From an optimization exercise on the open Yosys and OpenROAD flow, aimed at small area; shortcuts taken in it are not production practice.
Only simulation tests tie the RTL to the original design; equivalence was not proved.
Not every run is shown, and edits may drop behaviour that the tests do not exercise.
Power figures rest on the tool's default switching activity, not on a simulated workload.

## design/flow/config.mk

```make
export PLATFORM = sky130hd
export DESIGN_NAME = control_divergence_stack
export DESIGN_NICKNAME = control_divergence_stack
export VERILOG_FILES = /design/flow/design.v
export SDC_FILE = /design/flow/constraint.sdc
export NUM_CORES = 4
export LEC_CHECK = 0
export CAP_MARGIN = 20
export CORE_MARGIN = 2
export CORE_UTILIZATION = 40
export SLEW_MARGIN = 20
```

## design/flow/constraint.sdc

```tcl
create_clock -name core_clock -period 7.0 [get_ports {clk}]
set_input_delay 1.4000 -clock core_clock [delete_from_list [all_inputs] [get_ports {clk}]]
set_output_delay 1.4000 -clock core_clock [all_outputs]
set_load 0.01 [all_outputs]
```

## design/flow/design.v

```verilog
module	stack	#(parameter STACK_DEPTH=8, LOG2_STACK_DEPTH=3, STACK_WIDTH=72)
		(
		clk, 
		rst_n, 
		data_in, 
		push,
		pop, 
		push_back, 
		read_tos,
		data_vld,
		data_out,
		stack_full, 
		stack_empty
		);
input	clk;
input 	rst_n;
input   [STACK_WIDTH-1:0] data_in;
input	push;
input	pop;
input	push_back;
input	read_tos;
output	data_vld;
output	[STACK_WIDTH-1:0] data_out;
output	stack_full;	
output	stack_empty;	
reg   [STACK_WIDTH-1:0]    STACK[0:STACK_DEPTH-1];
reg   [LOG2_STACK_DEPTH-1:0] top_stack;
reg	data_vld;
reg	[STACK_WIDTH-1:0] data_out;
reg 	stack_full;
wire			      stack_full_next;
wire   [LOG2_STACK_DEPTH-1:0] top_stack_next;
wire   [LOG2_STACK_DEPTH-1:0] top_stack_prev;
wire			      data_valid_next;
parameter MIN_STACK_TOP = 3'h0;
parameter MAX_STACK_TOP = 3'h7;
always @(posedge clk)
begin
	if(!rst_n)
	begin
	stack_full <= 1'b0; 
		top_stack <= 3'h0;
		data_vld  <= 1'b0;
		data_out  <= 72'h0;			
	end	
	else
	begin
	stack_full <= stack_full_next;
	if(push && pop)  
	begin
		STACK[top_stack] <= data_in;
		top_stack 	 <= top_stack_next;
		data_out	 <= STACK[top_stack_prev];
		data_vld 	 <= data_valid_next;
	end
	else if(push)  
	begin
		STACK[top_stack] <= data_in;
		top_stack 	 <= top_stack_next;
		data_vld	 <= data_valid_next;
			data_out  <= 72'h0;			
	end
	else if (pop)  
	begin
		data_out	 <= STACK[top_stack_prev];
		data_vld 	 <= data_valid_next;
		top_stack 	 <= top_stack_next;
	end
	else if(push_back)	 
	begin
		STACK[top_stack_prev] <= data_in;
		data_vld 	 <= data_valid_next;
		top_stack 	 <= top_stack_next;
	end
	else if(read_tos)
	begin
		data_out	 <= STACK[top_stack_prev];
		data_vld 	 <= data_valid_next;
		top_stack 	 <= top_stack_next;	 
	end
	else	
			data_out  <= 72'h0;			
		data_vld 	 <= data_valid_next;
		top_stack 	 <= top_stack_next;
	end
end
assign stack_empty = ((top_stack == MIN_STACK_TOP) && (!stack_full)) ? 1'b1: 1'b0;
assign top_stack_next = push? top_stack + 1'b1 :
			pop ? top_stack - 1'b1 :
			top_stack;
assign top_stack_prev = pop ? top_stack - 1'b1 :
			push_back ? top_stack - 2'b11:
			(top_stack - 1'b1); 
assign data_valid_next = pop ? 1'b1: 1'b0;
assign stack_full_next = ((top_stack == MAX_STACK_TOP) && (top_stack_next == MIN_STACK_TOP)) ? 1'b1: 
			 ((top_stack == MIN_STACK_TOP) && (top_stack_next == MAX_STACK_TOP)) ? 1'b0:
			 stack_full;
endmodule
module 	control_divergence_stack	#(parameter STACK_DEPTH=8, LOG2_STACK_DEPTH=3, STACK_WIDTH=72, PC_WIDTH=32)
					(
					clk, 
					rst_n,
					is_branch, 
					data_in_1, 
					data_in_2,
					new_reconv_PC, 
					fetch_PC,
					stack_full, 
					stack_empty, 
					sm_busy,
					data_out, 
					data_vld
					);
input 	clk;
input	rst_n;
input 	is_branch;
input	[STACK_WIDTH-1:0] data_in_1;
input	[STACK_WIDTH-1:0] data_in_2;
input	[PC_WIDTH-1:0]	  new_reconv_PC;
input	[PC_WIDTH-1:0]	  fetch_PC;
output	stack_full;
output	stack_empty;
output	sm_busy;
output	[STACK_WIDTH-1:0] data_out;
output	data_vld;
parameter SIDLE	= 3'h0;
parameter SPUSH_POP_SAVE = 3'h1;
parameter SPOP	= 3'h2;
parameter SPUSH = 3'h3;
parameter SPUSH_SAVE = 3'h4;
wire 	[PC_WIDTH-1:0] next_reconv_PC;
reg 	[PC_WIDTH-1:0] next_reconv_PC_reg;
wire	[PC_WIDTH-1:0] next_reconv_PC_data;
reg 	[STACK_WIDTH-1:0] popped_data;
wire 	[STACK_WIDTH-1:0] popped_data_next;
reg 	[STACK_WIDTH-1:0] data_in_saved;
wire 	[STACK_WIDTH-1:0] data_in_saved_next;
reg 	[2:0] curr_state;
reg 	[2:0] next_state;
reg 	      read_tos_ff;
wire	[STACK_WIDTH-1:0] data_in;
wire 	push;
wire 	pop;
wire 	push_back;
wire	read_tos;
wire	save_in_data;
stack		#(.STACK_DEPTH(8), .LOG2_STACK_DEPTH(3), .STACK_WIDTH(72))
	STACK	(
		.clk		(clk), 
		.rst_n		(rst_n), 
		.data_in	(data_in), 
		.push		(push),
		.pop		(pop), 
		.push_back	(push_back), 
		.read_tos	(read_tos),
		.data_vld	(data_vld),
		.data_out	(data_out),
		.stack_full	(stack_full),	 
		.stack_empty	(stack_empty)
		);
always @(posedge clk)
begin
	if(!rst_n)
	begin
		curr_state <= SIDLE;
		next_reconv_PC_reg <= 32'h0; 
			popped_data <= 72'h0;
			data_in_saved <= 72'h0;
		read_tos_ff <= 1'b0;
	end
	else
	begin
		curr_state <= next_state;
		next_reconv_PC_reg <= next_reconv_PC_data;
		popped_data <= popped_data_next;
		data_in_saved <= data_in_saved_next;
		read_tos_ff <= read_tos;
	end
end
always @(*)
begin
	case(curr_state)
	SIDLE: 		next_state = (is_branch & !stack_empty) ? SPUSH_POP_SAVE : 
				     (is_branch & stack_empty)  ? SPUSH_SAVE     :
				     (fetch_PC==next_reconv_PC) ? SPOP           : SIDLE;
	SPUSH_POP_SAVE: next_state = SPUSH;
	SPUSH_SAVE    : next_state = SIDLE;
	SPUSH:		next_state = SIDLE;
	SPOP:		next_state = SIDLE;
	default:	next_state = SIDLE;
	endcase
end
assign sm_busy = (curr_state == SIDLE) ? 1'b0: 1'b1;
assign push = 	((curr_state == SIDLE) && (next_state == SPUSH_POP_SAVE)) ? 1'b1:
	 	((curr_state == SIDLE) && (next_state == SPUSH_SAVE))     ? 1'b1:
	 	((curr_state == SPUSH_SAVE) && (next_state == SIDLE))     ? 1'b1:
		((curr_state == SPUSH_POP_SAVE) && (next_state == SPUSH)) ? 1'b1:
		1'b0;
assign pop  =   ((curr_state == SIDLE) && (next_state == SPOP)) 	 ? 1'b1: 
		((curr_state == SIDLE) && (next_state == SPUSH_POP_SAVE)) ? 1'b1:
		1'b0;
assign push_back = ((curr_state == SPUSH) && (next_state == SIDLE)) ? 1'b1: 1'b0;
assign read_tos  = ((curr_state == SPOP) && (next_state == SIDLE)) ? 1'b1: 1'b0;
assign save_in_data = 	((curr_state == SIDLE) && (next_state == SPUSH_POP_SAVE)) ? 1'b1: 
	 		((curr_state == SIDLE) && (next_state == SPUSH_SAVE))     ? 1'b1:
			1'b0;
assign data_in = ((curr_state== SIDLE) && (next_state == SPUSH_POP_SAVE))  ? data_in_1:
	 	 ((curr_state == SIDLE) && (next_state == SPUSH_SAVE))     ? data_in_1:
		 ((curr_state == SPUSH_SAVE) && (next_state == SIDLE))     ? data_in_saved:  
		 ((curr_state == SPUSH_POP_SAVE) && (next_state == SPUSH)) ? data_in_saved: 
		 push_back 						   ? {popped_data[71:32], next_reconv_PC} : 72'h0; 
assign popped_data_next = ((next_state== SPUSH) && (curr_state == SPUSH_POP_SAVE)) ? data_out : popped_data;
assign next_reconv_PC_data	=	((curr_state == SIDLE) && is_branch) ? 	new_reconv_PC :
				        (read_tos_ff && (!stack_empty)) ? data_out[63:32] : next_reconv_PC_reg ;
assign next_reconv_PC = (read_tos_ff && (!stack_empty)) ? data_out[63:32] : next_reconv_PC_reg;
assign data_in_saved_next = save_in_data ? data_in_2: data_in_saved ;
endmodule
```

## design/flow/run.sh

```bash
#!/bin/bash
# synth_recipe.tcl (not shown) runs the flow's synth.tcl, then flattens the netlist and writes it again
# the make line also repeats each setting of config.mk as NAME=value (left out here)
make -C /OpenROAD-flow-scripts/flow DESIGN_CONFIG=/design/flow/config.mk WORK_HOME=/design/flow/orfs CLKGATE_MAP_FILE= SYNTH_SCRIPT=/design/flow/synth_recipe.tcl finish
```

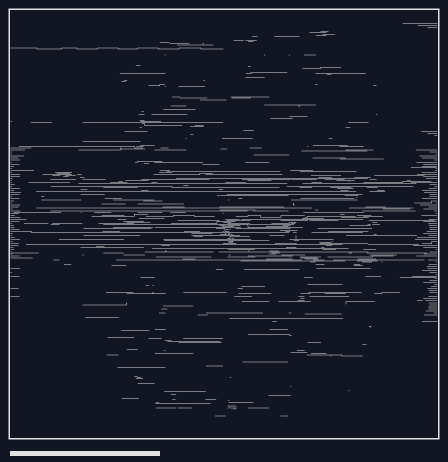
run_1/m3.png
Scale bar: 100 um.
share of all routed wire	9.9%
wire length on this layer	9150 um
longest straight run	213 um
nets with wire on the layer	346
DRT Wirelength: 92.2 mm
M3 GR Usage: 5.15%
via count: 19936

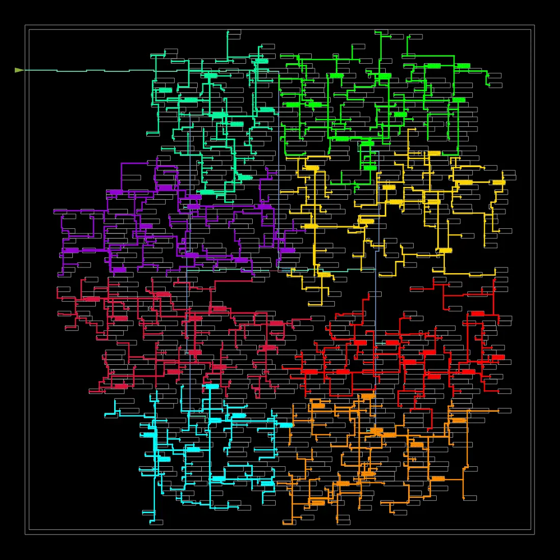
run_1/cts.png
sequential cell count: 801
H-tree depth: 3
Num CTS Buffers: 83

==> flow_metrics.py, run 1 <==
metrics = {
    "timing": {
        "finalCritPeriodShare_pct": 88.2,
        "fin_setup_tns_ns": 0,
        "fmax_ghz": 0.162,
        "fin_skew_ns": 0.0326,
        "fin_crit_ns": 6.18,
        "rsz0062_at_grt": "false",
        "tightest_slew_ns": 1.09,
    },
    "yosys": {
        "synth_cell_type_count": 48,
        "syn-num-nets": 2367,
        "synth_edf_count": 576,
        "ys.flop_type": "edfxtp_1",
        "syn_avg_cell_area_um2": 14.7,
        "ys_seq_elements": 801,
        "synthSimpleGateAreaFrac_pct": 8.00,
    },
    "grt": {
        "grt_max_degree": 80,
        "grt-busiest-layer": "met2",
        "grt_usage_pct": 22.5,
    },
    "critical_path": {
        "endpoint_kind": "register",
        "critPathRequiredTime_ns": 7.25,
        "start_kind": "register",
        "crit_type": "reg -> reg",
    },
    "layout": {
        "fin_nets": 2632,
        "area_delta_synth_final_pct": 21.7,
        "drive_gt1_share_pct": 14.5,
        "largest_reg_flops": 576,
    },
    "run_status": {
        "outcome": "no timing/DRC/antenna violations",
    },
    "power_and_ir_drop": {
        "clock_power_share_pct": 28.3,
        "comb_power_share_pct": 31.2,
        "seq_power_mw": 6.44,
        "ir_drop_v": 0.000451,
        "intPower_mw": 10.7,
        "leakage_nw": 12.9,
        "finalPower_mw": 15.9,
        "pg_comb_mw": 4.96,
    },
    "route": {
        "ant_nets": 0,
    },
    "placed_design": {
        "routabilityCongestion": 0.901,
        "port_buffers": 286,
        "hpwl_mm": 60.1,
    },
    "clock_network": {
        "insertion_delay_ns": 0.63,
        "post_cts_buffers": 0,
    },
    "floorplanning": {
        "die_y_um": 285,
        "die_width_um": 285,
    },
}
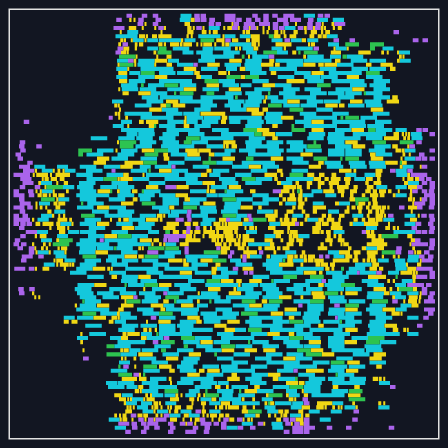
run_1/class_map.png
class	color	cells	share of their area
remaining buffers and delay cells	purple	331	8.8%
remaining logic cells	yellow	1198	25%
registers	cyan	801	59%
clock drivers and dummy loads	green	153	7.4%
sequential fraction of total cell area: 56.6%
post-route cell area: 38500 um2

==> run 1: routing by layer <==
metal / wire length (um) / up-vias
met1: 39100 / 10235
met2: 42400 / 928
li1: - / 8667
met3: 9150 / 106
met5: 0 / -
met4: 1510 / 0
==> run 1: Yosys cell counts, drive strengths merged (6+ instances only) <==
cell and count:
mux2i 75, nor4bb 26, buf 16, a21oi 113
nand2 382, dfxtp 225, clkbuf 135, nor2b 30
nor2 56, a211oi 62, a22oi 72, and2 33
ha 6, xnor2 31, inv 9, nor4 8
edfxtp 576, o21ai 110, nor3 8, mux4 144
==> run 1: area by class of cell <==
class / count / share of cell area (%)
Multi-Input combinational cell: 1189 / 24.3
Sequential cell: 801 / 56.6
Antenna cell: 3 / 0.0195
Inverter: 9 / 0.101
Clock inverter: 41 / 1.20
Clock buffer: 112 / 5.97
Timing Repair Buffer: 331 / 8.45
Tap cell: 1050 / 3.41
==> run 1: cell usage in the layout, fill, tap and decap left out, drive strengths merged, types with 12 or more instances in the layout <==
master,count
a211oi,62
a21oi,113
a22oi,72
and2,33
buf,44
clkbuf,113
clkdlybuf4s50,286
clkinv,27
dfxtp,225
edfxtp,576
inv,12
mux2i,75
mux4,144
nand2,382
nor2,56
nor2b,30
nor4bb,26
o21ai,110
xnor2,31
==> run 1: metrics by stage <==
step	instances	worst slack [ns]	hold slack, ns	area, um2	utilization (%)
after floorplan	2150	-0.0302	0.436	31700	-
after global placement	3377	1.13	0.441	35700	45.4
after detailed placement	3378	1.01	0.447	35800	45.4
after CTS	3531	0.913	0.455	38500	48.9
after global routing	3534	0.545	0.469	38500	48.9
final	3536	0.823	0.455	38500	48.9
==> run 1: worst max-delay path: stages, from the launching register on <==
cell,delay [ns]
dfxtp_4,0.47
inv_1,0.20
ha_1,0.19
or3b_2,0.61
buf_4,0.33
a211oi_1,0.57
xnor2_1,0.13
nor4_1,0.37
nand4_1,0.23
nor3_2,0.48
or2_1,0.23
and2_4,0.17
inv_2,0.06
ha_1,0.20
nor3_1,0.19
o21ai_0,0.11
buf_4,0.21
nor2_4,0.45
buf_4,0.49
==> run 1: final timing paths <==
check	start	cells past startpoint	slack, ns	end
min reg2reg	STACK.data_out[10]	2	0.46	STACK.data_out[10]
min	STACK.data_out[10]	2	0.46	STACK.data_out[10]
max reg2reg	STACK.top_stack[0]	18	0.82	STACK.STACK[2][70]
max	STACK.top_stack[0]	18	0.82	STACK.STACK[2][70]
==> inputs of run 2 (changes only) <==
==> design/flow/design.v (replaced) <==
module stack #(parameter STACK_DEPTH=8, STACK_WIDTH=72, PC_WIDTH=32)
	(
	input                         clk,
	input  [STACK_DEPTH-1:0]      we_hi,
	input  [STACK_DEPTH-1:0]      we_pc,
	input  [STACK_WIDTH-1:0]      bus_e,
	input  [STACK_WIDTH-1:0]      bus_o,
	input  [STACK_DEPTH-1:0]      rsel,
	output [STACK_WIDTH-1:0]      rd
	);
reg [STACK_WIDTH-1:0] S [0:STACK_DEPTH-1];
genvar r;
generate
for (r = 0; r < STACK_DEPTH; r = r + 1) begin : row
	wire [STACK_WIDTH-1:0] wd = r[0] ? bus_o : bus_e;
	always @(posedge clk) begin
		if (we_hi[r]) S[r][STACK_WIDTH-1:PC_WIDTH] <= wd[STACK_WIDTH-1:PC_WIDTH];
		if (we_pc[r]) S[r][PC_WIDTH-1:0] <= wd[PC_WIDTH-1:0];
	end
end
endgenerate
integer i;
reg [STACK_WIDTH-1:0] rd_r;
always @(*) begin
	rd_r = {STACK_WIDTH{1'b0}};
	for (i = 0; i < STACK_DEPTH; i = i + 1)
		rd_r = rd_r | ({STACK_WIDTH{rsel[i]}} & S[i]);
end
assign rd = rd_r;
endmodule
module 	control_divergence_stack	#(parameter STACK_DEPTH=8, LOG2_STACK_DEPTH=3, STACK_WIDTH=72, PC_WIDTH=32)
					(
					clk,
					rst_n,
					is_branch,
					data_in_1,
					data_in_2,
					new_reconv_PC,
					fetch_PC,
					stack_full,
					stack_empty,
					sm_busy,
					data_out,
					data_vld
					);
input 	clk;
input	rst_n;
input 	is_branch;
input	[STACK_WIDTH-1:0] data_in_1;
input	[STACK_WIDTH-1:0] data_in_2;
input	[PC_WIDTH-1:0]	  new_reconv_PC;
input	[PC_WIDTH-1:0]	  fetch_PC;
output	stack_full;
output	stack_empty;
output	sm_busy;
output	[STACK_WIDTH-1:0] data_out;
output	data_vld;
reg	busy, vld, st_a;
reg	[LOG2_STACK_DEPTH-1:0] top;
reg	full;
reg	[PC_WIDTH-1:0] rpc;
wire	[STACK_WIDTH-1:0] rd;
wire	idle      = !busy;
wire	empty     = (top == 3'd0) && !full;
wire	st_pps    = busy & vld & !st_a;
wire	st_pop    = busy & vld & st_a;
wire	idle_ap   = !busy & st_a;
wire	[PC_WIDTH-1:0] R = (idle_ap && !empty) ? rd[63:32] : rpc;
wire	match     = (fetch_PC == R) && !empty;
wire	br        = idle & is_branch;
wire	do_pop    = idle & !is_branch & match;
wire	inc       = br | (busy & !st_a);
wire	dec       = do_pop;
wire	[LOG2_STACK_DEPTH-1:0] top_p1 = top + 3'd1;
wire	[LOG2_STACK_DEPTH-1:0] top_m1 = top - 3'd1;
wire	[LOG2_STACK_DEPTH-1:0] top_m2 = top - 3'd2;
wire	[LOG2_STACK_DEPTH-1:0] ridx   = st_pps ? top_m2 : st_pop ? top : top_m1;
always @(posedge clk)
begin
	if (!rst_n)
	begin
		busy <= 1'b0;
		vld  <= 1'b0;
		st_a <= 1'b0;
		top  <= 3'd0;
		full <= 1'b0;
	end
	else
	begin
		busy <= br | do_pop | st_pps;
		vld  <= (br & !empty) | do_pop;
		st_a <= do_pop | (busy & vld);
		if (inc)
			top <= top_p1;
		else if (dec)
			top <= top_m1;
		if (inc && top == 3'd7)
			full <= 1'b1;
		else if (dec && top == 3'd0)
			full <= 1'b0;
	end
end
always @(posedge clk)
begin
	if (br)
		rpc <= new_reconv_PC;
	else if (idle_ap && !empty)
		rpc <= rd[63:32];
end
wire	[STACK_WIDTH-1:0] din_e = top[0] ? data_in_2 : data_in_1;
wire	[STACK_WIDTH-1:0] din_o = top[0] ? data_in_1 : data_in_2;
wire	[STACK_WIDTH-1:0] bus_e = {din_e[STACK_WIDTH-1:PC_WIDTH], busy ? rpc : din_e[PC_WIDTH-1:0]};
wire	[STACK_WIDTH-1:0] bus_o = {din_o[STACK_WIDTH-1:PC_WIDTH], busy ? rpc : din_o[PC_WIDTH-1:0]};
wire	[STACK_DEPTH-1:0] sel_t   = 8'd1 << top;
wire	[STACK_DEPTH-1:0] sel_t1  = 8'd1 << top_p1;
wire	[STACK_DEPTH-1:0] rsel    = 8'd1 << ridx;
wire	[STACK_DEPTH-1:0] we_hi   = br ? (sel_t | sel_t1) : 8'd0;
wire	[STACK_DEPTH-1:0] we_pc   = we_hi | (st_pps ? rsel : 8'd0);
stack	#(.STACK_DEPTH(STACK_DEPTH), .STACK_WIDTH(STACK_WIDTH), .PC_WIDTH(PC_WIDTH))
	STACK	(
		.clk	(clk),
		.we_hi	(we_hi),
		.we_pc	(we_pc),
		.bus_e	(bus_e),
		.bus_o	(bus_o),
		.rsel	(rsel),
		.rd	(rd)
		);
assign	sm_busy     = busy;
assign	data_vld    = vld;
assign	stack_full  = full;
assign	stack_empty = empty;
assign	data_out    = rd;
endmodule
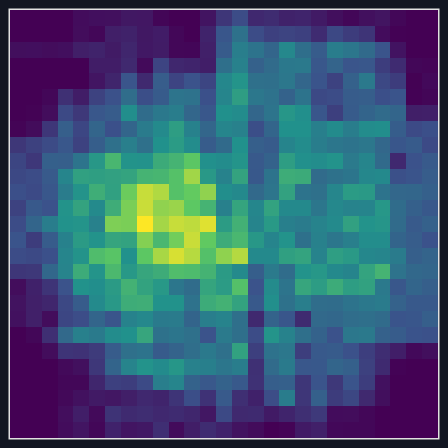
run_2/route_heat.png
27 x 27 tiles, from dark purple (low) to yellow (high), scaled to the fullest tile. Values are wire area over tile area, all layers added.
tiles over half the peak	19%
emptiest ninth of the die	top left
fullest tile	0.79
DRT Wirelength: 99.9 mm
via count: 20549
GRT Resource Usage Total: 27.6%

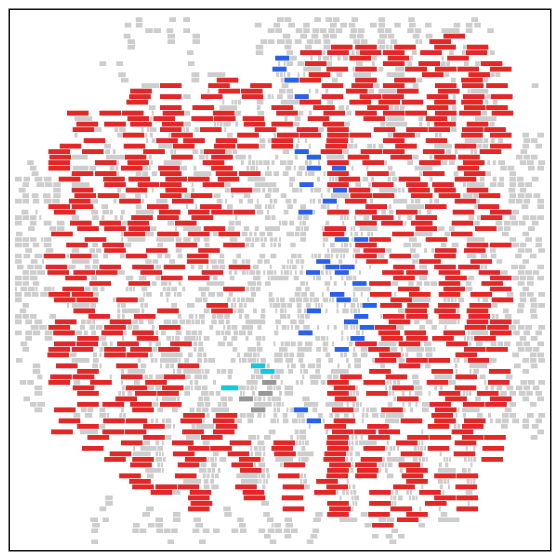
run_2/ff_map.png
netlist name	color	flops
top	cyan	3
STACK.S	red	576
rpc	blue	32
fin util: 49.6%
Seq. cell area: 18100 um2

==> run 2 against run 1 <==
- power fell by 29%
- utilization rose by 0.68 points
- critical path depth shrank 11
- sequential power decreased by about 30%
- highest routed layer is now met5
==> flow_metrics.py, run 2 <==
metrics = {
    "run_status": {
        "outcome": "no timing/DRC/antenna violations",
    },
    "critical_path": {
        "r2r_cells": 13,
        "r2r-end": "top[2]",
        "reg2reg_from": "top[0]",
        "start_kind": "register",
        "endpoint_kind": "output port",
        "critPathRequiredTime_ns": 5.60,
        "rrSetupSlack_ns": 1.48,
        "crit_type": "reg -> out",
    },
    "layout": {
        "final_cell_mix": "edfxtp_1, clkdlybuf4s50_1, nand2_1",
        "largest_reg_flops": 576,
        "area_delta_synth_final_pct": 22.8,
        "drive_gt1_share_pct": 13.1,
        "final_common_cell": "edfxtp_1",
    },
    "power_and_ir_drop": {
        "leakage_nw": 11.6,
        "comb_power_share_pct": 28.5,
        "intPower_mw": 7.64,
        "ir_drop_v": 0.000156,
    },
    "placed_design": {
        "port_buffers": 286,
        "hpwl_mm": 66.9,
    },
    "yosys": {
        "synth_common_cells": "edfxtp_1, nand2_1, a21oi_1, mux2i_1, mux2_2",
        "syn-num-nets": 2282,
        "synth_most_common_cell": "edfxtp_1",
        "ys_seq_elements": 615,
        "syn_avg_cell_area_um2": 13.4,
        "ys.flop_type": "edfxtp_1",
        "synth_edf_count": 576,
    },
    "floorplanning": {
        "die_width_um": 267,
        "rows": 96,
        "die_y_um": 267,
    },
    "timing": {
        "fin_skew_ns": 0.0178,
        "rsz0062_at_grt": "false",
        "fin_crit_ns": 6.57,
        "fmax_ghz": 0.152,
        "fin_setup_tns_ns": 0,
        "tightest_slew_ns": 1.13,
    },
    "hold_path": {
        "holdPathEnd": "rpc[28]",
        "min_path_cells": 2,
    },
    "clock_network": {
        "cts_buffers": 66,
        "post_cts_buffers": 0,
        "htreeDepth": 3,
        "insertion_delay_ns": 0.62,
    },
    "grt": {
        "grt_max_degree": 81,
    },
    "route": {
        "ant_nets": 0,
    },
}
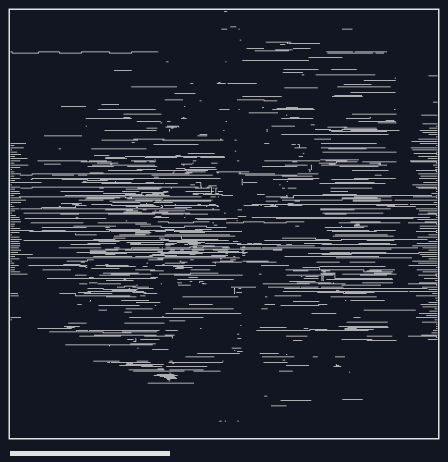
run_2/m3.png
Scale bar: 100 um.
main direction	horizontal
share of all routed wire	13%
longest straight run	133 um
wire length on this layer	12600 um
nets with wire on the layer	470
M3 GR Usage: 7.31%

-- run 2: cell count changes after synthesis, sizes merged, moves of 55 or more --
cell,previous run,this run
mux4,144,5
mux2,0,94
a221oi,1,62
mux2i,75,133
nand2,382,200
dfxtp,225,39
a211oi,62,6
o21ai,110,55
-- run 2: logic make-up after synthesis --
kind of cell	Yosys count	synth area share (%)
and+or+nand+nor	436	7.17
buffers and inverters	172	2.64
AOI/OAI and AO/OA	558	14.2
DFF	615	65.2
adders and majority gates	9	0.406
xor gates and xnor gates	40	1.32
muxes	232	9.02
-- run 2: per-layer routing --
metal | GRT usage, % | wire [um] | vias to the layer above
li1 | - | - | 8722
met1 | 37.8 | 38900 | 10191
met2 | 41.6 | 44200 | 1420
met3 | 7.31 | 12600 | 212
met4 | 11.1 | 4020 | 4
met5 | 0.693 | 84 | -
-- run 2: power by group through the flow --
stage	Clock [mW]	Sequential, mW	Combinational [mW]
after floorplan	0	4.56	1.61
after global placement	0	4.60	3.13
after detailed placement	0	4.61	3.14
after CTS	3.55	4.54	3.16
after global routing	3.70	4.56	3.35
final	3.52	4.54	3.21
-- run 2: metrics by stage --
step | cell area (um2) | setup slack (ns) | hold slack [ns] | util [%] | cells
6_report | 34000 | 0.433 | 0.506 | 49.6 | 3331
5_1_grt | 34000 | 0.225 | 0.534 | 49.6 | 3330
4_1_cts | 34000 | 0.493 | 0.502 | 49.6 | 3328
3_5_place_dp | 31900 | 1.16 | 0.495 | 46.5 | 3208
3_3_place_gp | 31900 | 1.28 | 0.495 | 46.5 | 3208
2_1_floorplan | 27700 | 1.38 | 0.464 | - | 2062
-- run 2: worst max path at each step --
stage                              end  slack, ns  depth (start not counted)
after CTS                 data_out[66]       0.49                         11
after global placement    data_out[43]       1.28                          7
after detailed placement  data_out[66]       1.16                         11
final                     data_out[43]       0.43                          7
after floorplan           data_out[15]       1.38                         16
after global routing      data_out[66]       0.22                         11
-- run 2: final cells by class --
class	count	area, um2
clock inverter	34	402
clock buffer	86	1770
antenna	3	7.51
tap	931	1160
timing repair buffer	359	3420
fill	5936	34500
inverter	28	106
sequential	615	18100
multi-input combinational	1275	9090
-- run 2: worst max-delay path: stages (launching register included) --
cell             delay (ns)
dfxtp_1                1.01
nand3b_1               0.78
o22ai_1                0.94
nand2_1                0.10
o21ai_0                0.31
nor3b_1                0.12
a31oi_1                0.59
clkdlybuf4s50_1        0.69
==> inputs of run 3 (changes only) <==
==> design/flow/flow/run.sh (new file) <==
#!/bin/bash
# The standard layout (standard.sh), with:
#  - the combinational mapping done by an area-oriented abc script,
#  - port buffers of the smallest buffer cell,
#  - a clock tree of clkbuf_4/clkbuf_8 without dummy loads.
set -euo pipefail
here=$(pwd)
export MY_ABC_SCRIPT=$here/flow/area.abc
export BUFFER_PORTS_ARGS="-buffer_cell sky130_fd_sc_hd__buf_1"
export CTS_ARGS="-sink_clustering_enable -repair_clock_nets -dont_use_dummy_load -buf_list {sky130_fd_sc_hd__clkbuf_4 sky130_fd_sc_hd__clkbuf_8} -sink_clustering_size 16 -sink_clustering_max_diameter 50"
sed "s|SYNTH_SCRIPT=[^ ]*|SYNTH_SCRIPT=$here/flow/synth.tcl|" standard.sh > my_standard.sh
grep -q "SYNTH_SCRIPT=$here/flow/synth.tcl" my_standard.sh
bash my_standard.sh > flow.log 2>&1
==> design/flow/flow/area.abc (new file) <==
strash
dc2
&get -n
&dch -f
&nf -R 1000 -p
&put
topo
==> design/flow/flow/synth.tcl (new file) <==
# The standard synthesis (synth_recipe.tcl), with only the abc script
# of the combinational mapping replaced by flow/area.abc
proc synth {args} { yosys synth -nofsm -noshare {*}$args }
proc abc {args} {
  set i [lsearch -exact $args -script]
  if {$i >= 0} { lset args [expr {$i + 1}] $::env(MY_ABC_SCRIPT) }
  yosys abc {*}$args
}
source $::env(SCRIPTS_DIR)/synth.tcl
# left out here: clear keep_hierarchy, flatten, clean up, hide names made inside functions, write 1_2_yosys.v
==> design/flow/standard.sh (new file) <==
#!/bin/bash
# synth_recipe.tcl (not shown) runs the flow's synth.tcl, then flattens the netlist and writes it again
# the make line also repeats each setting of config.mk as NAME=value (left out here)
make -C /OpenROAD-flow-scripts/flow DESIGN_CONFIG=/design/flow/config.mk WORK_HOME=/design/flow/orfs CLKGATE_MAP_FILE= SYNTH_SCRIPT=/design/flow/synth_recipe.tcl "${@:-finish}"
--- a/design/flow/config.mk
+++ b/design/flow/config.mk
@@ -9,3 +9,3 @@
 export CORE_MARGIN = 2
-export CORE_UTILIZATION = 40
+export CORE_UTILIZATION = 30
 export SLEW_MARGIN = 20
removed: design/flow/run.sh
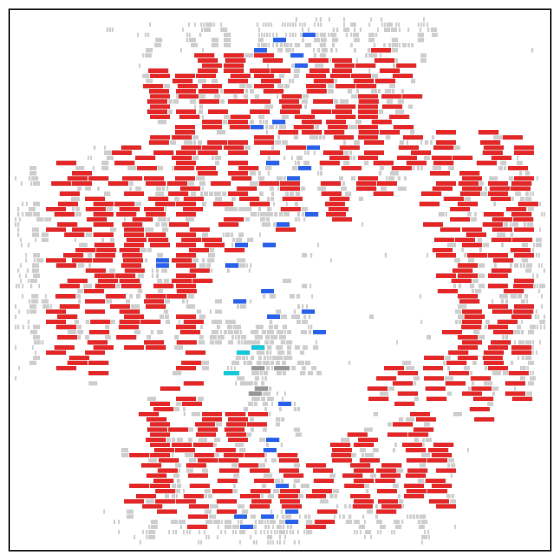
run_3/ff_map.png
netlist name	color	flops
top	cyan	3
STACK.S	red	576
rpc	blue	32
Seq. cell area: 18100 um2
P_seq: 4.38 mW

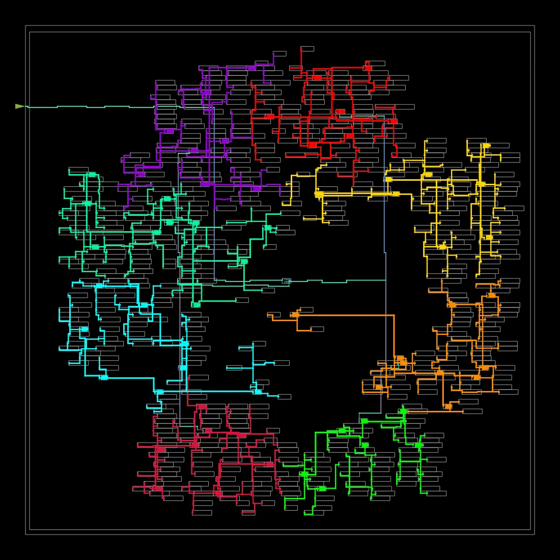
run_3/cts.png
root buf cell: clkbuf_8
CTS sink cnt: 615

==> run 3 against run 2 <==
- worst hold slack better by 0.078 ns
- clock power down 43%
- utilization shrank 14 points
- fmax is 14% higher
- wire length is 20% lower
- cell count fell by 15%
- global-route usage fell by 8.5 points
- power shrank 30%
- critical path type unchanged
- critical endpoint is now data_out[22]
- highest routed layer unchanged
==> flow_metrics.py, run 3 <==
metrics = {
    "yosys": {
        "syn_avg_cell_area_um2": 17.2,
        "synth_common_cells": "edfxtp_1, a222oi_1, mux2i_1, a22oi_1, mux2_1",
        "yosysSeqAreaShare_pct": 75.5,
        "syn-num-nets": 1615,
        "ys_warn_count": 3,
        "ys_seq_elements": 615,
        "synth_cell_type_count": 33,
        "synth_area_um2": 24000,
        "synth_most_common_cell": "edfxtp_1",
        "synth.area.top_cells": "edfxtp_1, a222oi_1, mux2i_1",
        "async_flop_share_pct": 0,
        "synth_edf_count": 576,
        "ys.flop_type": "edfxtp_1",
    },
    "grt": {
        "gr-usage-met2_pct": 31.0,
        "use_met1_pct": 25.2,
        "gr-total-overflow": 0,
        "grt_pass1_vias": 15722,
        "met3_usage_pct": 3.86,
        "grt-busiest-layer": "met2",
        "grt_usage_pct": 19.0,
        "grt_max_degree": 150,
    },
    "layout": {
        "num-fill-cells": 7541,
        "area_delta_synth_final_pct": 16.3,
        "drive_gt1_share_pct": 8.19,
        "largest_reg_flops": 576,
        "final_cell_mix": "edfxtp_1, buf_1, a222oi_1",
        "final_common_cell": "edfxtp_1",
        "fin_nets": 2017,
        "largest_registers": "STACK.S (576), rpc (32), top (3)",
    },
    "placed_design": {
        "routabilityCongestion": 0.807,
        "hpwl_mm": 52.5,
        "port_buffers": 286,
        "place_ws_ns": 1.56,
    },
    "timing": {
        "tightest_slew_ns": 1.13,
        "hold_ws_ns": 0.584,
        "setup_viol": 0,
        "fmax_ghz": 0.174,
        "fin_crit_ns": 5.75,
        "maxSlewViolCount": 0,
        "rsz0062_at_grt": "false",
        "fin_skew_ns": 0.0660,
        "finalCritPeriodShare_pct": 82.1,
        "postLayoutSetupSlackWorst_ns": 1.25,
    },
    "critical_path": {
        "crit_type": "reg -> out",
        "reg2reg_from": "top[1]",
        "critPathRequiredTime_ns": 5.60,
        "endpoint_kind": "output port",
        "start_kind": "register",
        "crit_start": "top[1]",
    },
    "clock_network": {
        "cts.clk_slew.worst_paths_ns": 0.06,
        "insertion_delay_ns": 0.65,
        "cts_buffer_depth": 3,
        "htreeDepth": 3,
        "cts_buffers": 67,
        "post_cts_buffers": 0,
    },
    "flow_run": {
        "cap_viol_max_count": 0,
    },
    "power_and_ir_drop": {
        "leakage_nw": 8.59,
        "finalPower_mw": 7.86,
        "ir_drop_v": 0.000106,
    },
    "route": {
        "drt_wl_total_mm": 79.7,
        "ant_nets": 0,
        "vias": 15521,
        "firstDrtPassIters": 6,
        "drc_errors": 0,
    },
    "run_status": {
        "outcome": "no timing/DRC/antenna violations",
    },
    "floorplanning": {
        "die_y_um": 287,
        "die_width_um": 287,
        "rows": 103,
        "dieArea_um2": 82100,
    },
    "hold_path": {
        "min_from": "vld",
    },
}
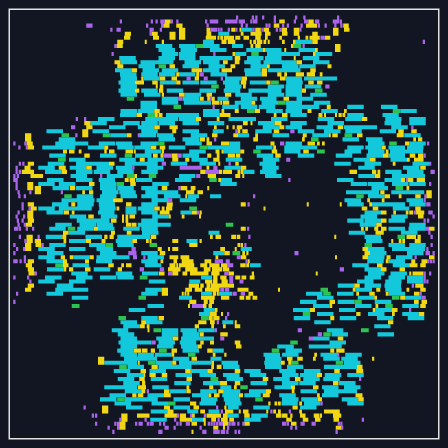
run_3/class_map.png
class	color	cells	share of their area
remaining logic cells	yellow	780	23%
clock-net drivers	green	67	3.5%
registers	cyan	615	68%
remaining buffers and delay cells	purple	333	5.6%
post-route cell area: 27900 um2
sequential fraction of total cell area: 64.9%
CORE AREA: 79000 um2
fin util: 35.3%

==> run 3: cell types whose count changed in the layout (fill, tap and decap cells not counted), moves of 90 or more <==
cell             change
clkdlybuf4s50_1    -286
mux2_2              -90
a222oi_1           +121
buf_1              +286
a21oi_1            -113
nand2_1            -142
==> run 3: final cells by class <==
cell class / instances / area (um2) / area share [%]
inverter: 6 / 22.5 / 0.0808
timing repair buffer: 333 / 1480 / 5.30
tap: 1050 / 1310 / 4.72
sequential: 615 / 18100 / 64.9
antenna: 1 / 2.50 / 0.00898
clock buffer: 67 / 922 / 3.31
multi-input combinational: 774 / 6040 / 21.7
==> run 3: final timing paths <==
check / end / slack [ns] / cells after the start
setup / recovery: data_out[22] / 1.25 / 10
hold / removal: st_a / 0.58 / 2
setup reg to reg: full / 1.53 / 18
hold reg to reg: st_a / 0.58 / 2
==> run 3: through the flow <==
stage,instance area (um2),setup TNS [ns],std cells
4_1_cts,27900,0,2845
3_5_place_dp,26900,0,2778
5_1_grt,27900,0,2845
6_report,27900,0,2846
3_3_place_gp,26900,0,2778
2_1_floorplan,24000,-5.45,1395
==> run 3: kinds of logic after synthesis <==
| family | count (synthesis) | share of synthesized area, % |
|---|---|---|
| multiplexers | 174 | 7.69 |
| AO/OA/AOI/OAI | 357 | 11.4 |
| XOR/XNOR | 27 | 0.987 |
| AND/OR/NAND/NOR | 207 | 3.90 |
| flip-flops | 615 | 75.5 |
| buffers and inverters | 6 | 0.0940 |
| adder cells (fa/ha/maj) | 9 | 0.470 |
==> run 3: layer usage <==
metal | vias to the layer above | wire length, um
li1 | 6737 | -
met1 | 7931 | 32900
met2 | 718 | 38000
met3 | 121 | 6310
met4 | 14 | 2400
met5 | - | 92
==> run 3: worst max-delay path: stages (launching register included) <==
cell and delay (ns):
dfxtp_1 0.49, clkinv_1 0.26, ha_4 0.31, a21oi_1 0.49, nand2b_1 0.26, nor2_4 0.55, buf_4 0.49, buf_4 0.34
a222oi_1 0.13, nand4_1 0.18, buf_1 0.18
==> run 3: report_power, final <==
part / leakage [nW] / total [mW] / switching [mW] / internal (mW)
sequential: 5.59 / 4.38 / 0.0743 / 4.31
clock: 0.482 / 1.99 / 1.14 / 0.850
combinational: 2.52 / 1.49 / 1.07 / 0.424
total: 8.59 / 7.86 / 2.28 / 5.58
==> inputs of run 4 (changes only) <==
--- a/design/flow/design.v
+++ b/design/flow/design.v
@@ -60,3 +60,3 @@
 reg	full;
-reg	[PC_WIDTH-1:0] rpc;
+reg	[PC_WIDTH-1:0] nrpc_q;
 wire	[STACK_WIDTH-1:0] rd;
@@ -64,6 +64,5 @@
 wire	empty     = (top == 3'd0) && !full;
-wire	st_pps    = busy & vld & !st_a;
+wire	st_save   = busy & !st_a;		 
 wire	st_pop    = busy & vld & st_a;
-wire	idle_ap   = !busy & st_a;
-wire	[PC_WIDTH-1:0] R = (idle_ap && !empty) ? rd[63:32] : rpc;
+wire	[PC_WIDTH-1:0] R = st_a ? rd[63:32] : rd[PC_WIDTH-1:0];
 wire	match     = (fetch_PC == R) && !empty;
@@ -71,3 +70,3 @@
 wire	do_pop    = idle & !is_branch & match;
-wire	inc       = br | (busy & !st_a);
+wire	inc       = br | st_save;
 wire	dec       = do_pop;
@@ -75,4 +74,4 @@
 wire	[LOG2_STACK_DEPTH-1:0] top_m1 = top - 3'd1;
-wire	[LOG2_STACK_DEPTH-1:0] top_m2 = top - 3'd2;
-wire	[LOG2_STACK_DEPTH-1:0] ridx   = st_pps ? top_m2 : st_pop ? top : top_m1;
+wire	[LOG2_STACK_DEPTH-1:0] ridx   = busy ? (st_pop ? top : top - 3'd2) :
+					(st_a ? top_m1 : top - 3'd3);
 always @(posedge clk)
@@ -89,5 +88,5 @@
 	begin
-		busy <= br | do_pop | st_pps;
+		busy <= br | do_pop | (st_save & vld);
 		vld  <= (br & !empty) | do_pop;
-		st_a <= do_pop | (busy & vld);
+		st_a <= busy ? vld : (do_pop | (st_a & !is_branch));
 		if (inc)
@@ -103,12 +102,7 @@
 always @(posedge clk)
-begin
-	if (br)
-		rpc <= new_reconv_PC;
-	else if (idle_ap && !empty)
-		rpc <= rd[63:32];
-end
+	nrpc_q <= new_reconv_PC;
 wire	[STACK_WIDTH-1:0] din_e = top[0] ? data_in_2 : data_in_1;
 wire	[STACK_WIDTH-1:0] din_o = top[0] ? data_in_1 : data_in_2;
-wire	[STACK_WIDTH-1:0] bus_e = {din_e[STACK_WIDTH-1:PC_WIDTH], busy ? rpc : din_e[PC_WIDTH-1:0]};
-wire	[STACK_WIDTH-1:0] bus_o = {din_o[STACK_WIDTH-1:PC_WIDTH], busy ? rpc : din_o[PC_WIDTH-1:0]};
+wire	[STACK_WIDTH-1:0] bus_e = {din_e[STACK_WIDTH-1:PC_WIDTH], busy ? nrpc_q : din_e[PC_WIDTH-1:0]};
+wire	[STACK_WIDTH-1:0] bus_o = {din_o[STACK_WIDTH-1:PC_WIDTH], busy ? nrpc_q : din_o[PC_WIDTH-1:0]};
 wire	[STACK_DEPTH-1:0] sel_t   = 8'd1 << top;
@@ -117,3 +111,3 @@
 wire	[STACK_DEPTH-1:0] we_hi   = br ? (sel_t | sel_t1) : 8'd0;
-wire	[STACK_DEPTH-1:0] we_pc   = we_hi | (st_pps ? rsel : 8'd0);
+wire	[STACK_DEPTH-1:0] we_pc   = we_hi | (st_save ? rsel : 8'd0);
 stack	#(.STACK_DEPTH(STACK_DEPTH), .STACK_WIDTH(STACK_WIDTH), .PC_WIDTH(PC_WIDTH))
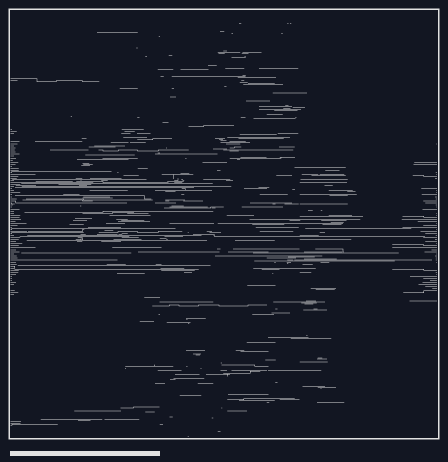
run_4/m3.png
Scale bar: 100 um.
nets with wire on the layer	301
share of all routed wire	10%
wire length on this layer	7680 um
longest straight run	140 um
main direction	horizontal
DRT Wirelength: 74.0 mm
via count: 15118
M3 GR Usage: 5.50%

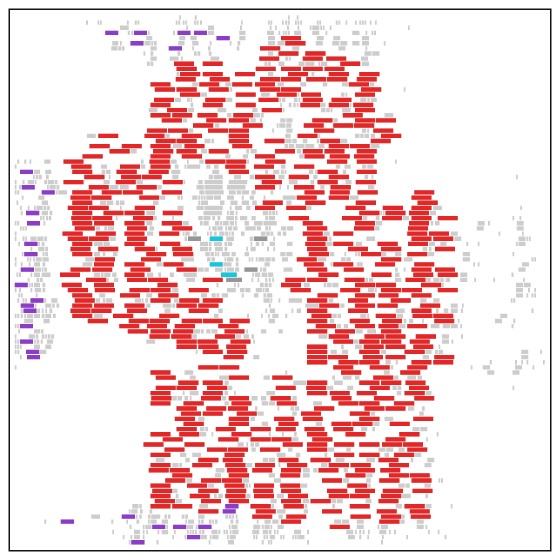
run_4/ff_map.png
netlist name	color	flops
STACK.S	red	576
nrpc_q	purple	32
top	cyan	3
not colored	4
sequential fraction of total cell area: 65.2%
fin util: 35.2%
P_seq: 4.49 mW

==> run 4 against run 3 <==
- worst setup slack lost 0.48 ns
- power rose by 7.2%
- critical path depth increased by 8
- cell count fell by 1.2%
- first-iteration DRC count rose by 10%
- clock skew is 0.014 ns higher
- global-route usage shrank 1.4 points
- count of clock-buffer cells in the layout is 6 lower
- clock power down 6%
- synthesized area decreased by 0.76%
==> flow_metrics.py, run 4 <==
metrics = {
    "clock_network": {
        "cts_buffer_depth": 3,
        "cts.clk_slew.worst_paths_ns": 0.09,
        "clockRootBuffer": "clkbuf_8",
        "post_cts_buffers": 0,
        "insertion_delay_ns": 0.71,
    },
    "route": {
        "firstDrtPassIters": 9,
        "drc_errors": 0,
    },
    "layout": {
        "final_cell_mix": "edfxtp_1, buf_1, a222oi_1",
        "num-fill-cells": 7456,
        "final_common_cell": "edfxtp_1",
        "design_area_um2": 27700,
        "stdcell_count": 2811,
        "drive_gt1_share_pct": 7.67,
        "area_delta_synth_final_pct": 16.7,
        "fin_nets": 1983,
        "largest_reg_flops": 576,
        "diodes": 0,
        "largest_registers": "STACK.S (576), nrpc_q (32), top (3)",
    },
    "yosys": {
        "synth_cell_type_count": 35,
        "synth_edf_count": 576,
        "syn-num-nets": 1586,
        "ys_warn_count": 3,
        "async_flop_share_pct": 0,
        "synth_area_um2": 23800,
        "ys_seq_elements": 615,
        "syn_avg_cell_area_um2": 17.4,
        "synth_most_common_cell": "edfxtp_1",
        "ys.flop_type": "edfxtp_1",
        "synth.area.top_cells": "edfxtp_1, a222oi_1, mux2_1",
        "synth_common_cells": "edfxtp_1, a222oi_1, a22oi_1, mux2i_1",
        "yosysSeqAreaShare_pct": 76.1,
    },
    "timing": {
        "fin_skew_ns": 0.0799,
        "rsz0062_at_grt": "false",
        "setup_viol": 0,
        "maxSlewViolCount": 0,
        "finalCritPeriodShare_pct": 88.9,
        "fmax_ghz": 0.161,
        "fin_crit_ns": 6.23,
    },
    "hold_path": {
        "min_from": "nrpc_q[7]",
        "holdPathEnd": "STACK.S[7][7]",
        "min_path_cells": 2,
    },
    "flow_run": {
        "cap_viol_max_count": 0,
    },
    "critical_path": {
        "reg2reg_from": "busy",
        "rrSetupSlack_ns": 0.77,
        "cp_top_family": "simple AND/OR/NAND/NOR gates",
        "crit_type": "reg -> reg",
        "endpoint_kind": "register",
        "critPathRequiredTime_ns": 7.55,
        "slowest_delay_ns": 1.01,
        "start_kind": "register",
        "crit_chain": "nand3_1 > nand2_1 > xnor2_1 > nand2_1 > o21a_1 > nor2_4 > buf_4 > a22oi_1 > nand3_1 > mux2i_1 > xnor2_1 > nor4_1 > nand4_1 > nor4_1 > nor4b_1 > or2_0 > o21ai_0 > a21oi_1",
        "cpMaxStageDelayCell": "nor2_4",
        "r2r-end": "top[0]",
        "r2r_cells": 18,
    },
    "power_and_ir_drop": {
        "comb_power_share_pct": 24.5,
        "leakage_nw": 8.60,
        "power.switching_mw": 2.67,
        "seqPwrFrac_pct": 53.2,
        "ir_drop_v": 0.000166,
        "intPower_mw": 5.76,
        "switching_share_pct": 31.7,
    },
    "run_status": {
        "outcome": "no timing/DRC/antenna violations",
    },
    "grt": {
        "grt_pass1_vias": 15042,
        "grt_usage_pct": 17.7,
        "gr-total-overflow": 0,
        "grt_max_degree": 74,
    },
    "placed_design": {
        "routabilityCongestion": 0.864,
        "post_dp_cell_area_um2": 26900,
        "port_buffers": 286,
        "dp.cells": 2749,
        "hpwl_mm": 49.6,
    },
    "floorplanning": {
        "rows": 103,
        "dieArea_um2": 81500,
        "die_width_um": 285,
        "core_um2": 78700,
        "die_y_um": 285,
    },
}
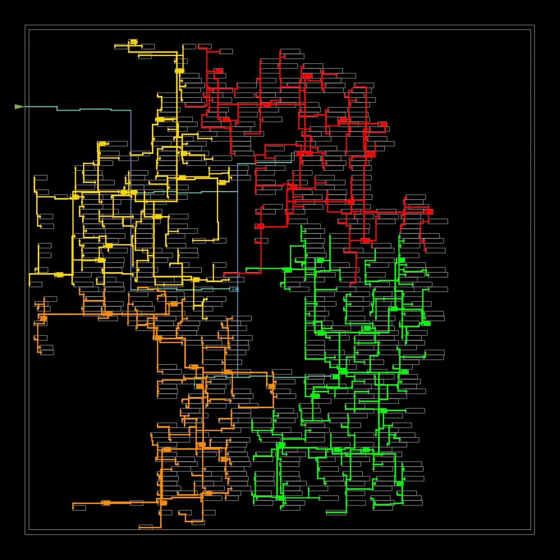
run_4/cts.png
Num CTS Buffers: 61
sequential cell count: 615
H-tree depth: 2

-- run 4: changes by cell type after synthesis, sizes merged, moves of 7 or more --
cell    before  now
a21oi       44    7
and3         1    9
o21ai       68   80
mux2i       94   85
clkinv       6   18
o32ai        0    7
nor2        57   39
nand2       56   66
a21o         9    0
-- run 4: power groups by stage --
stage | Sequential [mW] | Clock, mW | Combinational, mW
floorplan | 4.59 | 0 | 0.995
global placement | 4.56 | 0 | 2.05
detailed placement | 4.57 | 0 | 2.07
CTS | 4.49 | 1.93 | 2.07
global route | 4.51 | 2.06 | 2.20
finish | 4.49 | 1.88 | 2.06
-- run 4: cell type report --
| class | count | area (um2) | share of cell area, % |
|---|---|---|---|
| inverters | 18 | 67.6 | 0.244 |
| well taps | 1050 | 1310 | 4.74 |
| repair buffers | 334 | 1550 | 5.57 |
| multi-input cells | 733 | 5880 | 21.2 |
| flip-flops and latches | 615 | 18100 | 65.2 |
| clock buffers | 61 | 840 | 3.03 |
-- run 4: worst max path at each step --
stage,startpoint,end,slack [ns],cells past startpoint
after floorplan,top[0],top[1],0.12,18
after global placement,busy,top[1],1.11,18
after detailed placement,top[0],top[1],0.90,17
after CTS,busy,top[0],0.88,18
after global routing,busy,top[0],0.42,18
final,busy,top[0],0.77,18
-- run 4: metal layers --
metal / up-vias / GRT usage, % / share of wire (%)
li1: 6602 / - / -
met1: 7638 / 24.0 / 42
met2: 765 / 27.1 / 45
met3: 107 / 5.50 / 10
met4: 6 / 5.54 / 3.1
met5: - / 0 / 0.047
-- run 4: stage by stage --
stage | worst slack (ns) | total power, mW | hold slack (ns)
6_report | 0.774 | 8.43 | 0.617
5_1_grt | 0.423 | 8.77 | 0.678
4_1_cts | 0.880 | 8.50 | 0.621
3_5_place_dp | 0.899 | 6.64 | 0.635
3_3_place_gp | 1.11 | 6.61 | 0.615
2_1_floorplan | 0.115 | 5.59 | 0.575
-- run 4: cells by family after synthesis --
logic type               share of synthesized area [%]
adder cells (fa/ha/maj)                          0.474
flip-flops                                        76.1
buffers and inverters                            0.284
AO/OA/AOI/OAI                                     11.1
AND/OR/NAND/NOR                                   3.88
XOR/XNOR                                         0.884
multiplexers                                      7.37
==> inputs of run 5 (changes only) <==
--- a/design/flow/flow/run.sh
+++ b/design/flow/flow/run.sh
@@ -9,3 +9,3 @@
 export BUFFER_PORTS_ARGS="-buffer_cell sky130_fd_sc_hd__buf_1"
-export CTS_ARGS="-sink_clustering_enable -repair_clock_nets -dont_use_dummy_load -buf_list {sky130_fd_sc_hd__clkbuf_4 sky130_fd_sc_hd__clkbuf_8} -sink_clustering_size 16 -sink_clustering_max_diameter 50"
+export CTS_ARGS="-sink_clustering_enable -repair_clock_nets -dont_use_dummy_load -buf_list {sky130_fd_sc_hd__clkbuf_8 sky130_fd_sc_hd__clkbuf_16} -sink_clustering_size 30 -sink_clustering_max_diameter 80"
 sed "s|SYNTH_SCRIPT=[^ ]*|SYNTH_SCRIPT=$here/flow/synth.tcl|" standard.sh > my_standard.sh
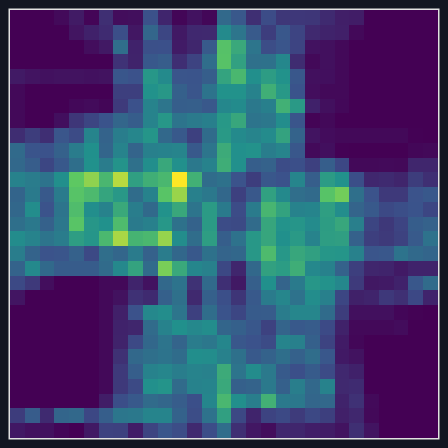
run_5/route_heat.png
29 x 29 tiles, from dark purple (low) to yellow (high), scaled to the fullest tile. Values are wire area over tile area, all layers added.
fullest tile	0.61
nearly empty tiles	21%
emptiest ninth of the die	top right
tiles over half the peak	12%
GRT Resource Usage Total: 17.3%
wire length per cell: 26.3 um

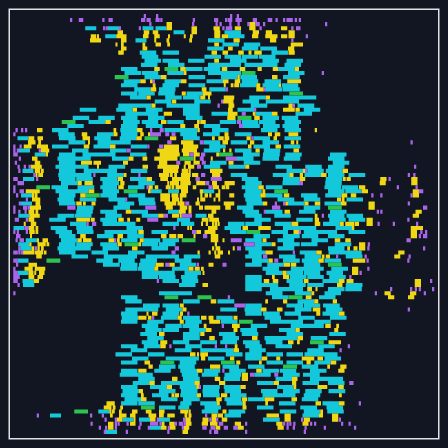
run_5/class_map.png
class	color	cells	share of their area
registers	cyan	615	69%
remaining buffers and delay cells	purple	334	5.9%
remaining logic cells	yellow	751	23%
clock-net drivers	green	29	2.8%
post-route cell area: 27600 um2
# rows: 103
fin util: 35.1%
sequential fraction of total cell area: 65.5%
CORE AREA: 78700 um2

==> run 5 against run 4 <==
- first-iteration DRC count is 2.1% lower
- worst hold slack lost 0.0014 ns
- fmax is essentially flat
- non-clock buffer count unchanged
- critical endpoint is now top[1]
- critical path depth down 1
- largest power group unchanged
- sequential power is essentially flat
- wire length is 1.2% lower
- register-to-register slack barely moved
- count of clock-buffer cells in the layout decreased by 32
- sequential cell count did not move
==> flow_metrics.py, run 5 <==
metrics = {
    "route": {
        "drt_wl_total_mm": 73.1,
        "wl_met3_mm": 7.49,
        "vias": 14970,
        "drc_errors": 0,
        "dr_wl_met2_mm": 32.6,
        "ant_nets": 0,
        "firstDrtPassIters": 10,
        "met1_length_mm": 30.9,
        "highest_layer": "met5",
    },
    "power_and_ir_drop": {
        "leakage_nw": 8.52,
        "finalPower_mw": 8.33,
        "ir_drop_v": 0.000210,
    },
    "yosys": {
        "ys_warn_count": 3,
        "syn-num-nets": 1586,
        "synth.area.top_cells": "edfxtp_1, a222oi_1, mux2_1",
        "synth_common_cells": "edfxtp_1, a222oi_1, a22oi_1, mux2i_1",
        "synth_most_common_cell": "edfxtp_1",
        "synth_cell_type_count": 35,
        "yosysSeqAreaShare_pct": 76.1,
        "syn_avg_cell_area_um2": 17.4,
        "synth_edf_count": 576,
        "synth_area_um2": 23800,
        "ys.flop_type": "edfxtp_1",
        "ys_seq_elements": 615,
        "synth.top_cell.area_share_pct": 72.8,
        "async_flop_share_pct": 0,
    },
    "floorplanning": {
        "dieArea_um2": 81500,
        "pin_count": 287,
        "die_width_um": 285,
        "die_y_um": 285,
    },
    "placed_design": {
        "port_buffers": 286,
        "post_dp_cell_area_um2": 26900,
        "routabilityCongestion": 0.864,
        "hpwl_mm": 49.6,
    },
    "flow_run": {
        "cap_viol_max_count": 0,
    },
    "timing": {
        "fin_crit_ns": 6.23,
        "tightest_slew_ns": 1.19,
        "fmax_ghz": 0.161,
        "rsz0062_at_grt": "false",
        "fin_setup_tns_ns": 0,
        "maxSlewViolCount": 0,
        "finalCritPeriodShare_pct": 88.9,
        "fin_skew_ns": 0.0633,
        "setup_viol": 0,
    },
    "grt": {
        "grt_pass1_vias": 14672,
        "gr-total-overflow": 0,
        "grt_pass1_wl_mm": 104,
        "grt_max_degree": 74,
    },
    "layout": {
        "diodes": 0,
        "num-fill-cells": 7474,
        "area_delta_synth_final_pct": 16.2,
        "largest_registers": "STACK.S (576), nrpc_q (32), top (3)",
        "regMostFlops": "STACK.S",
        "fin_nets": 1951,
        "drive_gt1_share_pct": 5.96,
        "final_common_cell": "edfxtp_1",
        "largest_reg_flops": 576,
        "final_cell_mix": "edfxtp_1, buf_1, a222oi_1",
    },
    "critical_path": {
        "critPathRequiredTime_ns": 7.50,
        "crit_type": "reg -> reg",
        "endpoint_kind": "register",
        "start_kind": "register",
    },
    "clock_network": {
        "cts_buffer_depth": 3,
        "cts.clk_slew.worst_paths_ns": 0.11,
        "post_cts_buffers": 0,
        "insertion_delay_ns": 0.61,
    },
    "run_status": {
        "outcome": "no timing/DRC/antenna violations",
    },
}
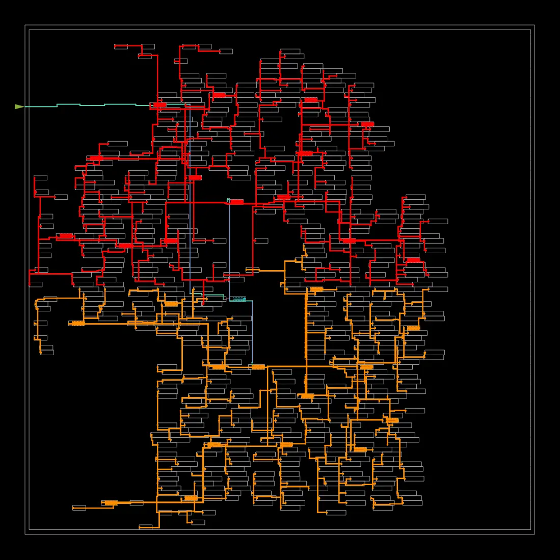
run_5/cts.png
H-tree depth: 1
Num CTS Buffers: 29
root buf cell: clkbuf_16

## run 5: report_power, final
group | leakage [nW] | internal [mW] | switching, mW
Combinational | 2.55 | 0.576 | 1.48
Clock | 0.357 | 0.737 | 1.05
Sequential | 5.61 | 4.41 | 0.0745
Total | 8.52 | 5.72 | 2.61
## run 5: area by class of cell
type / instances / area, um2 / share of cell area [%]
Clock buffer: 29 / 726 / 2.63
Inverter: 18 / 67.6 / 0.245
Multi-Input combinational cell: 733 / 5880 / 21.3
Sequential cell: 615 / 18100 / 65.5
Tap cell: 1050 / 1310 / 4.76
Timing Repair Buffer: 334 / 1550 / 5.60
## run 5: logic make-up (layout without fill, tap and decap cells)
kind of cell             Yosys count  in the layout  synth area share, %
flip-flops                       615            615                 76.1
AND/OR/NAND/NOR                  201            201                 3.88
AO/OA/AOI/OAI                    334            334                 11.1
adder cells (fa/ha/maj)            9              9                0.474
multiplexers                     165            165                 7.37
XOR/XNOR                          24             24                0.884
buffers and inverters             18            381                0.284
## run 5: routing by layer
| layer | global-route usage, % | vias up |
|---|---|---|
| li1 | - | 6551 |
| met1 | 24.0 | 7568 |
| met2 | 26.7 | 759 |
| met3 | 4.72 | 86 |
| met4 | 5.20 | 6 |
| met5 | 0 | - |
## run 5: per-stage QoR
stage          instances  setup WS [ns]  hold WS [ns]
2_1_floorplan       1366          0.115         0.575
3_3_place_gp        2749           1.11         0.615
3_5_place_dp        2749          0.899         0.635
4_1_cts             2778          0.856         0.616
5_1_grt             2779          0.384         0.654
6_report            2779          0.774         0.615
## run 5: worst max-delay path: stages, from the launching register on
cell and delay (ns):
dfxtp_1 0.52, clkinv_1 0.23, ha_1 0.44, mux2i_1 0.12
o21a_1 0.45, nor2_4 1.02, buf_4 0.37, a22oi_1 0.12
nand3_1 0.16, mux2i_1 0.10, xnor2_1 0.15, nor4_1 0.47
nand4_1 0.15, nor4_1 0.23, nor4b_1 0.94, or2_0 0.37
o21ai_0 0.13, and2_0 0.16
## run 5: worst paths after layout
path	from	to	slack, ns	depth (start not counted)
hold reg to reg	nrpc_q[26]	STACK.S[7][26]	0.62	2
hold / removal	nrpc_q[26]	STACK.S[7][26]	0.62	2
setup / recovery	top[2]	top[1]	0.77	17
setup reg to reg	top[2]	top[1]	0.77	17
==> inputs of run 6 (changes only) <==
==> design/flow/flow/area.abc (replaced) <==
strash
dc2
&get -n
&dch -f
&nf -R 1000 -p
&put
strash
&get -n
&dch -f
&nf -R 1000 -p
&put
topo
--- a/design/flow/config.mk
+++ b/design/flow/config.mk
@@ -7,5 +7,5 @@
 export LEC_CHECK = 0
-export CAP_MARGIN = 20
+export CAP_MARGIN = 5
 export CORE_MARGIN = 2
 export CORE_UTILIZATION = 30
-export SLEW_MARGIN = 20
+export SLEW_MARGIN = 5
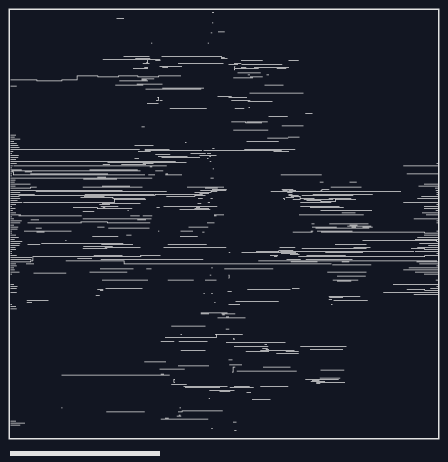
run_6/m3.png
Scale bar: 100 um.
share of all routed wire	9.7%
wire length on this layer	7120 um
M3 GR Usage: 3.60%
via count: 15165
DRT Wirelength: 73.6 mm

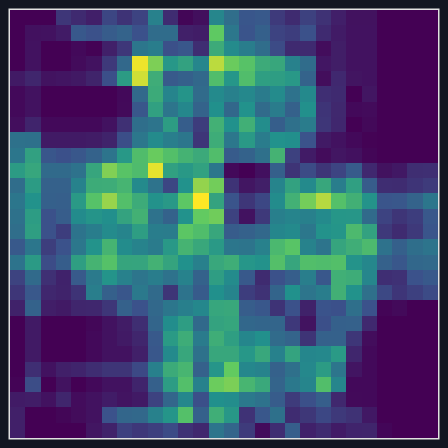
run_6/route_heat.png
28 x 28 tiles, from dark purple (low) to yellow (high), scaled to the fullest tile. Values are wire area over tile area, all layers added.
nearly empty tiles	16%
tiles over half the peak	21%
fullest tile	0.53
mean over tiles	0.15
GRT Resource Usage Total: 17.4%
wire length per cell: 26.3 um

==> run 6 against run 5 <==
- sequential power about the same
- critical path depth down 7
- clock skew down 0.00082 ns
- sequential share of layout area up 0.23 points
- count of clock-buffer cells in the layout unchanged
- clock power about the same
- critical path type is now reg -> out
- global-route usage about the same
- critical endpoint is now data_out[58]
- still clean
- utilization down 0.063 points
- power up 0.61%
- largest power group unchanged
==> flow_metrics.py, run 6 <==
metrics = {
    "floorplanning": {
        "die_width_um": 285,
        "dieArea_um2": 81200,
        "core_um2": 78600,
        "initial_utilization_pct": 30.1,
        "die_y_um": 285,
        "pin_count": 287,
        "rows": 103,
    },
    "clock_network": {
        "cts_tree": "done",
        "cts_hold_buf": 0,
        "cts_sinks": 615,
        "cts_buffer_depth": 3,
        "clockRootBuffer": "clkbuf_16",
        "insertion_delay_ns": 0.62,
        "cts_buffers": 29,
        "post_cts_buffers": 0,
        "cts_resized": 0,
        "htreeDepth": 1,
        "cts.clk_slew.worst_paths_ns": 0.11,
    },
    "layout": {
        "multi_input_area_um2": 5650,
        "largest_registers": "STACK.S (576), nrpc_q (32), top (3)",
        "area_delta_synth_final_pct": 16.3,
        "final_cell_mix": "edfxtp_1, buf_1, a22oi_1",
        "stdcell_count": 2796,
        "regMostFlops": "STACK.S",
        "fin_nets": 1967,
        "largest_reg_flops": 576,
        "num-fill-cells": 7613,
        "register_area_um2": 18100,
        "drive_gt1_share_pct": 6.19,
        "final_common_cell": "edfxtp_1",
    },
    "critical_path": {
        "start_kind": "register",
        "crit_fanout": 25,
        "rrSetupSlack_ns": 1.22,
        "critPathRequiredTime_ns": 5.60,
        "crit_arrival_ns": 4.51,
        "crit_type": "reg -> out",
        "endpoint_kind": "output port",
    },
    "run_status": {
        "outcome": "no timing/DRC/antenna violations",
    },
    "flow_run": {
        "cap_viol_max_count": 0,
    },
    "timing": {
        "tightest_slew_ns": 1.10,
        "fin_setup_tns_ns": 0,
        "postLayoutSetupSlackWorst_ns": 1.09,
        "rsz0062_at_grt": "false",
        "setup_viol": 0,
        "fmax_ghz": 0.169,
        "fin_skew_ns": 0.0625,
        "finalCritPeriodShare_pct": 84.4,
        "maxSlewViolCount": 0,
        "fin_crit_ns": 5.91,
        "relSlewSlack_pct": 26.6,
        "hold_ws_ns": 0.591,
        "finalHoldViolations": 0,
    },
    "placed_design": {
        "dp.cells": 2766,
        "post_dp_cell_area_um2": 26800,
        "port_buffers": 286,
        "routabilityCongestion": 0.895,
        "place_ws_ns": 1.38,
        "hpwl_mm": 48.8,
    },
    "route": {
        "first_iter_violations": 1919,
        "drc_errors": 0,
        "ant_nets": 0,
        "firstDrtPassIters": 9,
        "via_per_inst": 5.42,
    },
    "yosys": {
        "synth_area_um2": 23700,
        "syn_avg_cell_area_um2": 17.2,
        "synth.top_cell.area_share_pct": 73.1,
        "synth.area.top_cells": "edfxtp_1, a22oi_1, a222oi_1",
        "synth_most_common_cell": "edfxtp_1",
        "async_flop_share_pct": 0,
        "synth_cells": 1380,
        "ys_warn_count": 3,
        "ys.flop_type": "edfxtp_1",
        "synth_common_cells": "edfxtp_1, a22oi_1, a222oi_1, nand2_1, mux2_1",
        "synth_edf_count": 576,
        "yosys.area.top_type": "edfxtp_1",
        "synth_cell_type_count": 35,
        "syn-num-nets": 1600,
        "yosysSeqAreaShare_pct": 76.4,
        "ys_seq_elements": 615,
    },
    "power_and_ir_drop": {
        "cellPowerDensity_nw_per_um2": 304,
        "ir_drop_v": 0.000192,
        "leakage_nw": 8.55,
        "finalPower_mw": 8.38,
    },
    "grt": {
        "grt_max_degree": 65,
        "antenna_found_initial": 3,
        "grt_pass1_wl_mm": 104,
        "gr-total-overflow": 0,
        "grt_pass1_vias": 14681,
    },
    "hold_path": {
        "hold_class": "reg -> reg",
    },
}
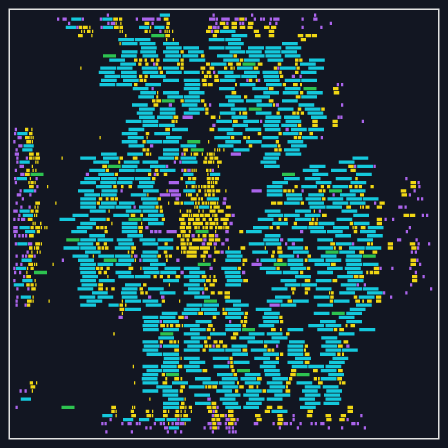
run_6/class_map.png
class	color	cells	share of their area
registers	cyan	615	69%
clock-net drivers	green	29	2.8%
remaining buffers and delay cells	purple	336	6.0%
remaining logic cells	yellow	765	22%
sequential fraction of total cell area: 65.7%
fin util: 35.0%
post-route cell area: 27500 um2

run 6: cell count changes after synthesis, sizes merged, moves of 15 or more:
cell | previous run | this run
a222oi | 122 | 107
clkinv | 18 | 46
mux2i | 85 | 23
nand4 | 15 | 39
nand2 | 66 | 83
o21ai | 80 | 4
a22oi | 94 | 207
nand3 | 60 | 38
run 6: path summary, 6_finish.rpt:
check,startpoint,to,cells past startpoint
max reg2reg,top[2],top[1],19
max,top[2],data_out[58],10
min,nrpc_q[30],STACK.S[5][30],2
min reg2reg,nrpc_q[30],STACK.S[5][30],2
run 6: final cells by class:
type | instances | share of cell area, %
diodes | 1 | 0.00909
multi-input cells | 719 | 20.5
well taps | 1050 | 4.77
repair buffers | 336 | 5.72
inverters | 46 | 0.627
flip-flops and latches | 615 | 65.7
clock buffers | 29 | 2.64
run 6: critical path: stages, from the launching register on:
cell and delay, ns:
dfxtp_1 0.50, clkinv_1 0.26, ha_1 0.44, nor2_1 0.15, a21oi_1 0.08, o21a_1 0.45
nor2_4 0.90, buf_4 0.43, a22oi_1 0.14, nand4_1 0.27, buf_1 0.26
run 6: logic make-up (layout without fill, tap and decap cells):
family	count (synthesis)	in the layout	share of synthesized area, %
xor+xnor	24	24	0.888
simple gates	225	225	4.40
compound gates	356	356	12.3
mux	105	105	4.87
flops	615	615	76.4
fa+ha+maj	9	9	0.476
other cells	0	1	0
buf+inv	46	411	0.729
run 6: where the power goes:
group | internal [mW] | switching [mW] | total [mW]
combinational | 0.594 | 1.49 | 2.08
sequential | 4.42 | 0.0800 | 4.50
clock | 0.737 | 1.06 | 1.79
run 6: per-layer routing:
layer / share of wire (%) / vias to the layer above / track usage (%)
li1: - / 6596 / -
met1: 42 / 7707 / 24.5
met2: 46 / 791 / 27.5
met3: 9.7 / 69 / 3.60
met4: 2.1 / 2 / 3.98
met5: 0.018 / - / 0
==> inputs of run 7 (changes only) <==
--- a/design/flow/config.mk
+++ b/design/flow/config.mk
@@ -7,5 +7,7 @@
 export LEC_CHECK = 0
-export CAP_MARGIN = 5
+export CAP_MARGIN = 20
 export CORE_MARGIN = 2
 export CORE_UTILIZATION = 30
-export SLEW_MARGIN = 5
+export GPL_ROUTABILITY_DRIVEN = 0
+export GPL_TIMING_DRIVEN = 0
+export SLEW_MARGIN = 20
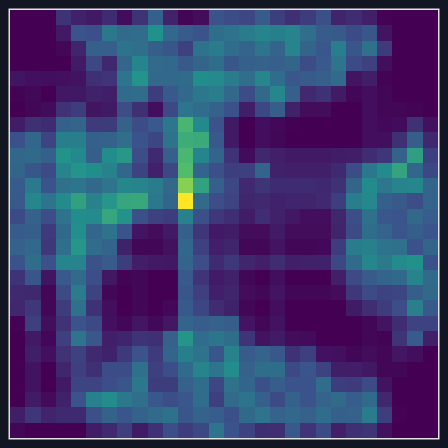
run_7/route_heat.png
28 x 28 tiles, from dark purple (low) to yellow (high), scaled to the fullest tile. Values are wire area over tile area, all layers added.
fullest tile	0.74
tiles over half the peak	3.1%
mean over tiles	0.15
GRT Resource Usage Total: 17.8%
wire length per cell: 26.2 um
DRT Wirelength: 73.7 mm

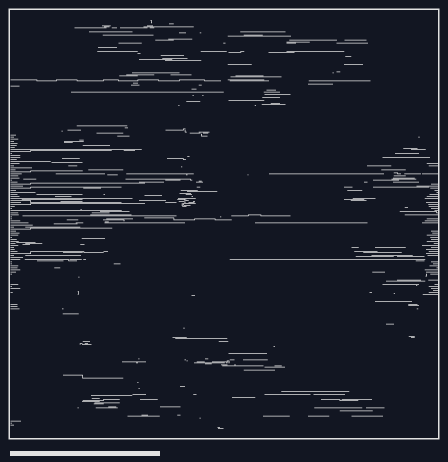
run_7/m3.png
Scale bar: 100 um.
main direction	horizontal
longest straight run	130 um
wire length on this layer	5470 um
via count: 15172
M3 GR Usage: 3.54%

==> run 7 against run 6 <==
- still clean on timing, DRC and antenna
- synthesized area is the same
- fmax fell by 12%
- critical path depth up 12
- first-iteration DRC count shrank 14%
- clock skew down 0.0064 ns
- combinational power up about 10%
==> flow_metrics.py, run 7 <==
metrics = {
    "layout": {
        "diodes": 0,
        "fin_nets": 1986,
        "num-fill-cells": 7406,
        "largest_reg_flops": 576,
        "final_common_cell": "edfxtp_1",
        "stdcell_count": 2814,
        "largest_registers": "STACK.S (576), nrpc_q (32), top (3)",
        "area_delta_synth_final_pct": 21.5,
        "final_cell_mix": "edfxtp_1, buf_1, a22oi_1",
        "drive_gt1_share_pct": 7.43,
        "regMostFlops": "STACK.S",
        "design_area_um2": 28800,
    },
    "timing": {
        "setup_viol": 0,
        "relSlewSlack_pct": 41.0,
        "postLayoutSetupSlackWorst_ns": 0.262,
        "fin_crit_ns": 6.74,
        "tightest_slew_ns": 0.878,
        "finalCritPeriodShare_pct": 96.3,
        "fin_skew_ns": 0.0560,
        "fin_setup_tns_ns": 0,
        "hold_ws_ns": 0.583,
        "rsz0062_at_grt": "false",
        "finalHoldViolations": 0,
        "maxSlewViolCount": 0,
        "fmax_ghz": 0.148,
    },
    "clock_network": {
        "htreeDepth": 1,
        "clockRootBuffer": "clkbuf_16",
        "cts_buffers": 30,
        "cts_sinks": 615,
        "cts_tree": "done",
        "cts_hold_buf": 0,
        "cts_buffer_depth": 3,
        "insertion_delay_ns": 0.61,
        "cts.clk_slew.worst_paths_ns": 0.07,
    },
    "power_and_ir_drop": {
        "leakage_nw": 8.99,
        "ir_drop_v": 0.000193,
        "finalPower_mw": 8.61,
        "cellPowerDensity_nw_per_um2": 300,
    },
    "placed_design": {
        "dp.cells": 2783,
        "place_ws_ns": 0.278,
        "post_dp_cell_area_um2": 28000,
        "hpwl_mm": 52.0,
        "port_buffers": 286,
    },
    "yosys": {
        "syn_avg_cell_area_um2": 17.2,
        "yosysSeqAreaShare_pct": 76.4,
        "synth.top_cell.area_share_pct": 73.1,
        "synth_edf_count": 576,
        "async_flop_share_pct": 0,
        "yosys.area.top_type": "edfxtp_1",
        "synth.area.top_cells": "edfxtp_1, a22oi_1, a222oi_1",
        "synth_area_um2": 23700,
        "synth_most_common_cell": "edfxtp_1",
        "ys_seq_elements": 615,
        "ys_warn_count": 3,
        "synth_cell_type_count": 35,
        "syn-num-nets": 1600,
        "synth_cells": 1380,
        "synth_common_cells": "edfxtp_1, a22oi_1, a222oi_1, nand2_1, mux2_1",
        "ys.flop_type": "edfxtp_1",
    },
    "floorplanning": {
        "initial_utilization_pct": 30.1,
        "core_um2": 78600,
        "dieArea_um2": 81200,
        "rows": 103,
        "pin_count": 287,
        "die_width_um": 285,
        "die_y_um": 285,
    },
    "run_status": {
        "outcome": "no timing/DRC/antenna violations",
    },
    "grt": {
        "antenna_found_initial": 9,
        "grt_pass1_vias": 15567,
        "grt_max_degree": 66,
        "grt_pass1_wl_mm": 106,
        "gr-total-overflow": 0,
    },
    "route": {
        "via_per_inst": 5.39,
        "ant_nets": 0,
        "first_iter_violations": 1657,
        "drc_errors": 0,
        "firstDrtPassIters": 8,
    },
    "critical_path": {
        "endpoint_kind": "register",
        "rrSetupSlack_ns": 0.26,
        "critPathRequiredTime_ns": 7.53,
        "crit_arrival_ns": 7.27,
        "start_kind": "register",
        "crit_fanout": 32,
        "crit_type": "reg -> reg",
    },
    "flow_run": {
        "cap_viol_max_count": 0,
    },
    "hold_path": {
        "hold_class": "reg -> reg",
    },
}
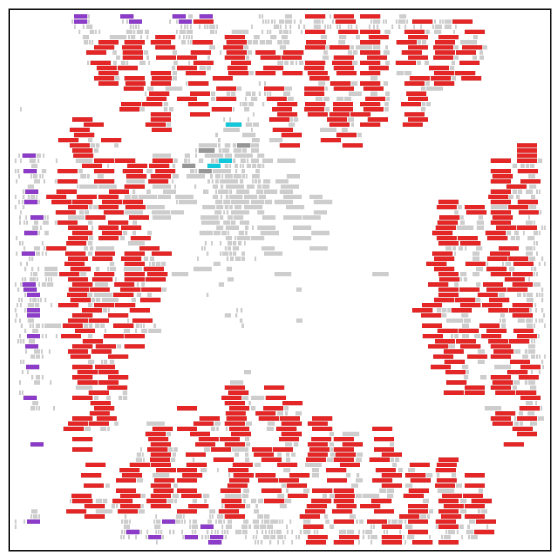
run_7/ff_map.png
netlist name	color	flops
nrpc_q	purple	32
STACK.S	red	576
top	cyan	3
not colored	4
sequential fraction of total cell area: 62.9%
fin util: 36.6%
P_seq: 4.50 mW

-- run 7: cell counts after synthesis --
No cell type changed its count.
-- run 7: routing by layer --
| metal | track usage, % | wire length (um) | up-vias |
|---|---|---|---|
| met5 | 0 | 112 | - |
| met4 | 4.57 | 2090 | 18 |
| met3 | 3.54 | 5470 | 116 |
| met2 | 29.4 | 34800 | 633 |
| met1 | 24.0 | 31300 | 7752 |
| li1 | - | - | 6653 |
-- run 7: timing repair --
item / CTS / global route
endpoints found under the hold margin: 0 / 0
setup endpoints to repair: 0 / 3
setup buffers: 0 / 1
resized for setup: 0 / 2
-- run 7: logic make-up (layout without fill, tap and decap cells) --
logic type,count (synthesis),after routing,synth area share (%)
AO/OA/AOI/OAI,356,356,12.3
XOR/XNOR,24,24,0.888
adder cells (fa/ha/maj),9,9,0.476
buffers and inverters,46,430,0.729
flip-flops,615,615,76.4
multiplexers,105,105,4.87
AND/OR/NAND/NOR,225,225,4.40
-- run 7: final timing paths --
kind | startpoint | cells after the start | endpoint
hold reg to reg | full | 2 | full
hold / removal | full | 2 | full
setup reg to reg | top[0] | 22 | top[0]
setup / recovery | top[0] | 22 | top[0]
-- run 7: worst max-delay path, stage by stage, from the launching register on --
cell and delay [ns]:
dfxtp_4 0.62, buf_12 0.27, clkinv_1 0.23, ha_1 0.40, xor2_1 0.19, nor2_1 0.07
a31oi_1 0.37, nand2_1 0.24, nor2_4 0.58, buf_16 0.23, buf_16 0.17, a22oi_1 0.10
nand4_1 0.24, mux2i_1 0.14, xnor2_1 0.15, nor3_1 0.71, nand4_1 0.35, a221oi_1 0.33
nand4_1 0.22, nor2_1 0.37, or2_0 0.34, o21ai_0 0.13, a21oi_1 0.16
-- run 7: area by class of cell --
type	count	area [um2]	share of cell area, %
inverters	46	174	0.605
clock buffers	30	751	2.61
flip-flops and latches	615	18100	62.9
repair buffers	354	2750	9.57
well taps	1050	1310	4.57
multi-input cells	719	5680	19.8
-- run 7: where the power goes --
| group | total, mW | switching [mW] | internal, mW |
|---|---|---|---|
| logic | 2.29 | 1.53 | 0.763 |
| registers | 4.50 | 0.0799 | 4.42 |
| clock network | 1.82 | 1.06 | 0.758 |
==> inputs of run 8 (changes only) <==
--- a/design/flow/config.mk
+++ b/design/flow/config.mk
@@ -10,3 +10,2 @@
 export CORE_UTILIZATION = 30
-export GPL_ROUTABILITY_DRIVEN = 0
 export GPL_TIMING_DRIVEN = 0
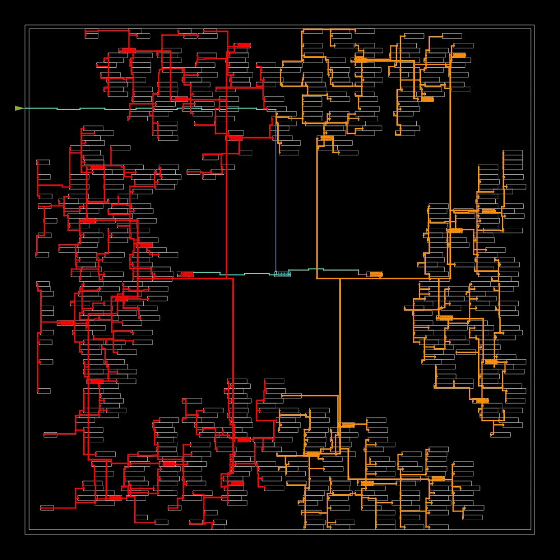
run_8/cts.png
Num CTS Buffers: 30

==> run 8 against run 7 <==
- still clean
- via count stayed put
- sequential cell count unchanged
- clock power hardly changed
- global-route usage is the same
- design area is the same
- critical path depth did not move
- utilization unchanged
- largest cell class unchanged
==> flow_metrics.py, run 8 <==
metrics = {
    "layout": {
        "final_common_cell": "edfxtp_1",
        "fin_util_pct": 36.6,
        "diodes": 0,
        "num-fill-cells": 7406,
        "register_area_um2": 18100,
        "multi_input_area_um2": 5680,
        "regMostFlops": "STACK.S",
        "largest_registers": "STACK.S (576), nrpc_q (32), top (3)",
        "final_cell_mix": "edfxtp_1, buf_1, a22oi_1",
        "fin_nets": 1986,
        "largest_reg_flops": 576,
        "area_delta_synth_final_pct": 21.5,
        "drive_gt1_share_pct": 7.43,
    },
    "clock_network": {
        "cts.clk_slew.worst_paths_ns": 0.07,
        "clockRootBuffer": "clkbuf_16",
        "cts_buffer_depth": 3,
        "insertion_delay_ns": 0.61,
        "cts_tree": "done",
        "cts_sinks": 615,
        "htreeDepth": 1,
        "cts_hold_buf": 0,
    },
    "yosys": {
        "yosys.area.top_type": "edfxtp_1",
        "syn-num-nets": 1600,
        "ys.flop_type": "edfxtp_1",
        "synth_cell_type_count": 35,
        "synth_common_cells": "edfxtp_1, a22oi_1, a222oi_1, nand2_1, mux2_1",
        "ys_seq_elements": 615,
        "synth_cells": 1380,
        "async_flop_share_pct": 0,
        "synth_edf_count": 576,
        "yosysSeqAreaShare_pct": 76.4,
        "synth.area.top_cells": "edfxtp_1, a22oi_1, a222oi_1",
        "synth_most_common_cell": "edfxtp_1",
        "ys_warn_count": 3,
        "syn_avg_cell_area_um2": 17.2,
        "synth.top_cell.area_share_pct": 73.1,
        "synth_area_um2": 23700,
    },
    "flow_run": {
        "cap_viol_max_count": 0,
    },
    "timing": {
        "hold_ws_ns": 0.583,
        "rsz0062_at_grt": "false",
        "relSlewSlack_pct": 41.0,
        "tightest_slew_ns": 0.878,
        "fin_crit_ns": 6.74,
        "finalCritPeriodShare_pct": 96.3,
        "finalHoldViolations": 0,
        "fmax_ghz": 0.148,
        "maxSlewViolCount": 0,
        "setup_viol": 0,
        "fin_skew_ns": 0.0560,
    },
    "route": {
        "via_per_inst": 5.39,
        "vias": 15172,
        "first_iter_violations": 1657,
        "firstDrtPassIters": 8,
        "drc_errors": 0,
        "drt-wirelength-per-cell_um": 26.2,
        "drt_wl_total_mm": 73.7,
        "ant_nets": 0,
    },
    "grt": {
        "grt_usage_pct": 17.8,
        "grt_pass1_vias": 15567,
        "grt_max_degree": 66,
        "gr-total-overflow": 0,
        "antenna_found_initial": 9,
        "grt_pass1_wl_mm": 106,
    },
    "placed_design": {
        "port_buffers": 286,
        "routabilityCongestion": 0.804,
        "hpwl_mm": 52.0,
    },
    "critical_path": {
        "crit_chain": "buf_12 > clkinv_1 > ha_1 > xor2_1 > nor2_1 > a31oi_1 > nand2_1 > nor2_4 > buf_16 > buf_16 > a22oi_1 > nand4_1 > mux2i_1 > xnor2_1 > nor3_1 > nand4_1 > a221oi_1 > nand4_1 > nor2_1 > or2_0 > o21ai_0 > a21oi_1",
        "endpoint_kind": "register",
        "cpMaxStageDelayCell": "nor3_1",
        "slowest_delay_ns": 0.71,
        "path_buf_inv": 4,
        "crit_fanout": 32,
        "r2r-end": "top[0]",
        "cp_top_family": "simple AND/OR/NAND/NOR gates",
        "crit_type": "reg -> reg",
        "critPathMostFrequentCell": "nand4_1",
        "r2r_cells": 22,
        "crit_arrival_ns": 7.27,
        "start_kind": "register",
        "rrSetupSlack_ns": 0.26,
        "critPathRequiredTime_ns": 7.53,
        "reg2reg_from": "top[0]",
    },
    "floorplanning": {
        "die_y_um": 285,
        "initial_utilization_pct": 30.1,
        "dieArea_um2": 81200,
        "die_width_um": 285,
        "rows": 103,
        "pin_count": 287,
    },
    "run_status": {
        "outcome": "no timing/DRC/antenna violations",
    },
    "hold_path": {
        "hold_class": "reg -> reg",
        "min_from": "full",
        "holdPathEnd": "full",
        "min_path_cells": 2,
    },
    "power_and_ir_drop": {
        "ir_drop_v": 0.000193,
        "cellPowerDensity_nw_per_um2": 300,
        "leakage_nw": 8.99,
    },
}
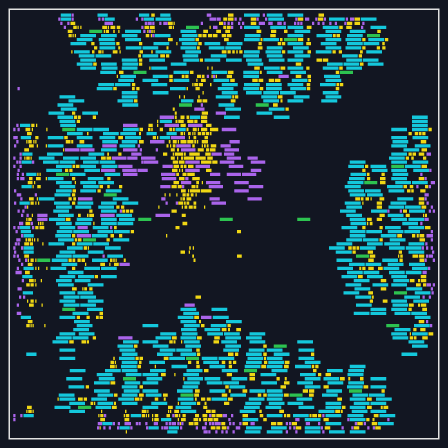
run_8/class_map.png
class	color	cells	share of their area
remaining buffers and delay cells	purple	354	10%
clock-net drivers	green	30	2.7%
remaining logic cells	yellow	765	21%
registers	cyan	615	66%
post-route cell area: 28800 um2
CORE AREA: 78600 um2

[run 8: cell counts in the layout (fill, tap and decap cells not counted)]
Identical to the previous run, type by type.
[run 8: layer usage]
metal | GRT usage, % | routed length, um | vias up
met2 | 29.4 | 34800 | 633
met5 | 0 | 112 | -
li1 | - | - | 6653
met1 | 24.0 | 31300 | 7752
met3 | 3.54 | 5470 | 116
met4 | 4.57 | 2090 | 18
[run 8: report_power, final]
part	leakage (nW)	switching, mW	internal [mW]	total, mW
Clock	0.370	1.06	0.758	1.82
Sequential	5.62	0.0799	4.42	4.50
Combinational	3.00	1.53	0.763	2.29
[run 8: cell families after synthesis]
kind of cell    share of synthesized area [%]
buf+inv                                 0.729
simple gates                             4.40
flops                                    76.4
compound gates                           12.3
fa+ha+maj                               0.476
mux                                      4.87
xor+xnor                                0.888
[run 8: how the worst max path moves through the flow]
stage,start,endpoint,slack (ns),depth (start not counted)
2_1_floorplan,top[0],top[1],0.46,18
3_3_place_gp,top[0],top[0],-4.63,19
3_5_place_dp,top[0],top[1],0.28,21
4_1_cts,top[0],top[1],0.24,21
5_1_grt,top[0],top[0],0.02,22
6_report,top[0],top[0],0.26,22
[run 8: cell type report]
class	instances	share of cell area, %
Clock buffer	30	2.61
Inverter	46	0.605
Multi-Input combinational cell	719	19.8
Sequential cell	615	62.9
Tap cell	1050	4.57
Timing Repair Buffer	354	9.57
[run 8: timing repair]
| action | CTS | global route |
|---|---|---|
| resized for setup | 0 | 2 |
| setup endpoints to repair | 0 | 3 |
| setup buffers | 0 | 1 |
[run 8: through the flow]
step	instance area, um2	setup TNS [ns]	std cells	setup slack (ns)	power [mW]
6_report	28800	0	2814	0.262	8.61
5_1_grt	28800	0	2814	0.0154	8.96
4_1_cts	28700	0	2813	0.236	8.67
3_5_place_dp	28000	0	2783	0.278	6.88
3_3_place_gp	26100	-801.15	2716	-4.63	6.59
2_1_floorplan	23700	0	1380	0.459	5.62
==> inputs of run 9 (changes only) <==
--- a/design/flow/flow/run.sh
+++ b/design/flow/flow/run.sh
@@ -8,2 +8,3 @@
 export MY_ABC_SCRIPT=$here/flow/area.abc
+export RECOVER_POWER=100
 export BUFFER_PORTS_ARGS="-buffer_cell sky130_fd_sc_hd__buf_1"
--- a/design/flow/config.mk
+++ b/design/flow/config.mk
@@ -10,3 +10,2 @@
 export CORE_UTILIZATION = 30
-export GPL_TIMING_DRIVEN = 0
 export SLEW_MARGIN = 20
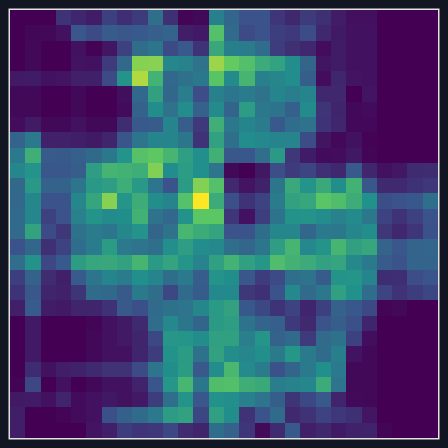
run_9/route_heat.png
28 x 28 tiles, from dark purple (low) to yellow (high), scaled to the fullest tile. Values are wire area over tile area, all layers added.
nearly empty tiles	16%
mean over tiles	0.15
emptiest ninth of the die	top right
wire length per cell: 26.4 um
DRT Wirelength: 73.7 mm
via count: 15199
GRT Resource Usage Total: 17.4%

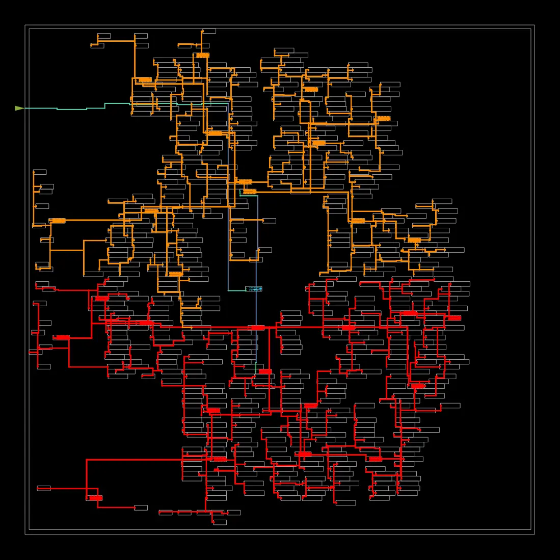
run_9/cts.png
Num CTS Buffers: 29

==> run 9 against run 8 <==
- now fails the layout checks on max-capacitance violations, max-slew violations
- critical path type is now reg -> out
- sequential power is essentially flat
- largest cell class unchanged
- first-iteration DRC count grew 13%
- design area shrank 4.8%
- utilization shrank 1.8 points
- cell count shrank 0.64%
- critical path depth shrank 11
- register-to-register slack gained 0.70 ns
- sequential cell count is the same
- via count grew 0.18%
- critical endpoint is now data_out[19]
- combinational power shrank about 10%
==> flow_metrics.py, run 9 <==
metrics = {
    "layout": {
        "final_common_cell": "edfxtp_1",
        "final_cell_mix": "edfxtp_1, buf_1, a22oi_1",
        "regMostFlops": "STACK.S",
        "largest_registers": "STACK.S (576), nrpc_q (32), top (3)",
        "area_delta_synth_final_pct": 15.6,
    },
    "yosys": {
        "ys.flop_type": "edfxtp_1",
        "synth_edf_count": 576,
        "synth_cell_type_count": 35,
        "synth_area_um2": 23700,
        "yosysSeqAreaShare_pct": 76.4,
        "synth.top_cell.area_share_pct": 73.1,
        "ys_seq_elements": 615,
        "ys_warn_count": 3,
    },
    "critical_path": {
        "start_kind": "register",
        "critPathMostFrequentCell": "clkbuf_1",
        "path_buf_inv": 4,
        "cpMaxStageDelayCell": "o21ai_0",
        "r2r-end": "top[1]",
        "reg2reg_from": "top[2]",
        "cp_top_family": "compound AO/OA/AOI/OAI gates",
        "r2r_cells": 19,
        "rrSetupSlack_ns": 0.96,
    },
    "hold_path": {
        "min_from": "nrpc_q[30]",
        "hold_class": "reg -> reg",
        "holdPathEnd": "STACK.S[5][30]",
    },
    "timing": {
        "rsz0062_at_grt": "false",
        "finalCritPeriodShare_pct": 88.1,
        "fin_skew_ns": 0.0612,
        "fin_setup_tns_ns": 0,
        "maxSlewViolCount": 691,
        "tightest_slew_ns": 3.32,
        "setup_viol": 0,
        "relSlewSlack_pct": -121,
    },
    "placed_design": {
        "hpwl_mm": 48.8,
        "port_buffers": 286,
        "routabilityCongestion": 0.895,
    },
    "grt": {
        "grt_max_degree": 65,
        "grt_pass1_vias": 14681,
    },
    "clock_network": {
        "insertion_delay_ns": 0.62,
        "htreeDepth": 1,
        "cts_tree": "done",
        "cts_resized": 0,
        "cts.clk_slew.worst_paths_ns": 0.11,
    },
    "route": {
        "ant_nets": 0,
        "via_per_inst": 5.44,
        "drc_errors": 0,
        "wl_met3_mm": 6.94,
        "firstDrtPassIters": 6,
        "first_iter_violations": 1871,
    },
    "floorplanning": {
        "die_width_um": 285,
        "initial_utilization_pct": 30.1,
        "die_y_um": 285,
        "dieArea_um2": 81200,
        "pin_count": 287,
    },
    "power_and_ir_drop": {
        "cellPowerDensity_nw_per_um2": 306,
        "clock_power_share_pct": 21.4,
        "seqPwrFrac_pct": 54.0,
        "power.switching_mw": 2.62,
        "comb_power_share_pct": 24.6,
        "intPower_mw": 5.76,
    },
    "flow_run": {
        "cap_viol_max_count": 19,
    },
    "run_status": {
        "outcome": "finished with violations",
        "so_faults": "max-capacitance violations, max-slew violations",
    },
}
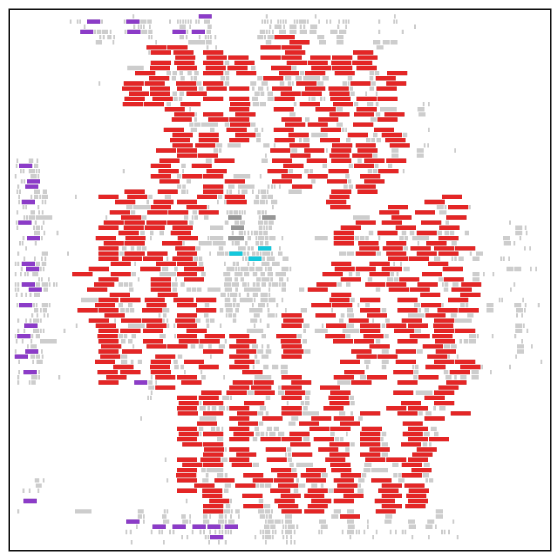
run_9/ff_map.png
netlist name	color	flops
top	cyan	3
nrpc_q	purple	32
STACK.S	red	576
Seq. cell area: 18100 um2
fin util: 34.8%

[run 9: cell counts after synthesis]
Identical to the previous run, type by type.
[run 9: how the worst max path moves through the flow]
stage	startpoint	cells past startpoint	slack, ns	endpoint
global route	top[2]	21	0.50	top[0]
finish	top[2]	11	0.83	data_out[19]
floorplan	top[0]	18	0.46	top[1]
global placement	top[2]	20	1.38	top[1]
CTS	top[2]	11	1.17	data_out[46]
detailed placement	top[2]	19	1.38	top[1]
[run 9: area by class of cell]
type | instances | area (um2) | share of cell area (%)
diodes | 1 | 2.50 | 0.00914
clock buffers | 29 | 726 | 2.65
repair buffers | 336 | 1490 | 5.45
flip-flops and latches | 615 | 18100 | 66.0
multi-input cells | 719 | 5590 | 20.4
inverters | 46 | 173 | 0.631
well taps | 1050 | 1310 | 4.80
[run 9: power by group through the flow]
stage,logic [mW],clock network [mW],registers [mW]
2_1_floorplan,1.03,0,4.59
3_5_place_dp,2.10,0,4.59
4_1_cts,2.10,1.84,4.51
5_1_grt,2.21,1.95,4.55
3_3_place_gp,2.08,0,4.58
6_report,2.06,1.79,4.52
[run 9: kinds of logic (layout without fill, tap and decap cells)]
kind of cell               after synthesis  count (layout)  synth area share [%]
DFF                                    615             615                  76.4
muxes                                  105             105                  4.87
and+or+nand+nor                        225             225                  4.40
adders and majority gates                9               9                 0.476
xor gates and xnor gates                24              24                 0.888
other                                    0               1                     0
buffers and inverters                   46             411                 0.729
AOI/OAI and AO/OA                      356             356                  12.3
[run 9: through the flow]
step	hold slack, ns	setup WS, ns	total power, mW	cell area (um2)
after floorplan	0.567	0.459	5.62	23700
after global placement	0.574	1.38	6.66	26800
after detailed placement	0.556	1.38	6.69	26800
after CTS	0.595	1.17	8.45	27500
after global routing	0.623	0.503	8.71	27400
final	0.594	0.831	8.37	27400
[run 9: layer usage]
metal / GRT usage (%) / up-vias
li1: - / 6602
met1: 24.5 / 7743
met2: 27.5 / 775
met3: 3.60 / 77
met4: 3.98 / 2
met5: 0 / -
==> inputs of run 10 (changes only) <==
--- a/design/flow/flow/run.sh
+++ b/design/flow/flow/run.sh
@@ -8,3 +8,2 @@
 export MY_ABC_SCRIPT=$here/flow/area.abc
-export RECOVER_POWER=100
 export BUFFER_PORTS_ARGS="-buffer_cell sky130_fd_sc_hd__buf_1"
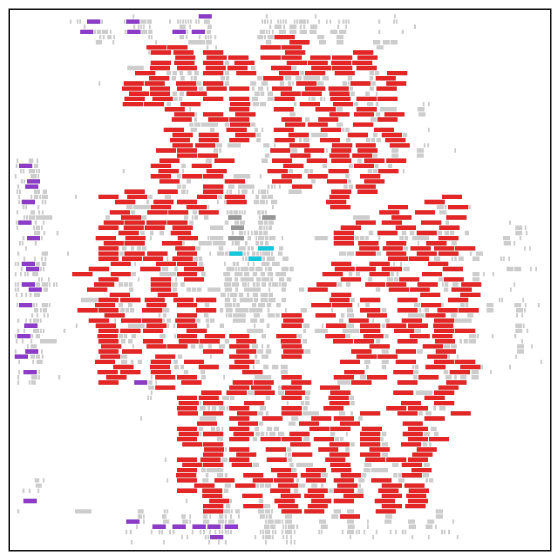
run_10/ff_map.png
netlist name	color	flops
top	cyan	3
nrpc_q	purple	32
STACK.S	red	576
not colored	4
fin util: 35.0%
Seq. cell area: 18100 um2
sequential fraction of total cell area: 65.7%

==> run 10 against run 9 <==
- now clean on timing, DRC and antenna
- via count fell by 0.22%
- utilization grew 0.18 points
- critical path depth is 1 lower
- design area rose by 0.53%
- fmax is 4.4% higher
- sequential share of layout area fell by 0.33 points
- die area is the same
- clock power about the same
- global-route usage stayed put
- synthesized area stayed put
- highest routed layer unchanged
==> flow_metrics.py, run 10 <==
metrics = {
    "run_status": {
        "outcome": "no timing/DRC/antenna violations",
    },
    "grt": {
        "grt_usage_pct": 17.4,
        "grt_pass1_wl_mm": 104,
        "grt_pass1_vias": 14681,
        "antenna_found_initial": 3,
        "grt_max_degree": 65,
    },
    "layout": {
        "final_cell_mix": "edfxtp_1, buf_1, a22oi_1",
        "largest_registers": "STACK.S (576), nrpc_q (32), top (3)",
        "multi_input_area_um2": 5650,
        "regMostFlops": "STACK.S",
        "area_delta_synth_final_pct": 16.3,
        "largest_reg_flops": 576,
        "design_area_um2": 27500,
        "fin_nets": 1967,
        "final_common_cell": "edfxtp_1",
        "num-fill-cells": 7613,
        "stdcell_count": 2796,
    },
    "route": {
        "vias": 15165,
        "first_iter_violations": 1919,
        "drt-wirelength-per-cell_um": 26.3,
        "firstDrtPassIters": 9,
        "via_per_inst": 5.42,
        "ant_nets": 0,
    },
    "placed_design": {
        "post_dp_cell_area_um2": 26800,
        "place_ws_ns": 1.38,
        "port_buffers": 286,
        "routabilityCongestion": 0.895,
        "hpwl_mm": 48.8,
    },
    "hold_path": {
        "hold_class": "reg -> reg",
    },
    "yosys": {
        "ys_warn_count": 3,
        "syn_avg_cell_area_um2": 17.2,
        "yosys.area.top_type": "edfxtp_1",
        "synth.top_cell.area_share_pct": 73.1,
        "ys.flop_type": "edfxtp_1",
        "synth_area_um2": 23700,
        "async_flop_share_pct": 0,
        "synth.area.top_cells": "edfxtp_1, a22oi_1, a222oi_1",
        "ys_seq_elements": 615,
        "synth_cells": 1380,
        "synth_common_cells": "edfxtp_1, a22oi_1, a222oi_1, nand2_1, mux2_1",
        "synth_most_common_cell": "edfxtp_1",
    },
    "timing": {
        "maxSlewViolCount": 0,
        "fin_skew_ns": 0.0625,
        "rsz0062_at_grt": "false",
        "relSlewSlack_pct": 26.6,
        "fin_crit_ns": 5.91,
        "hold_ws_ns": 0.591,
        "setup_viol": 0,
        "fin_setup_tns_ns": 0,
        "fmax_ghz": 0.169,
        "finalHoldViolations": 0,
        "finalCritPeriodShare_pct": 84.4,
    },
    "critical_path": {
        "crit_arrival_ns": 4.51,
        "cpMaxStageDelayCell": "nor2_4",
        "critPathRequiredTime_ns": 5.60,
        "start_kind": "register",
        "endpoint_kind": "output port",
        "rrSetupSlack_ns": 1.22,
        "crit_chain": "clkinv_1 > ha_1 > nor2_1 > a21oi_1 > o21a_1 > nor2_4 > buf_4 > a22oi_1 > nand4_1 > buf_1",
        "slowest_delay_ns": 0.90,
        "crit_type": "reg -> out",
        "crit_fanout": 25,
    },
    "floorplanning": {
        "pin_count": 287,
        "rows": 103,
        "die_width_um": 285,
        "core_um2": 78600,
        "die_y_um": 285,
        "initial_utilization_pct": 30.1,
        "dieArea_um2": 81200,
    },
    "clock_network": {
        "cts_buffer_depth": 3,
        "cts.clk_slew.worst_paths_ns": 0.11,
        "cts_sinks": 615,
        "cts_resized": 0,
        "cts_buffers": 29,
        "cts_hold_buf": 0,
        "htreeDepth": 1,
        "insertion_delay_ns": 0.62,
        "clockRootBuffer": "clkbuf_16",
        "post_cts_buffers": 0,
    },
    "power_and_ir_drop": {
        "leakage_nw": 8.55,
        "ir_drop_v": 0.000192,
        "cellPowerDensity_nw_per_um2": 304,
    },
}
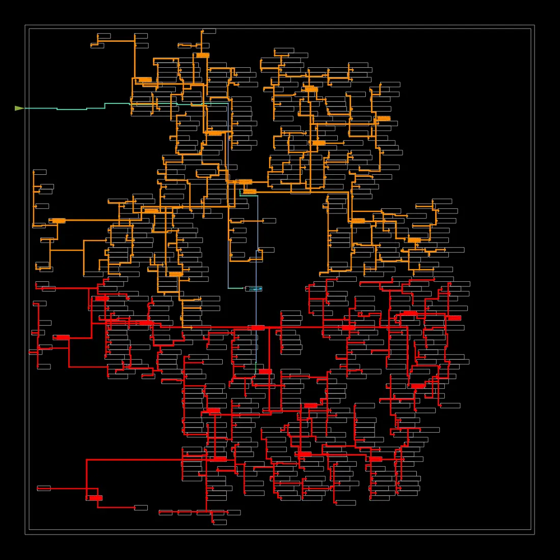
run_10/cts.png

## run 10: final timing paths
check,startpoint,to,depth (start not counted)
max,top[2],data_out[58],10
min,nrpc_q[30],STACK.S[5][30],2
max reg2reg,top[2],top[1],19
min reg2reg,nrpc_q[30],STACK.S[5][30],2
## run 10: layout make-up
cell class / count / area share, %
inverter: 46 / 0.627
antenna: 1 / 0.00909
clock buffer: 29 / 2.64
multi-input combinational: 719 / 20.5
sequential: 615 / 65.7
timing repair buffer: 336 / 5.72
tap: 1050 / 4.77
## run 10: critical path: cells and delay by family (launching register included)
family / cells / cell delay, ns
adders and majority gates: 1 / 0.44
buffers and inverters: 3 / 0.95
AOI/OAI and AO/OA: 3 / 0.67
DFF: 1 / 0.50
and+or+nand+nor: 3 / 1.32
## run 10: report_power, final
group          leakage, nW  switching [mW]  internal, mW
Sequential            5.62          0.0800          4.42
Combinational         2.58            1.49         0.594
Clock                0.357            1.06         0.737
Total                 8.55            2.62          5.75
## run 10: cell families after synthesis
family,synth area share (%)
compound gates,12.3
simple gates,4.40
flops,76.4
fa+ha+maj,0.476
mux,4.87
xor+xnor,0.888
buf+inv,0.729
## run 10: metal layers
layer  track usage, %  wire (um)  part of all wire (%)  vias up
met5                0         13                 0.018        -
met4             3.98       1520                   2.1        2
met3             3.60       7120                   9.7       69
met2             27.5      34000                    46      791
met1             24.5      30900                    42     7707
li1                 -          -                     -     6596
==> inputs of run 11 (changes only) <==
--- a/design/flow/config.mk
+++ b/design/flow/config.mk
@@ -9,3 +9,3 @@
 export CORE_MARGIN = 2
-export CORE_UTILIZATION = 30
+export CORE_UTILIZATION = 35
 export SLEW_MARGIN = 20
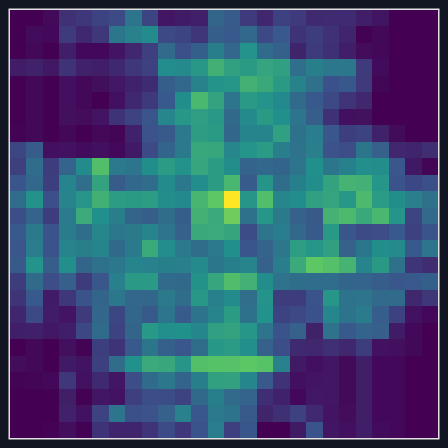
run_11/route_heat.png
26 x 26 tiles, from dark purple (low) to yellow (high), scaled to the fullest tile. Values are wire area over tile area, all layers added.
emptiest ninth of the die	top left
mean over tiles	0.17
densest ninth of the die	middle
nearly empty tiles	11%
fullest tile	0.61
wire length per cell: 27.7 um
GRT Resource Usage Total: 20.2%
via count: 15268

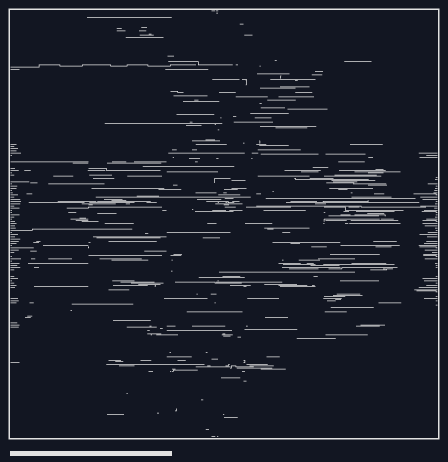
run_11/m3.png
Scale bar: 100 um.
share of all routed wire	8.1%
wire length on this layer	5890 um
nets with wire on the layer	283
main direction	horizontal
longest straight run	95.2 um
M3 GR Usage: 2.60%
DRT Wirelength: 72.6 mm

==> run 11 against run 10 <==
- synthesized area did not move
- clock power barely moved
- count of clock-buffer cells in the layout did not move
- synthesized cell count did not move
- sequential share of layout area rose by 0.66 points
- register-to-register slack got worse by 0.32 ns
- fmax fell by 3.1%
- critical path type is now reg -> reg
- critical endpoint is now top[1]
- largest cell class unchanged
==> flow_metrics.py, run 11 <==
metrics = {
    "clock_network": {
        "cts_buffers": 29,
        "cts_resized": 0,
        "insertion_delay_ns": 0.60,
        "cts_tree": "done",
        "cts_buffer_depth": 3,
        "cts.clk_slew.worst_paths_ns": 0.10,
        "post_cts_buffers": 0,
        "cts_sinks": 615,
    },
    "route": {
        "via_per_inst": 5.83,
        "firstDrtPassIters": 10,
    },
    "yosys": {
        "synth_common_cells": "edfxtp_1, a22oi_1, a222oi_1, nand2_1, mux2_1",
        "synth.top_cell.area_share_pct": 73.1,
        "synth_cells": 1380,
        "ys_seq_elements": 615,
        "synth_cell_type_count": 35,
        "yosysSeqAreaShare_pct": 76.4,
        "ys_warn_count": 3,
        "async_flop_share_pct": 0,
        "syn_avg_cell_area_um2": 17.2,
        "yosys.area.top_type": "edfxtp_1",
        "synth_area_um2": 23700,
        "synth_most_common_cell": "edfxtp_1",
        "synth.area.top_cells": "edfxtp_1, a22oi_1, a222oi_1",
    },
    "run_status": {
        "outcome": "no timing/DRC/antenna violations",
    },
    "critical_path": {
        "critPathRequiredTime_ns": 7.53,
        "cpMaxStageDelayCell": "nor3_1",
        "crit_type": "reg -> reg",
        "crit_arrival_ns": 6.63,
        "slowest_delay_ns": 0.66,
        "endpoint_kind": "register",
    },
    "placed_design": {
        "routabilityCongestion": 0.920,
        "hpwl_mm": 48.3,
        "place_ws_ns": 1.14,
    },
    "layout": {
        "drive_gt1_share_pct": 6.07,
        "final_cell_mix": "edfxtp_1, buf_1, a22oi_1",
        "design_area_um2": 27200,
        "num-fill-cells": 6189,
    },
    "timing": {
        "setup_viol": 0,
        "rsz0062_at_grt": "false",
        "fin_crit_ns": 6.10,
        "fin_setup_tns_ns": 0,
        "finalCritPeriodShare_pct": 87.1,
        "fmax_ghz": 0.164,
    },
    "floorplanning": {
        "die_width_um": 264,
        "die_y_um": 264,
        "pin_count": 287,
        "initial_utilization_pct": 35.3,
    },
    "flow_run": {
        "cap_viol_max_count": 0,
    },
    "power_and_ir_drop": {
        "cellPowerDensity_nw_per_um2": 308,
        "switching_share_pct": 31.5,
        "clock_power_share_pct": 21.7,
        "intPower_mw": 5.74,
        "power.switching_mw": 2.64,
    },
    "grt": {
        "grt_pass1_vias": 14895,
    },
    "hold_path": {
        "hold_class": "reg -> reg",
    },
}
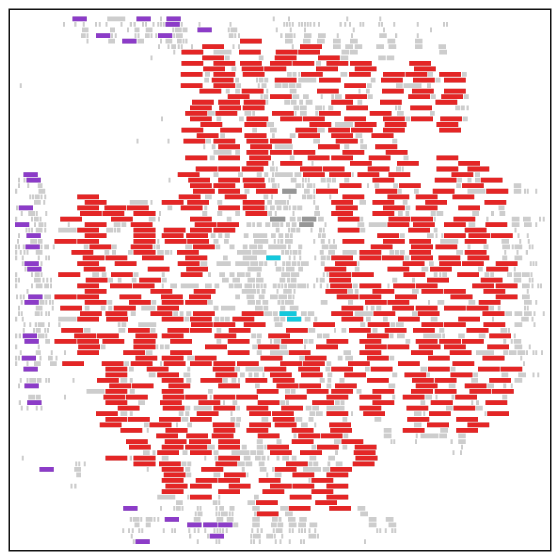
run_11/ff_map.png
netlist name	color	flops
top	cyan	3
STACK.S	red	576
nrpc_q	purple	32
sequential fraction of total cell area: 66.4%
fin util: 40.6%

## run 11: worst max-delay path: cells and delay by family (launching register included)
kind            cells  cell delay, ns
buf+inv             2            0.67
compound gates      5            1.90
simple gates        8            2.29
xor+xnor            1            0.13
fa+ha+maj           1            0.48
flops               1            0.51
## run 11: per-layer routing
layer	track usage, %	routed length [um]	vias to the layer above
li1	-	-	6597
met1	28.1	29800	7795
met2	33.5	35000	781
met3	2.60	5890	93
met4	5.48	1860	2
met5	0	14	-
## run 11: through the flow
step | hold slack (ns) | instances | total power, mW | utilization (%)
after floorplan | 0.567 | 1380 | 5.62 | -
after global placement | 0.505 | 2589 | 6.63 | 39.6
after detailed placement | 0.512 | 2589 | 6.66 | 39.6
after CTS | 0.529 | 2618 | 8.43 | 40.6
after global routing | 0.552 | 2618 | 8.68 | 40.6
final | 0.532 | 2619 | 8.39 | 40.6
## run 11: cell type report
class | count | area, um2 | share of cell area (%)
tap | 873 | 1090 | 4.01
inverter | 46 | 173 | 0.634
clock buffer | 29 | 726 | 2.66
timing repair buffer | 336 | 1520 | 5.59
sequential | 615 | 18100 | 66.4
antenna | 1 | 2.50 | 0.00918
multi-input combinational | 719 | 5650 | 20.7
## run 11: power by group through the flow
stage | combinational [mW] | sequential [mW] | clock, mW
after floorplan | 1.03 | 4.59 | 0
after global placement | 2.05 | 4.58 | 0
after detailed placement | 2.08 | 4.59 | 0
after CTS | 2.08 | 4.50 | 1.84
after global routing | 2.20 | 4.53 | 1.95
final | 2.07 | 4.50 | 1.82
## run 11: cell families after synthesis
family	Yosys count	synth area share [%]
buf+inv	46	0.729
mux	105	4.87
flops	615	76.4
fa+ha+maj	9	0.476
compound gates	356	12.3
simple gates	225	4.40
xor+xnor	24	0.888
## run 11: worst paths after layout
kind	from	endpoint	slack [ns]	depth (start not counted)
setup / recovery	top[2]	top[1]	0.90	17
hold / removal	top[0]	top[0]	0.53	1
setup reg to reg	top[2]	top[1]	0.90	17
hold reg to reg	top[0]	top[0]	0.53	1
==> inputs of run 12 (changes only) <==
--- a/design/flow/flow/run.sh
+++ b/design/flow/flow/run.sh
@@ -9,3 +9,3 @@
 export BUFFER_PORTS_ARGS="-buffer_cell sky130_fd_sc_hd__buf_1"
-export CTS_ARGS="-sink_clustering_enable -repair_clock_nets -dont_use_dummy_load -buf_list {sky130_fd_sc_hd__clkbuf_8 sky130_fd_sc_hd__clkbuf_16} -sink_clustering_size 30 -sink_clustering_max_diameter 80"
+export CTS_ARGS="-sink_clustering_enable -repair_clock_nets -dont_use_dummy_load -buf_list {sky130_fd_sc_hd__clkbuf_4 sky130_fd_sc_hd__clkbuf_8} -sink_clustering_buffer sky130_fd_sc_hd__clkbuf_16 -sink_clustering_size 30 -sink_clustering_max_diameter 80"
 sed "s|SYNTH_SCRIPT=[^ ]*|SYNTH_SCRIPT=$here/flow/synth.tcl|" standard.sh > my_standard.sh
==> design/flow/flow/area.abc (replaced) <==
strash
dc2
&get -n
&dch -f
&nf -R 1000 -p
&put
strash
&get -n
&dch
&nf -R 1000 -p
&put
topo
--- a/design/flow/config.mk
+++ b/design/flow/config.mk
@@ -10,2 +10,3 @@
 export CORE_UTILIZATION = 35
+export GPL_ROUTABILITY_DRIVEN = 0
 export SLEW_MARGIN = 20
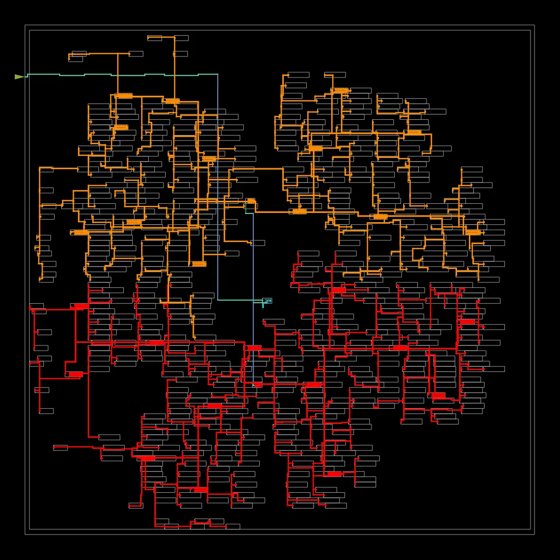
run_12/cts.png
root buf cell: clkbuf_8

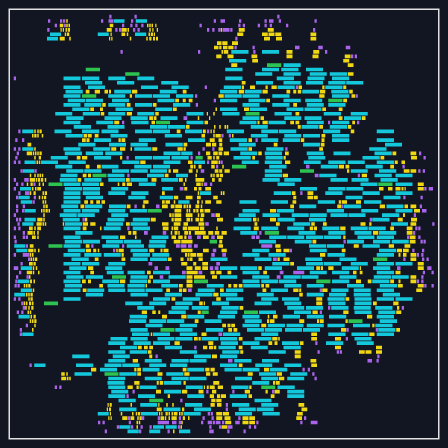
run_12/class_map.png
class	color	cells	share of their area
registers	cyan	615	70%
remaining buffers and delay cells	purple	326	5.4%
clock-net drivers	green	29	2.7%
remaining logic cells	yellow	785	22%
fin util: 40.4%
# rows: 95
CORE AREA: 67000 um2

==> run 12 against run 11 <==
- still clean
- sequential cell count unchanged
- via count down 2.1%
- fmax up 2.4%
- wire length down 2.4%
- combinational power down 4%
- worst setup slack better by 0.14 ns
- count of clock-buffer cells in the layout unchanged
- critical path depth down 6
==> flow_metrics.py, run 12 <==
metrics = {
    "run_status": {
        "outcome": "no timing/DRC/antenna violations",
    },
    "grt": {
        "antenna_found_initial": 2,
        "grt_pass1_vias": 14793,
        "gr-total-overflow": 0,
        "grt_max_degree": 81,
    },
    "critical_path": {
        "crit_type": "reg -> out",
        "crit_fanout": 23,
        "crit_arrival_ns": 4.55,
        "critPathMostFrequentCell": "buf_4",
        "critPathRequiredTime_ns": 5.60,
        "slowest_delay_ns": 0.71,
        "endpoint_kind": "output port",
        "cpMaxStageDelayCell": "nor2_4",
        "crit_chain": "clkinv_1 > ha_1 > nor2_1 > a211oi_1 > a21o_1 > nor2_4 > buf_4 > buf_4 > a22oi_1 > nand4_1 > buf_1",
    },
    "yosys": {
        "ys_warn_count": 3,
        "synth_most_common_cell": "edfxtp_1",
        "yosysSeqAreaShare_pct": 76.5,
        "ys.flop_type": "edfxtp_1",
        "synth_cells": 1400,
        "synth.area.top_cells": "edfxtp_1, a22oi_1, a222oi_1",
        "syn-num-nets": 1620,
        "syn_avg_cell_area_um2": 16.9,
        "async_flop_share_pct": 0,
        "yosys.area.top_type": "edfxtp_1",
        "synth_common_cells": "edfxtp_1, a22oi_1, nand2_1, a222oi_1, mux2_1",
        "synth_area_um2": 23600,
        "synth.top_cell.area_share_pct": 73.2,
    },
    "power_and_ir_drop": {
        "finalPower_mw": 8.22,
        "intPower_mw": 5.66,
        "comb_power_share_pct": 24.1,
        "leakage_nw": 8.53,
        "seqPwrFrac_pct": 54.7,
        "clock_power_share_pct": 21.2,
        "switching_share_pct": 31.1,
        "cellPowerDensity_nw_per_um2": 304,
    },
    "timing": {
        "fmax_ghz": 0.168,
        "fin_skew_ns": 0.0449,
        "tightest_slew_ns": 1.10,
        "fin_crit_ns": 5.95,
        "fin_setup_tns_ns": 0,
        "setup_viol": 0,
        "finalCritPeriodShare_pct": 85.1,
        "relSlewSlack_pct": 26.4,
        "rsz0062_at_grt": "false",
        "maxSlewViolCount": 0,
    },
    "route": {
        "via_per_inst": 5.68,
        "firstDrtPassIters": 9,
        "ant_nets": 0,
        "first_iter_violations": 2005,
    },
    "flow_run": {
        "cap_viol_max_count": 0,
    },
    "layout": {
        "num-fill-cells": 6214,
        "fin_nets": 1977,
        "register_area_um2": 18100,
        "multi_input_area_um2": 5690,
        "drive_gt1_share_pct": 5.64,
        "final_cell_mix": "edfxtp_1, buf_1, a22oi_1",
        "largest_reg_flops": 576,
        "final_common_cell": "edfxtp_1",
        "largest_registers": "STACK.S (576), nrpc_q (32), top (3)",
    },
    "hold_path": {
        "hold_class": "reg -> reg",
    },
    "clock_network": {
        "post_cts_buffers": 0,
        "cts.clk_slew.worst_paths_ns": 0.11,
        "cts_resized": 0,
        "cts_sinks": 615,
        "cts_buffers": 29,
        "insertion_delay_ns": 0.72,
        "cts_buffer_depth": 3,
        "htreeDepth": 1,
    },
    "placed_design": {
        "port_buffers": 286,
    },
    "floorplanning": {
        "initial_utilization_pct": 35.2,
        "dieArea_um2": 69600,
        "die_y_um": 264,
        "die_width_um": 264,
    },
}
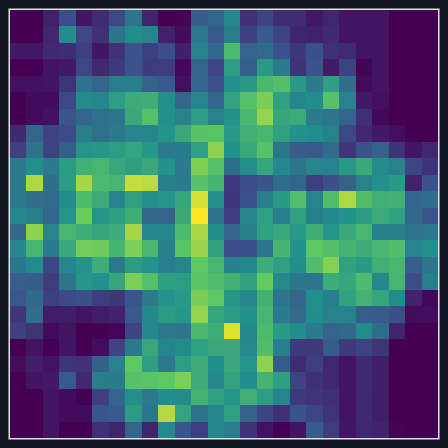
run_12/route_heat.png
26 x 26 tiles, from dark purple (low) to yellow (high), scaled to the fullest tile. Values are wire area over tile area, all layers added.
nearly empty tiles	11%
tiles over half the peak	30%
mean over tiles	0.16
fullest tile	0.46
GRT Resource Usage Total: 19.8%
via count: 14954
wire length per cell: 26.9 um
DRT Wirelength: 70.9 mm

[run 12: worst max-delay path: cells and delay by family, from the launching register on]
kind	cells	cell delay, ns
flops	1	0.50
buf+inv	4	1.17
simple gates	3	1.10
fa+ha+maj	1	0.44
compound gates	3	0.61
[run 12: logic make-up after synthesis]
family / after synthesis / share of synthesized area, %
AO/OA/AOI/OAI: 307 / 10.8
XOR/XNOR: 25 / 0.927
adder cells (fa/ha/maj): 9 / 0.477
buffers and inverters: 25 / 0.397
flip-flops: 615 / 76.5
multiplexers: 107 / 4.98
AND/OR/NAND/NOR: 312 / 5.93
[run 12: metrics by stage]
stage	utilization (%)	worst slack (ns)	hold WS [ns]	cell area, um2	instances
floorplan	-	0.0693	0.555	23700	1400
global placement	39.3	1.07	0.553	26400	2599
detailed placement	39.3	0.744	0.557	26400	2599
CTS	40.3	0.695	0.580	27000	2628
global route	40.4	0.603	0.631	27100	2630
finish	40.4	1.05	0.574	27100	2631
[run 12: final timing paths]
path	start	endpoint	slack, ns	cells past startpoint
worst max-delay path	top[2]	data_out[61]	1.05	11
worst min register to register	nrpc_q[2]	STACK.S[0][2]	0.57	2
worst min-delay path	nrpc_q[2]	STACK.S[0][2]	0.57	2
worst max register to register	top[2]	top[1]	1.12	18
[run 12: cell type report]
cell class / count / area share, %
well taps: 873 / 4.04
flip-flops and latches: 615 / 66.8
clock buffers: 29 / 2.56
diodes: 3 / 0.0277
multi-input cells: 760 / 21.0
inverters: 25 / 0.347
repair buffers: 326 / 5.18
[run 12: layer usage]
metal / vias to the layer above / share of wire (%) / wire length [um] / global-route usage [%]
met1: 7614 / 41 / 29000 / 26.9
li1: 6591 / - / - / -
met5: - / 0 / 0 / 0
met3: 68 / 7.8 / 5530 / 2.95
met4: 0 / 2.2 / 1560 / 4.88
met2: 681 / 49 / 34800 / 33.4
[run 12: power by group through the flow]
stage	sequential, mW	combinational, mW	clock [mW]
5_1_grt	4.52	2.14	1.88
3_3_place_gp	4.57	1.98	0
3_5_place_dp	4.58	2.00	0
4_1_cts	4.50	2.01	1.78
6_report	4.50	1.98	1.74
2_1_floorplan	4.59	1.01	0

## Gallery

Cell classes on the final placement.
shot_01.png
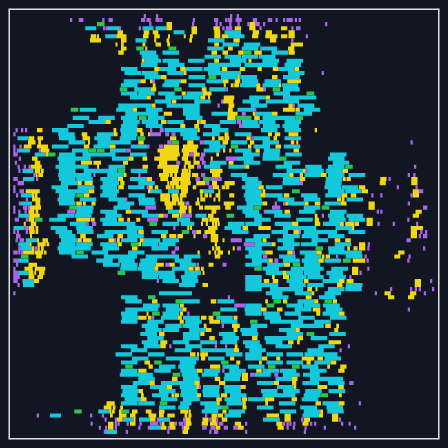
shot_02.png
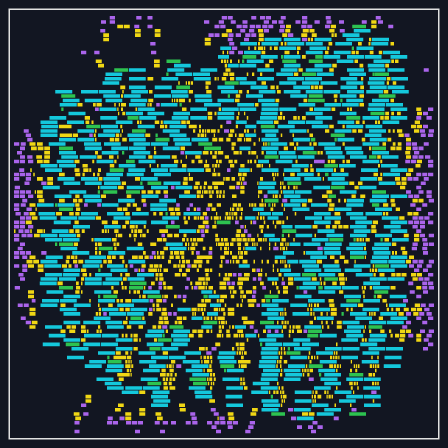
shot_03.png
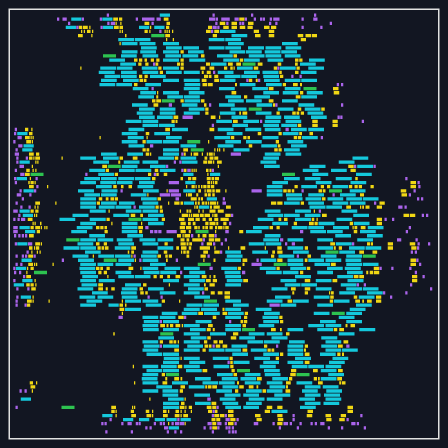
shot_04.png
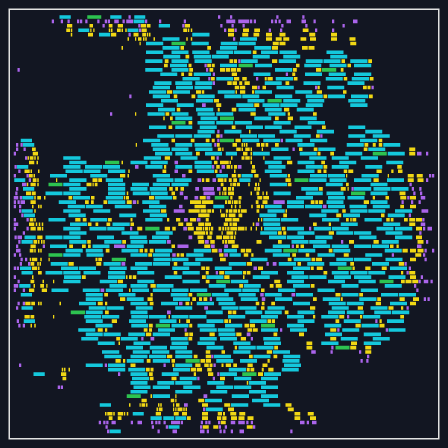
shot_04.png is run 11.
shot_03.png is run 9.
shot_02.png is run 2.
shot_01.png is run 4.

Key to shot_02.png:
class	color	cells	share of their area
remaining buffers and delay cells	purple	359	10%
registers	cyan	615	55%
remaining logic cells	yellow	1303	28%
clock drivers and dummy loads	green	120	6.6%

[what the ideal ports hide]
No port has a modelled driver above. Below, the same layouts with a new extraction and two added sets of constraints. Step 1 sets driving cells, clkbuf_16 on the clock port and buf_2 on the other inputs (assumed; they add their load-dependent delay and slew). Step 2 moves the port delays by t, midway between the first and last clock arrival at a register: inputs arrive t later, outputs are due t later. That takes back most of the time a late clock gives input paths. Three values: ideal, step 1, step 2; two values: the first two.
| run | t (ns) | setup WS [ns] | worst hold slack (ns) | worst setup path after step 2 | worst slew at a driven data input, ns |
|---|---|---|---|---|---|
| run 1 | 0.682 | 0.823 / 0.823 / 0.823 | 0.455 / 0.455 / 0.455 | register to register | 0.10 |
| run 2 | 0.671 | 0.433 / 0.372 / 1.043 | 0.506 / 0.506 / 0.506 | register to output | 0.12 |
| run 3 | 0.691 | 1.252 / 1.195 / 1.534 | 0.584 / 0.584 / 0.584 | register to register | 0.14 |
| run 4 | 0.713 | 0.774 / 0.774 / 0.774 | 0.617 / 0.617 / 0.617 | register to register | 0.09 |
| run 5 | 0.642 | 0.774 / 0.774 / 0.774 | 0.615 / 0.615 / 0.615 | register to register | 0.09 |
| run 6 | 0.654 | 1.089 / 1.029 / 1.224 | 0.591 / 0.591 / 0.591 | register to register | 0.12 |
| run 7 | 0.661 | 0.262 / 0.262 / 0.262 | 0.583 / 0.583 / 0.583 | register to register | 0.12 |
| run 8 | 0.661 | 0.262 / 0.262 / 0.262 | 0.583 / 0.583 / 0.583 | register to register | 0.12 |
| run 9 | 0.655 | 0.831 / 0.771 / 0.958 | 0.594 / 0.594 / 0.594 | register to register | 0.13 |
| run 10 | 0.654 | 1.089 / 1.029 / 1.224 | 0.591 / 0.591 / 0.591 | register to register | 0.12 |
| run 11 | 0.650 | 0.902 / 0.902 / 0.902 | 0.532 / 0.532 / 0.532 | register to register | 0.13 |
| run 12 | 0.763 | 1.045 / 0.986 / 1.121 | 0.574 / 0.574 / 0.574 | register to register | 0.11 |
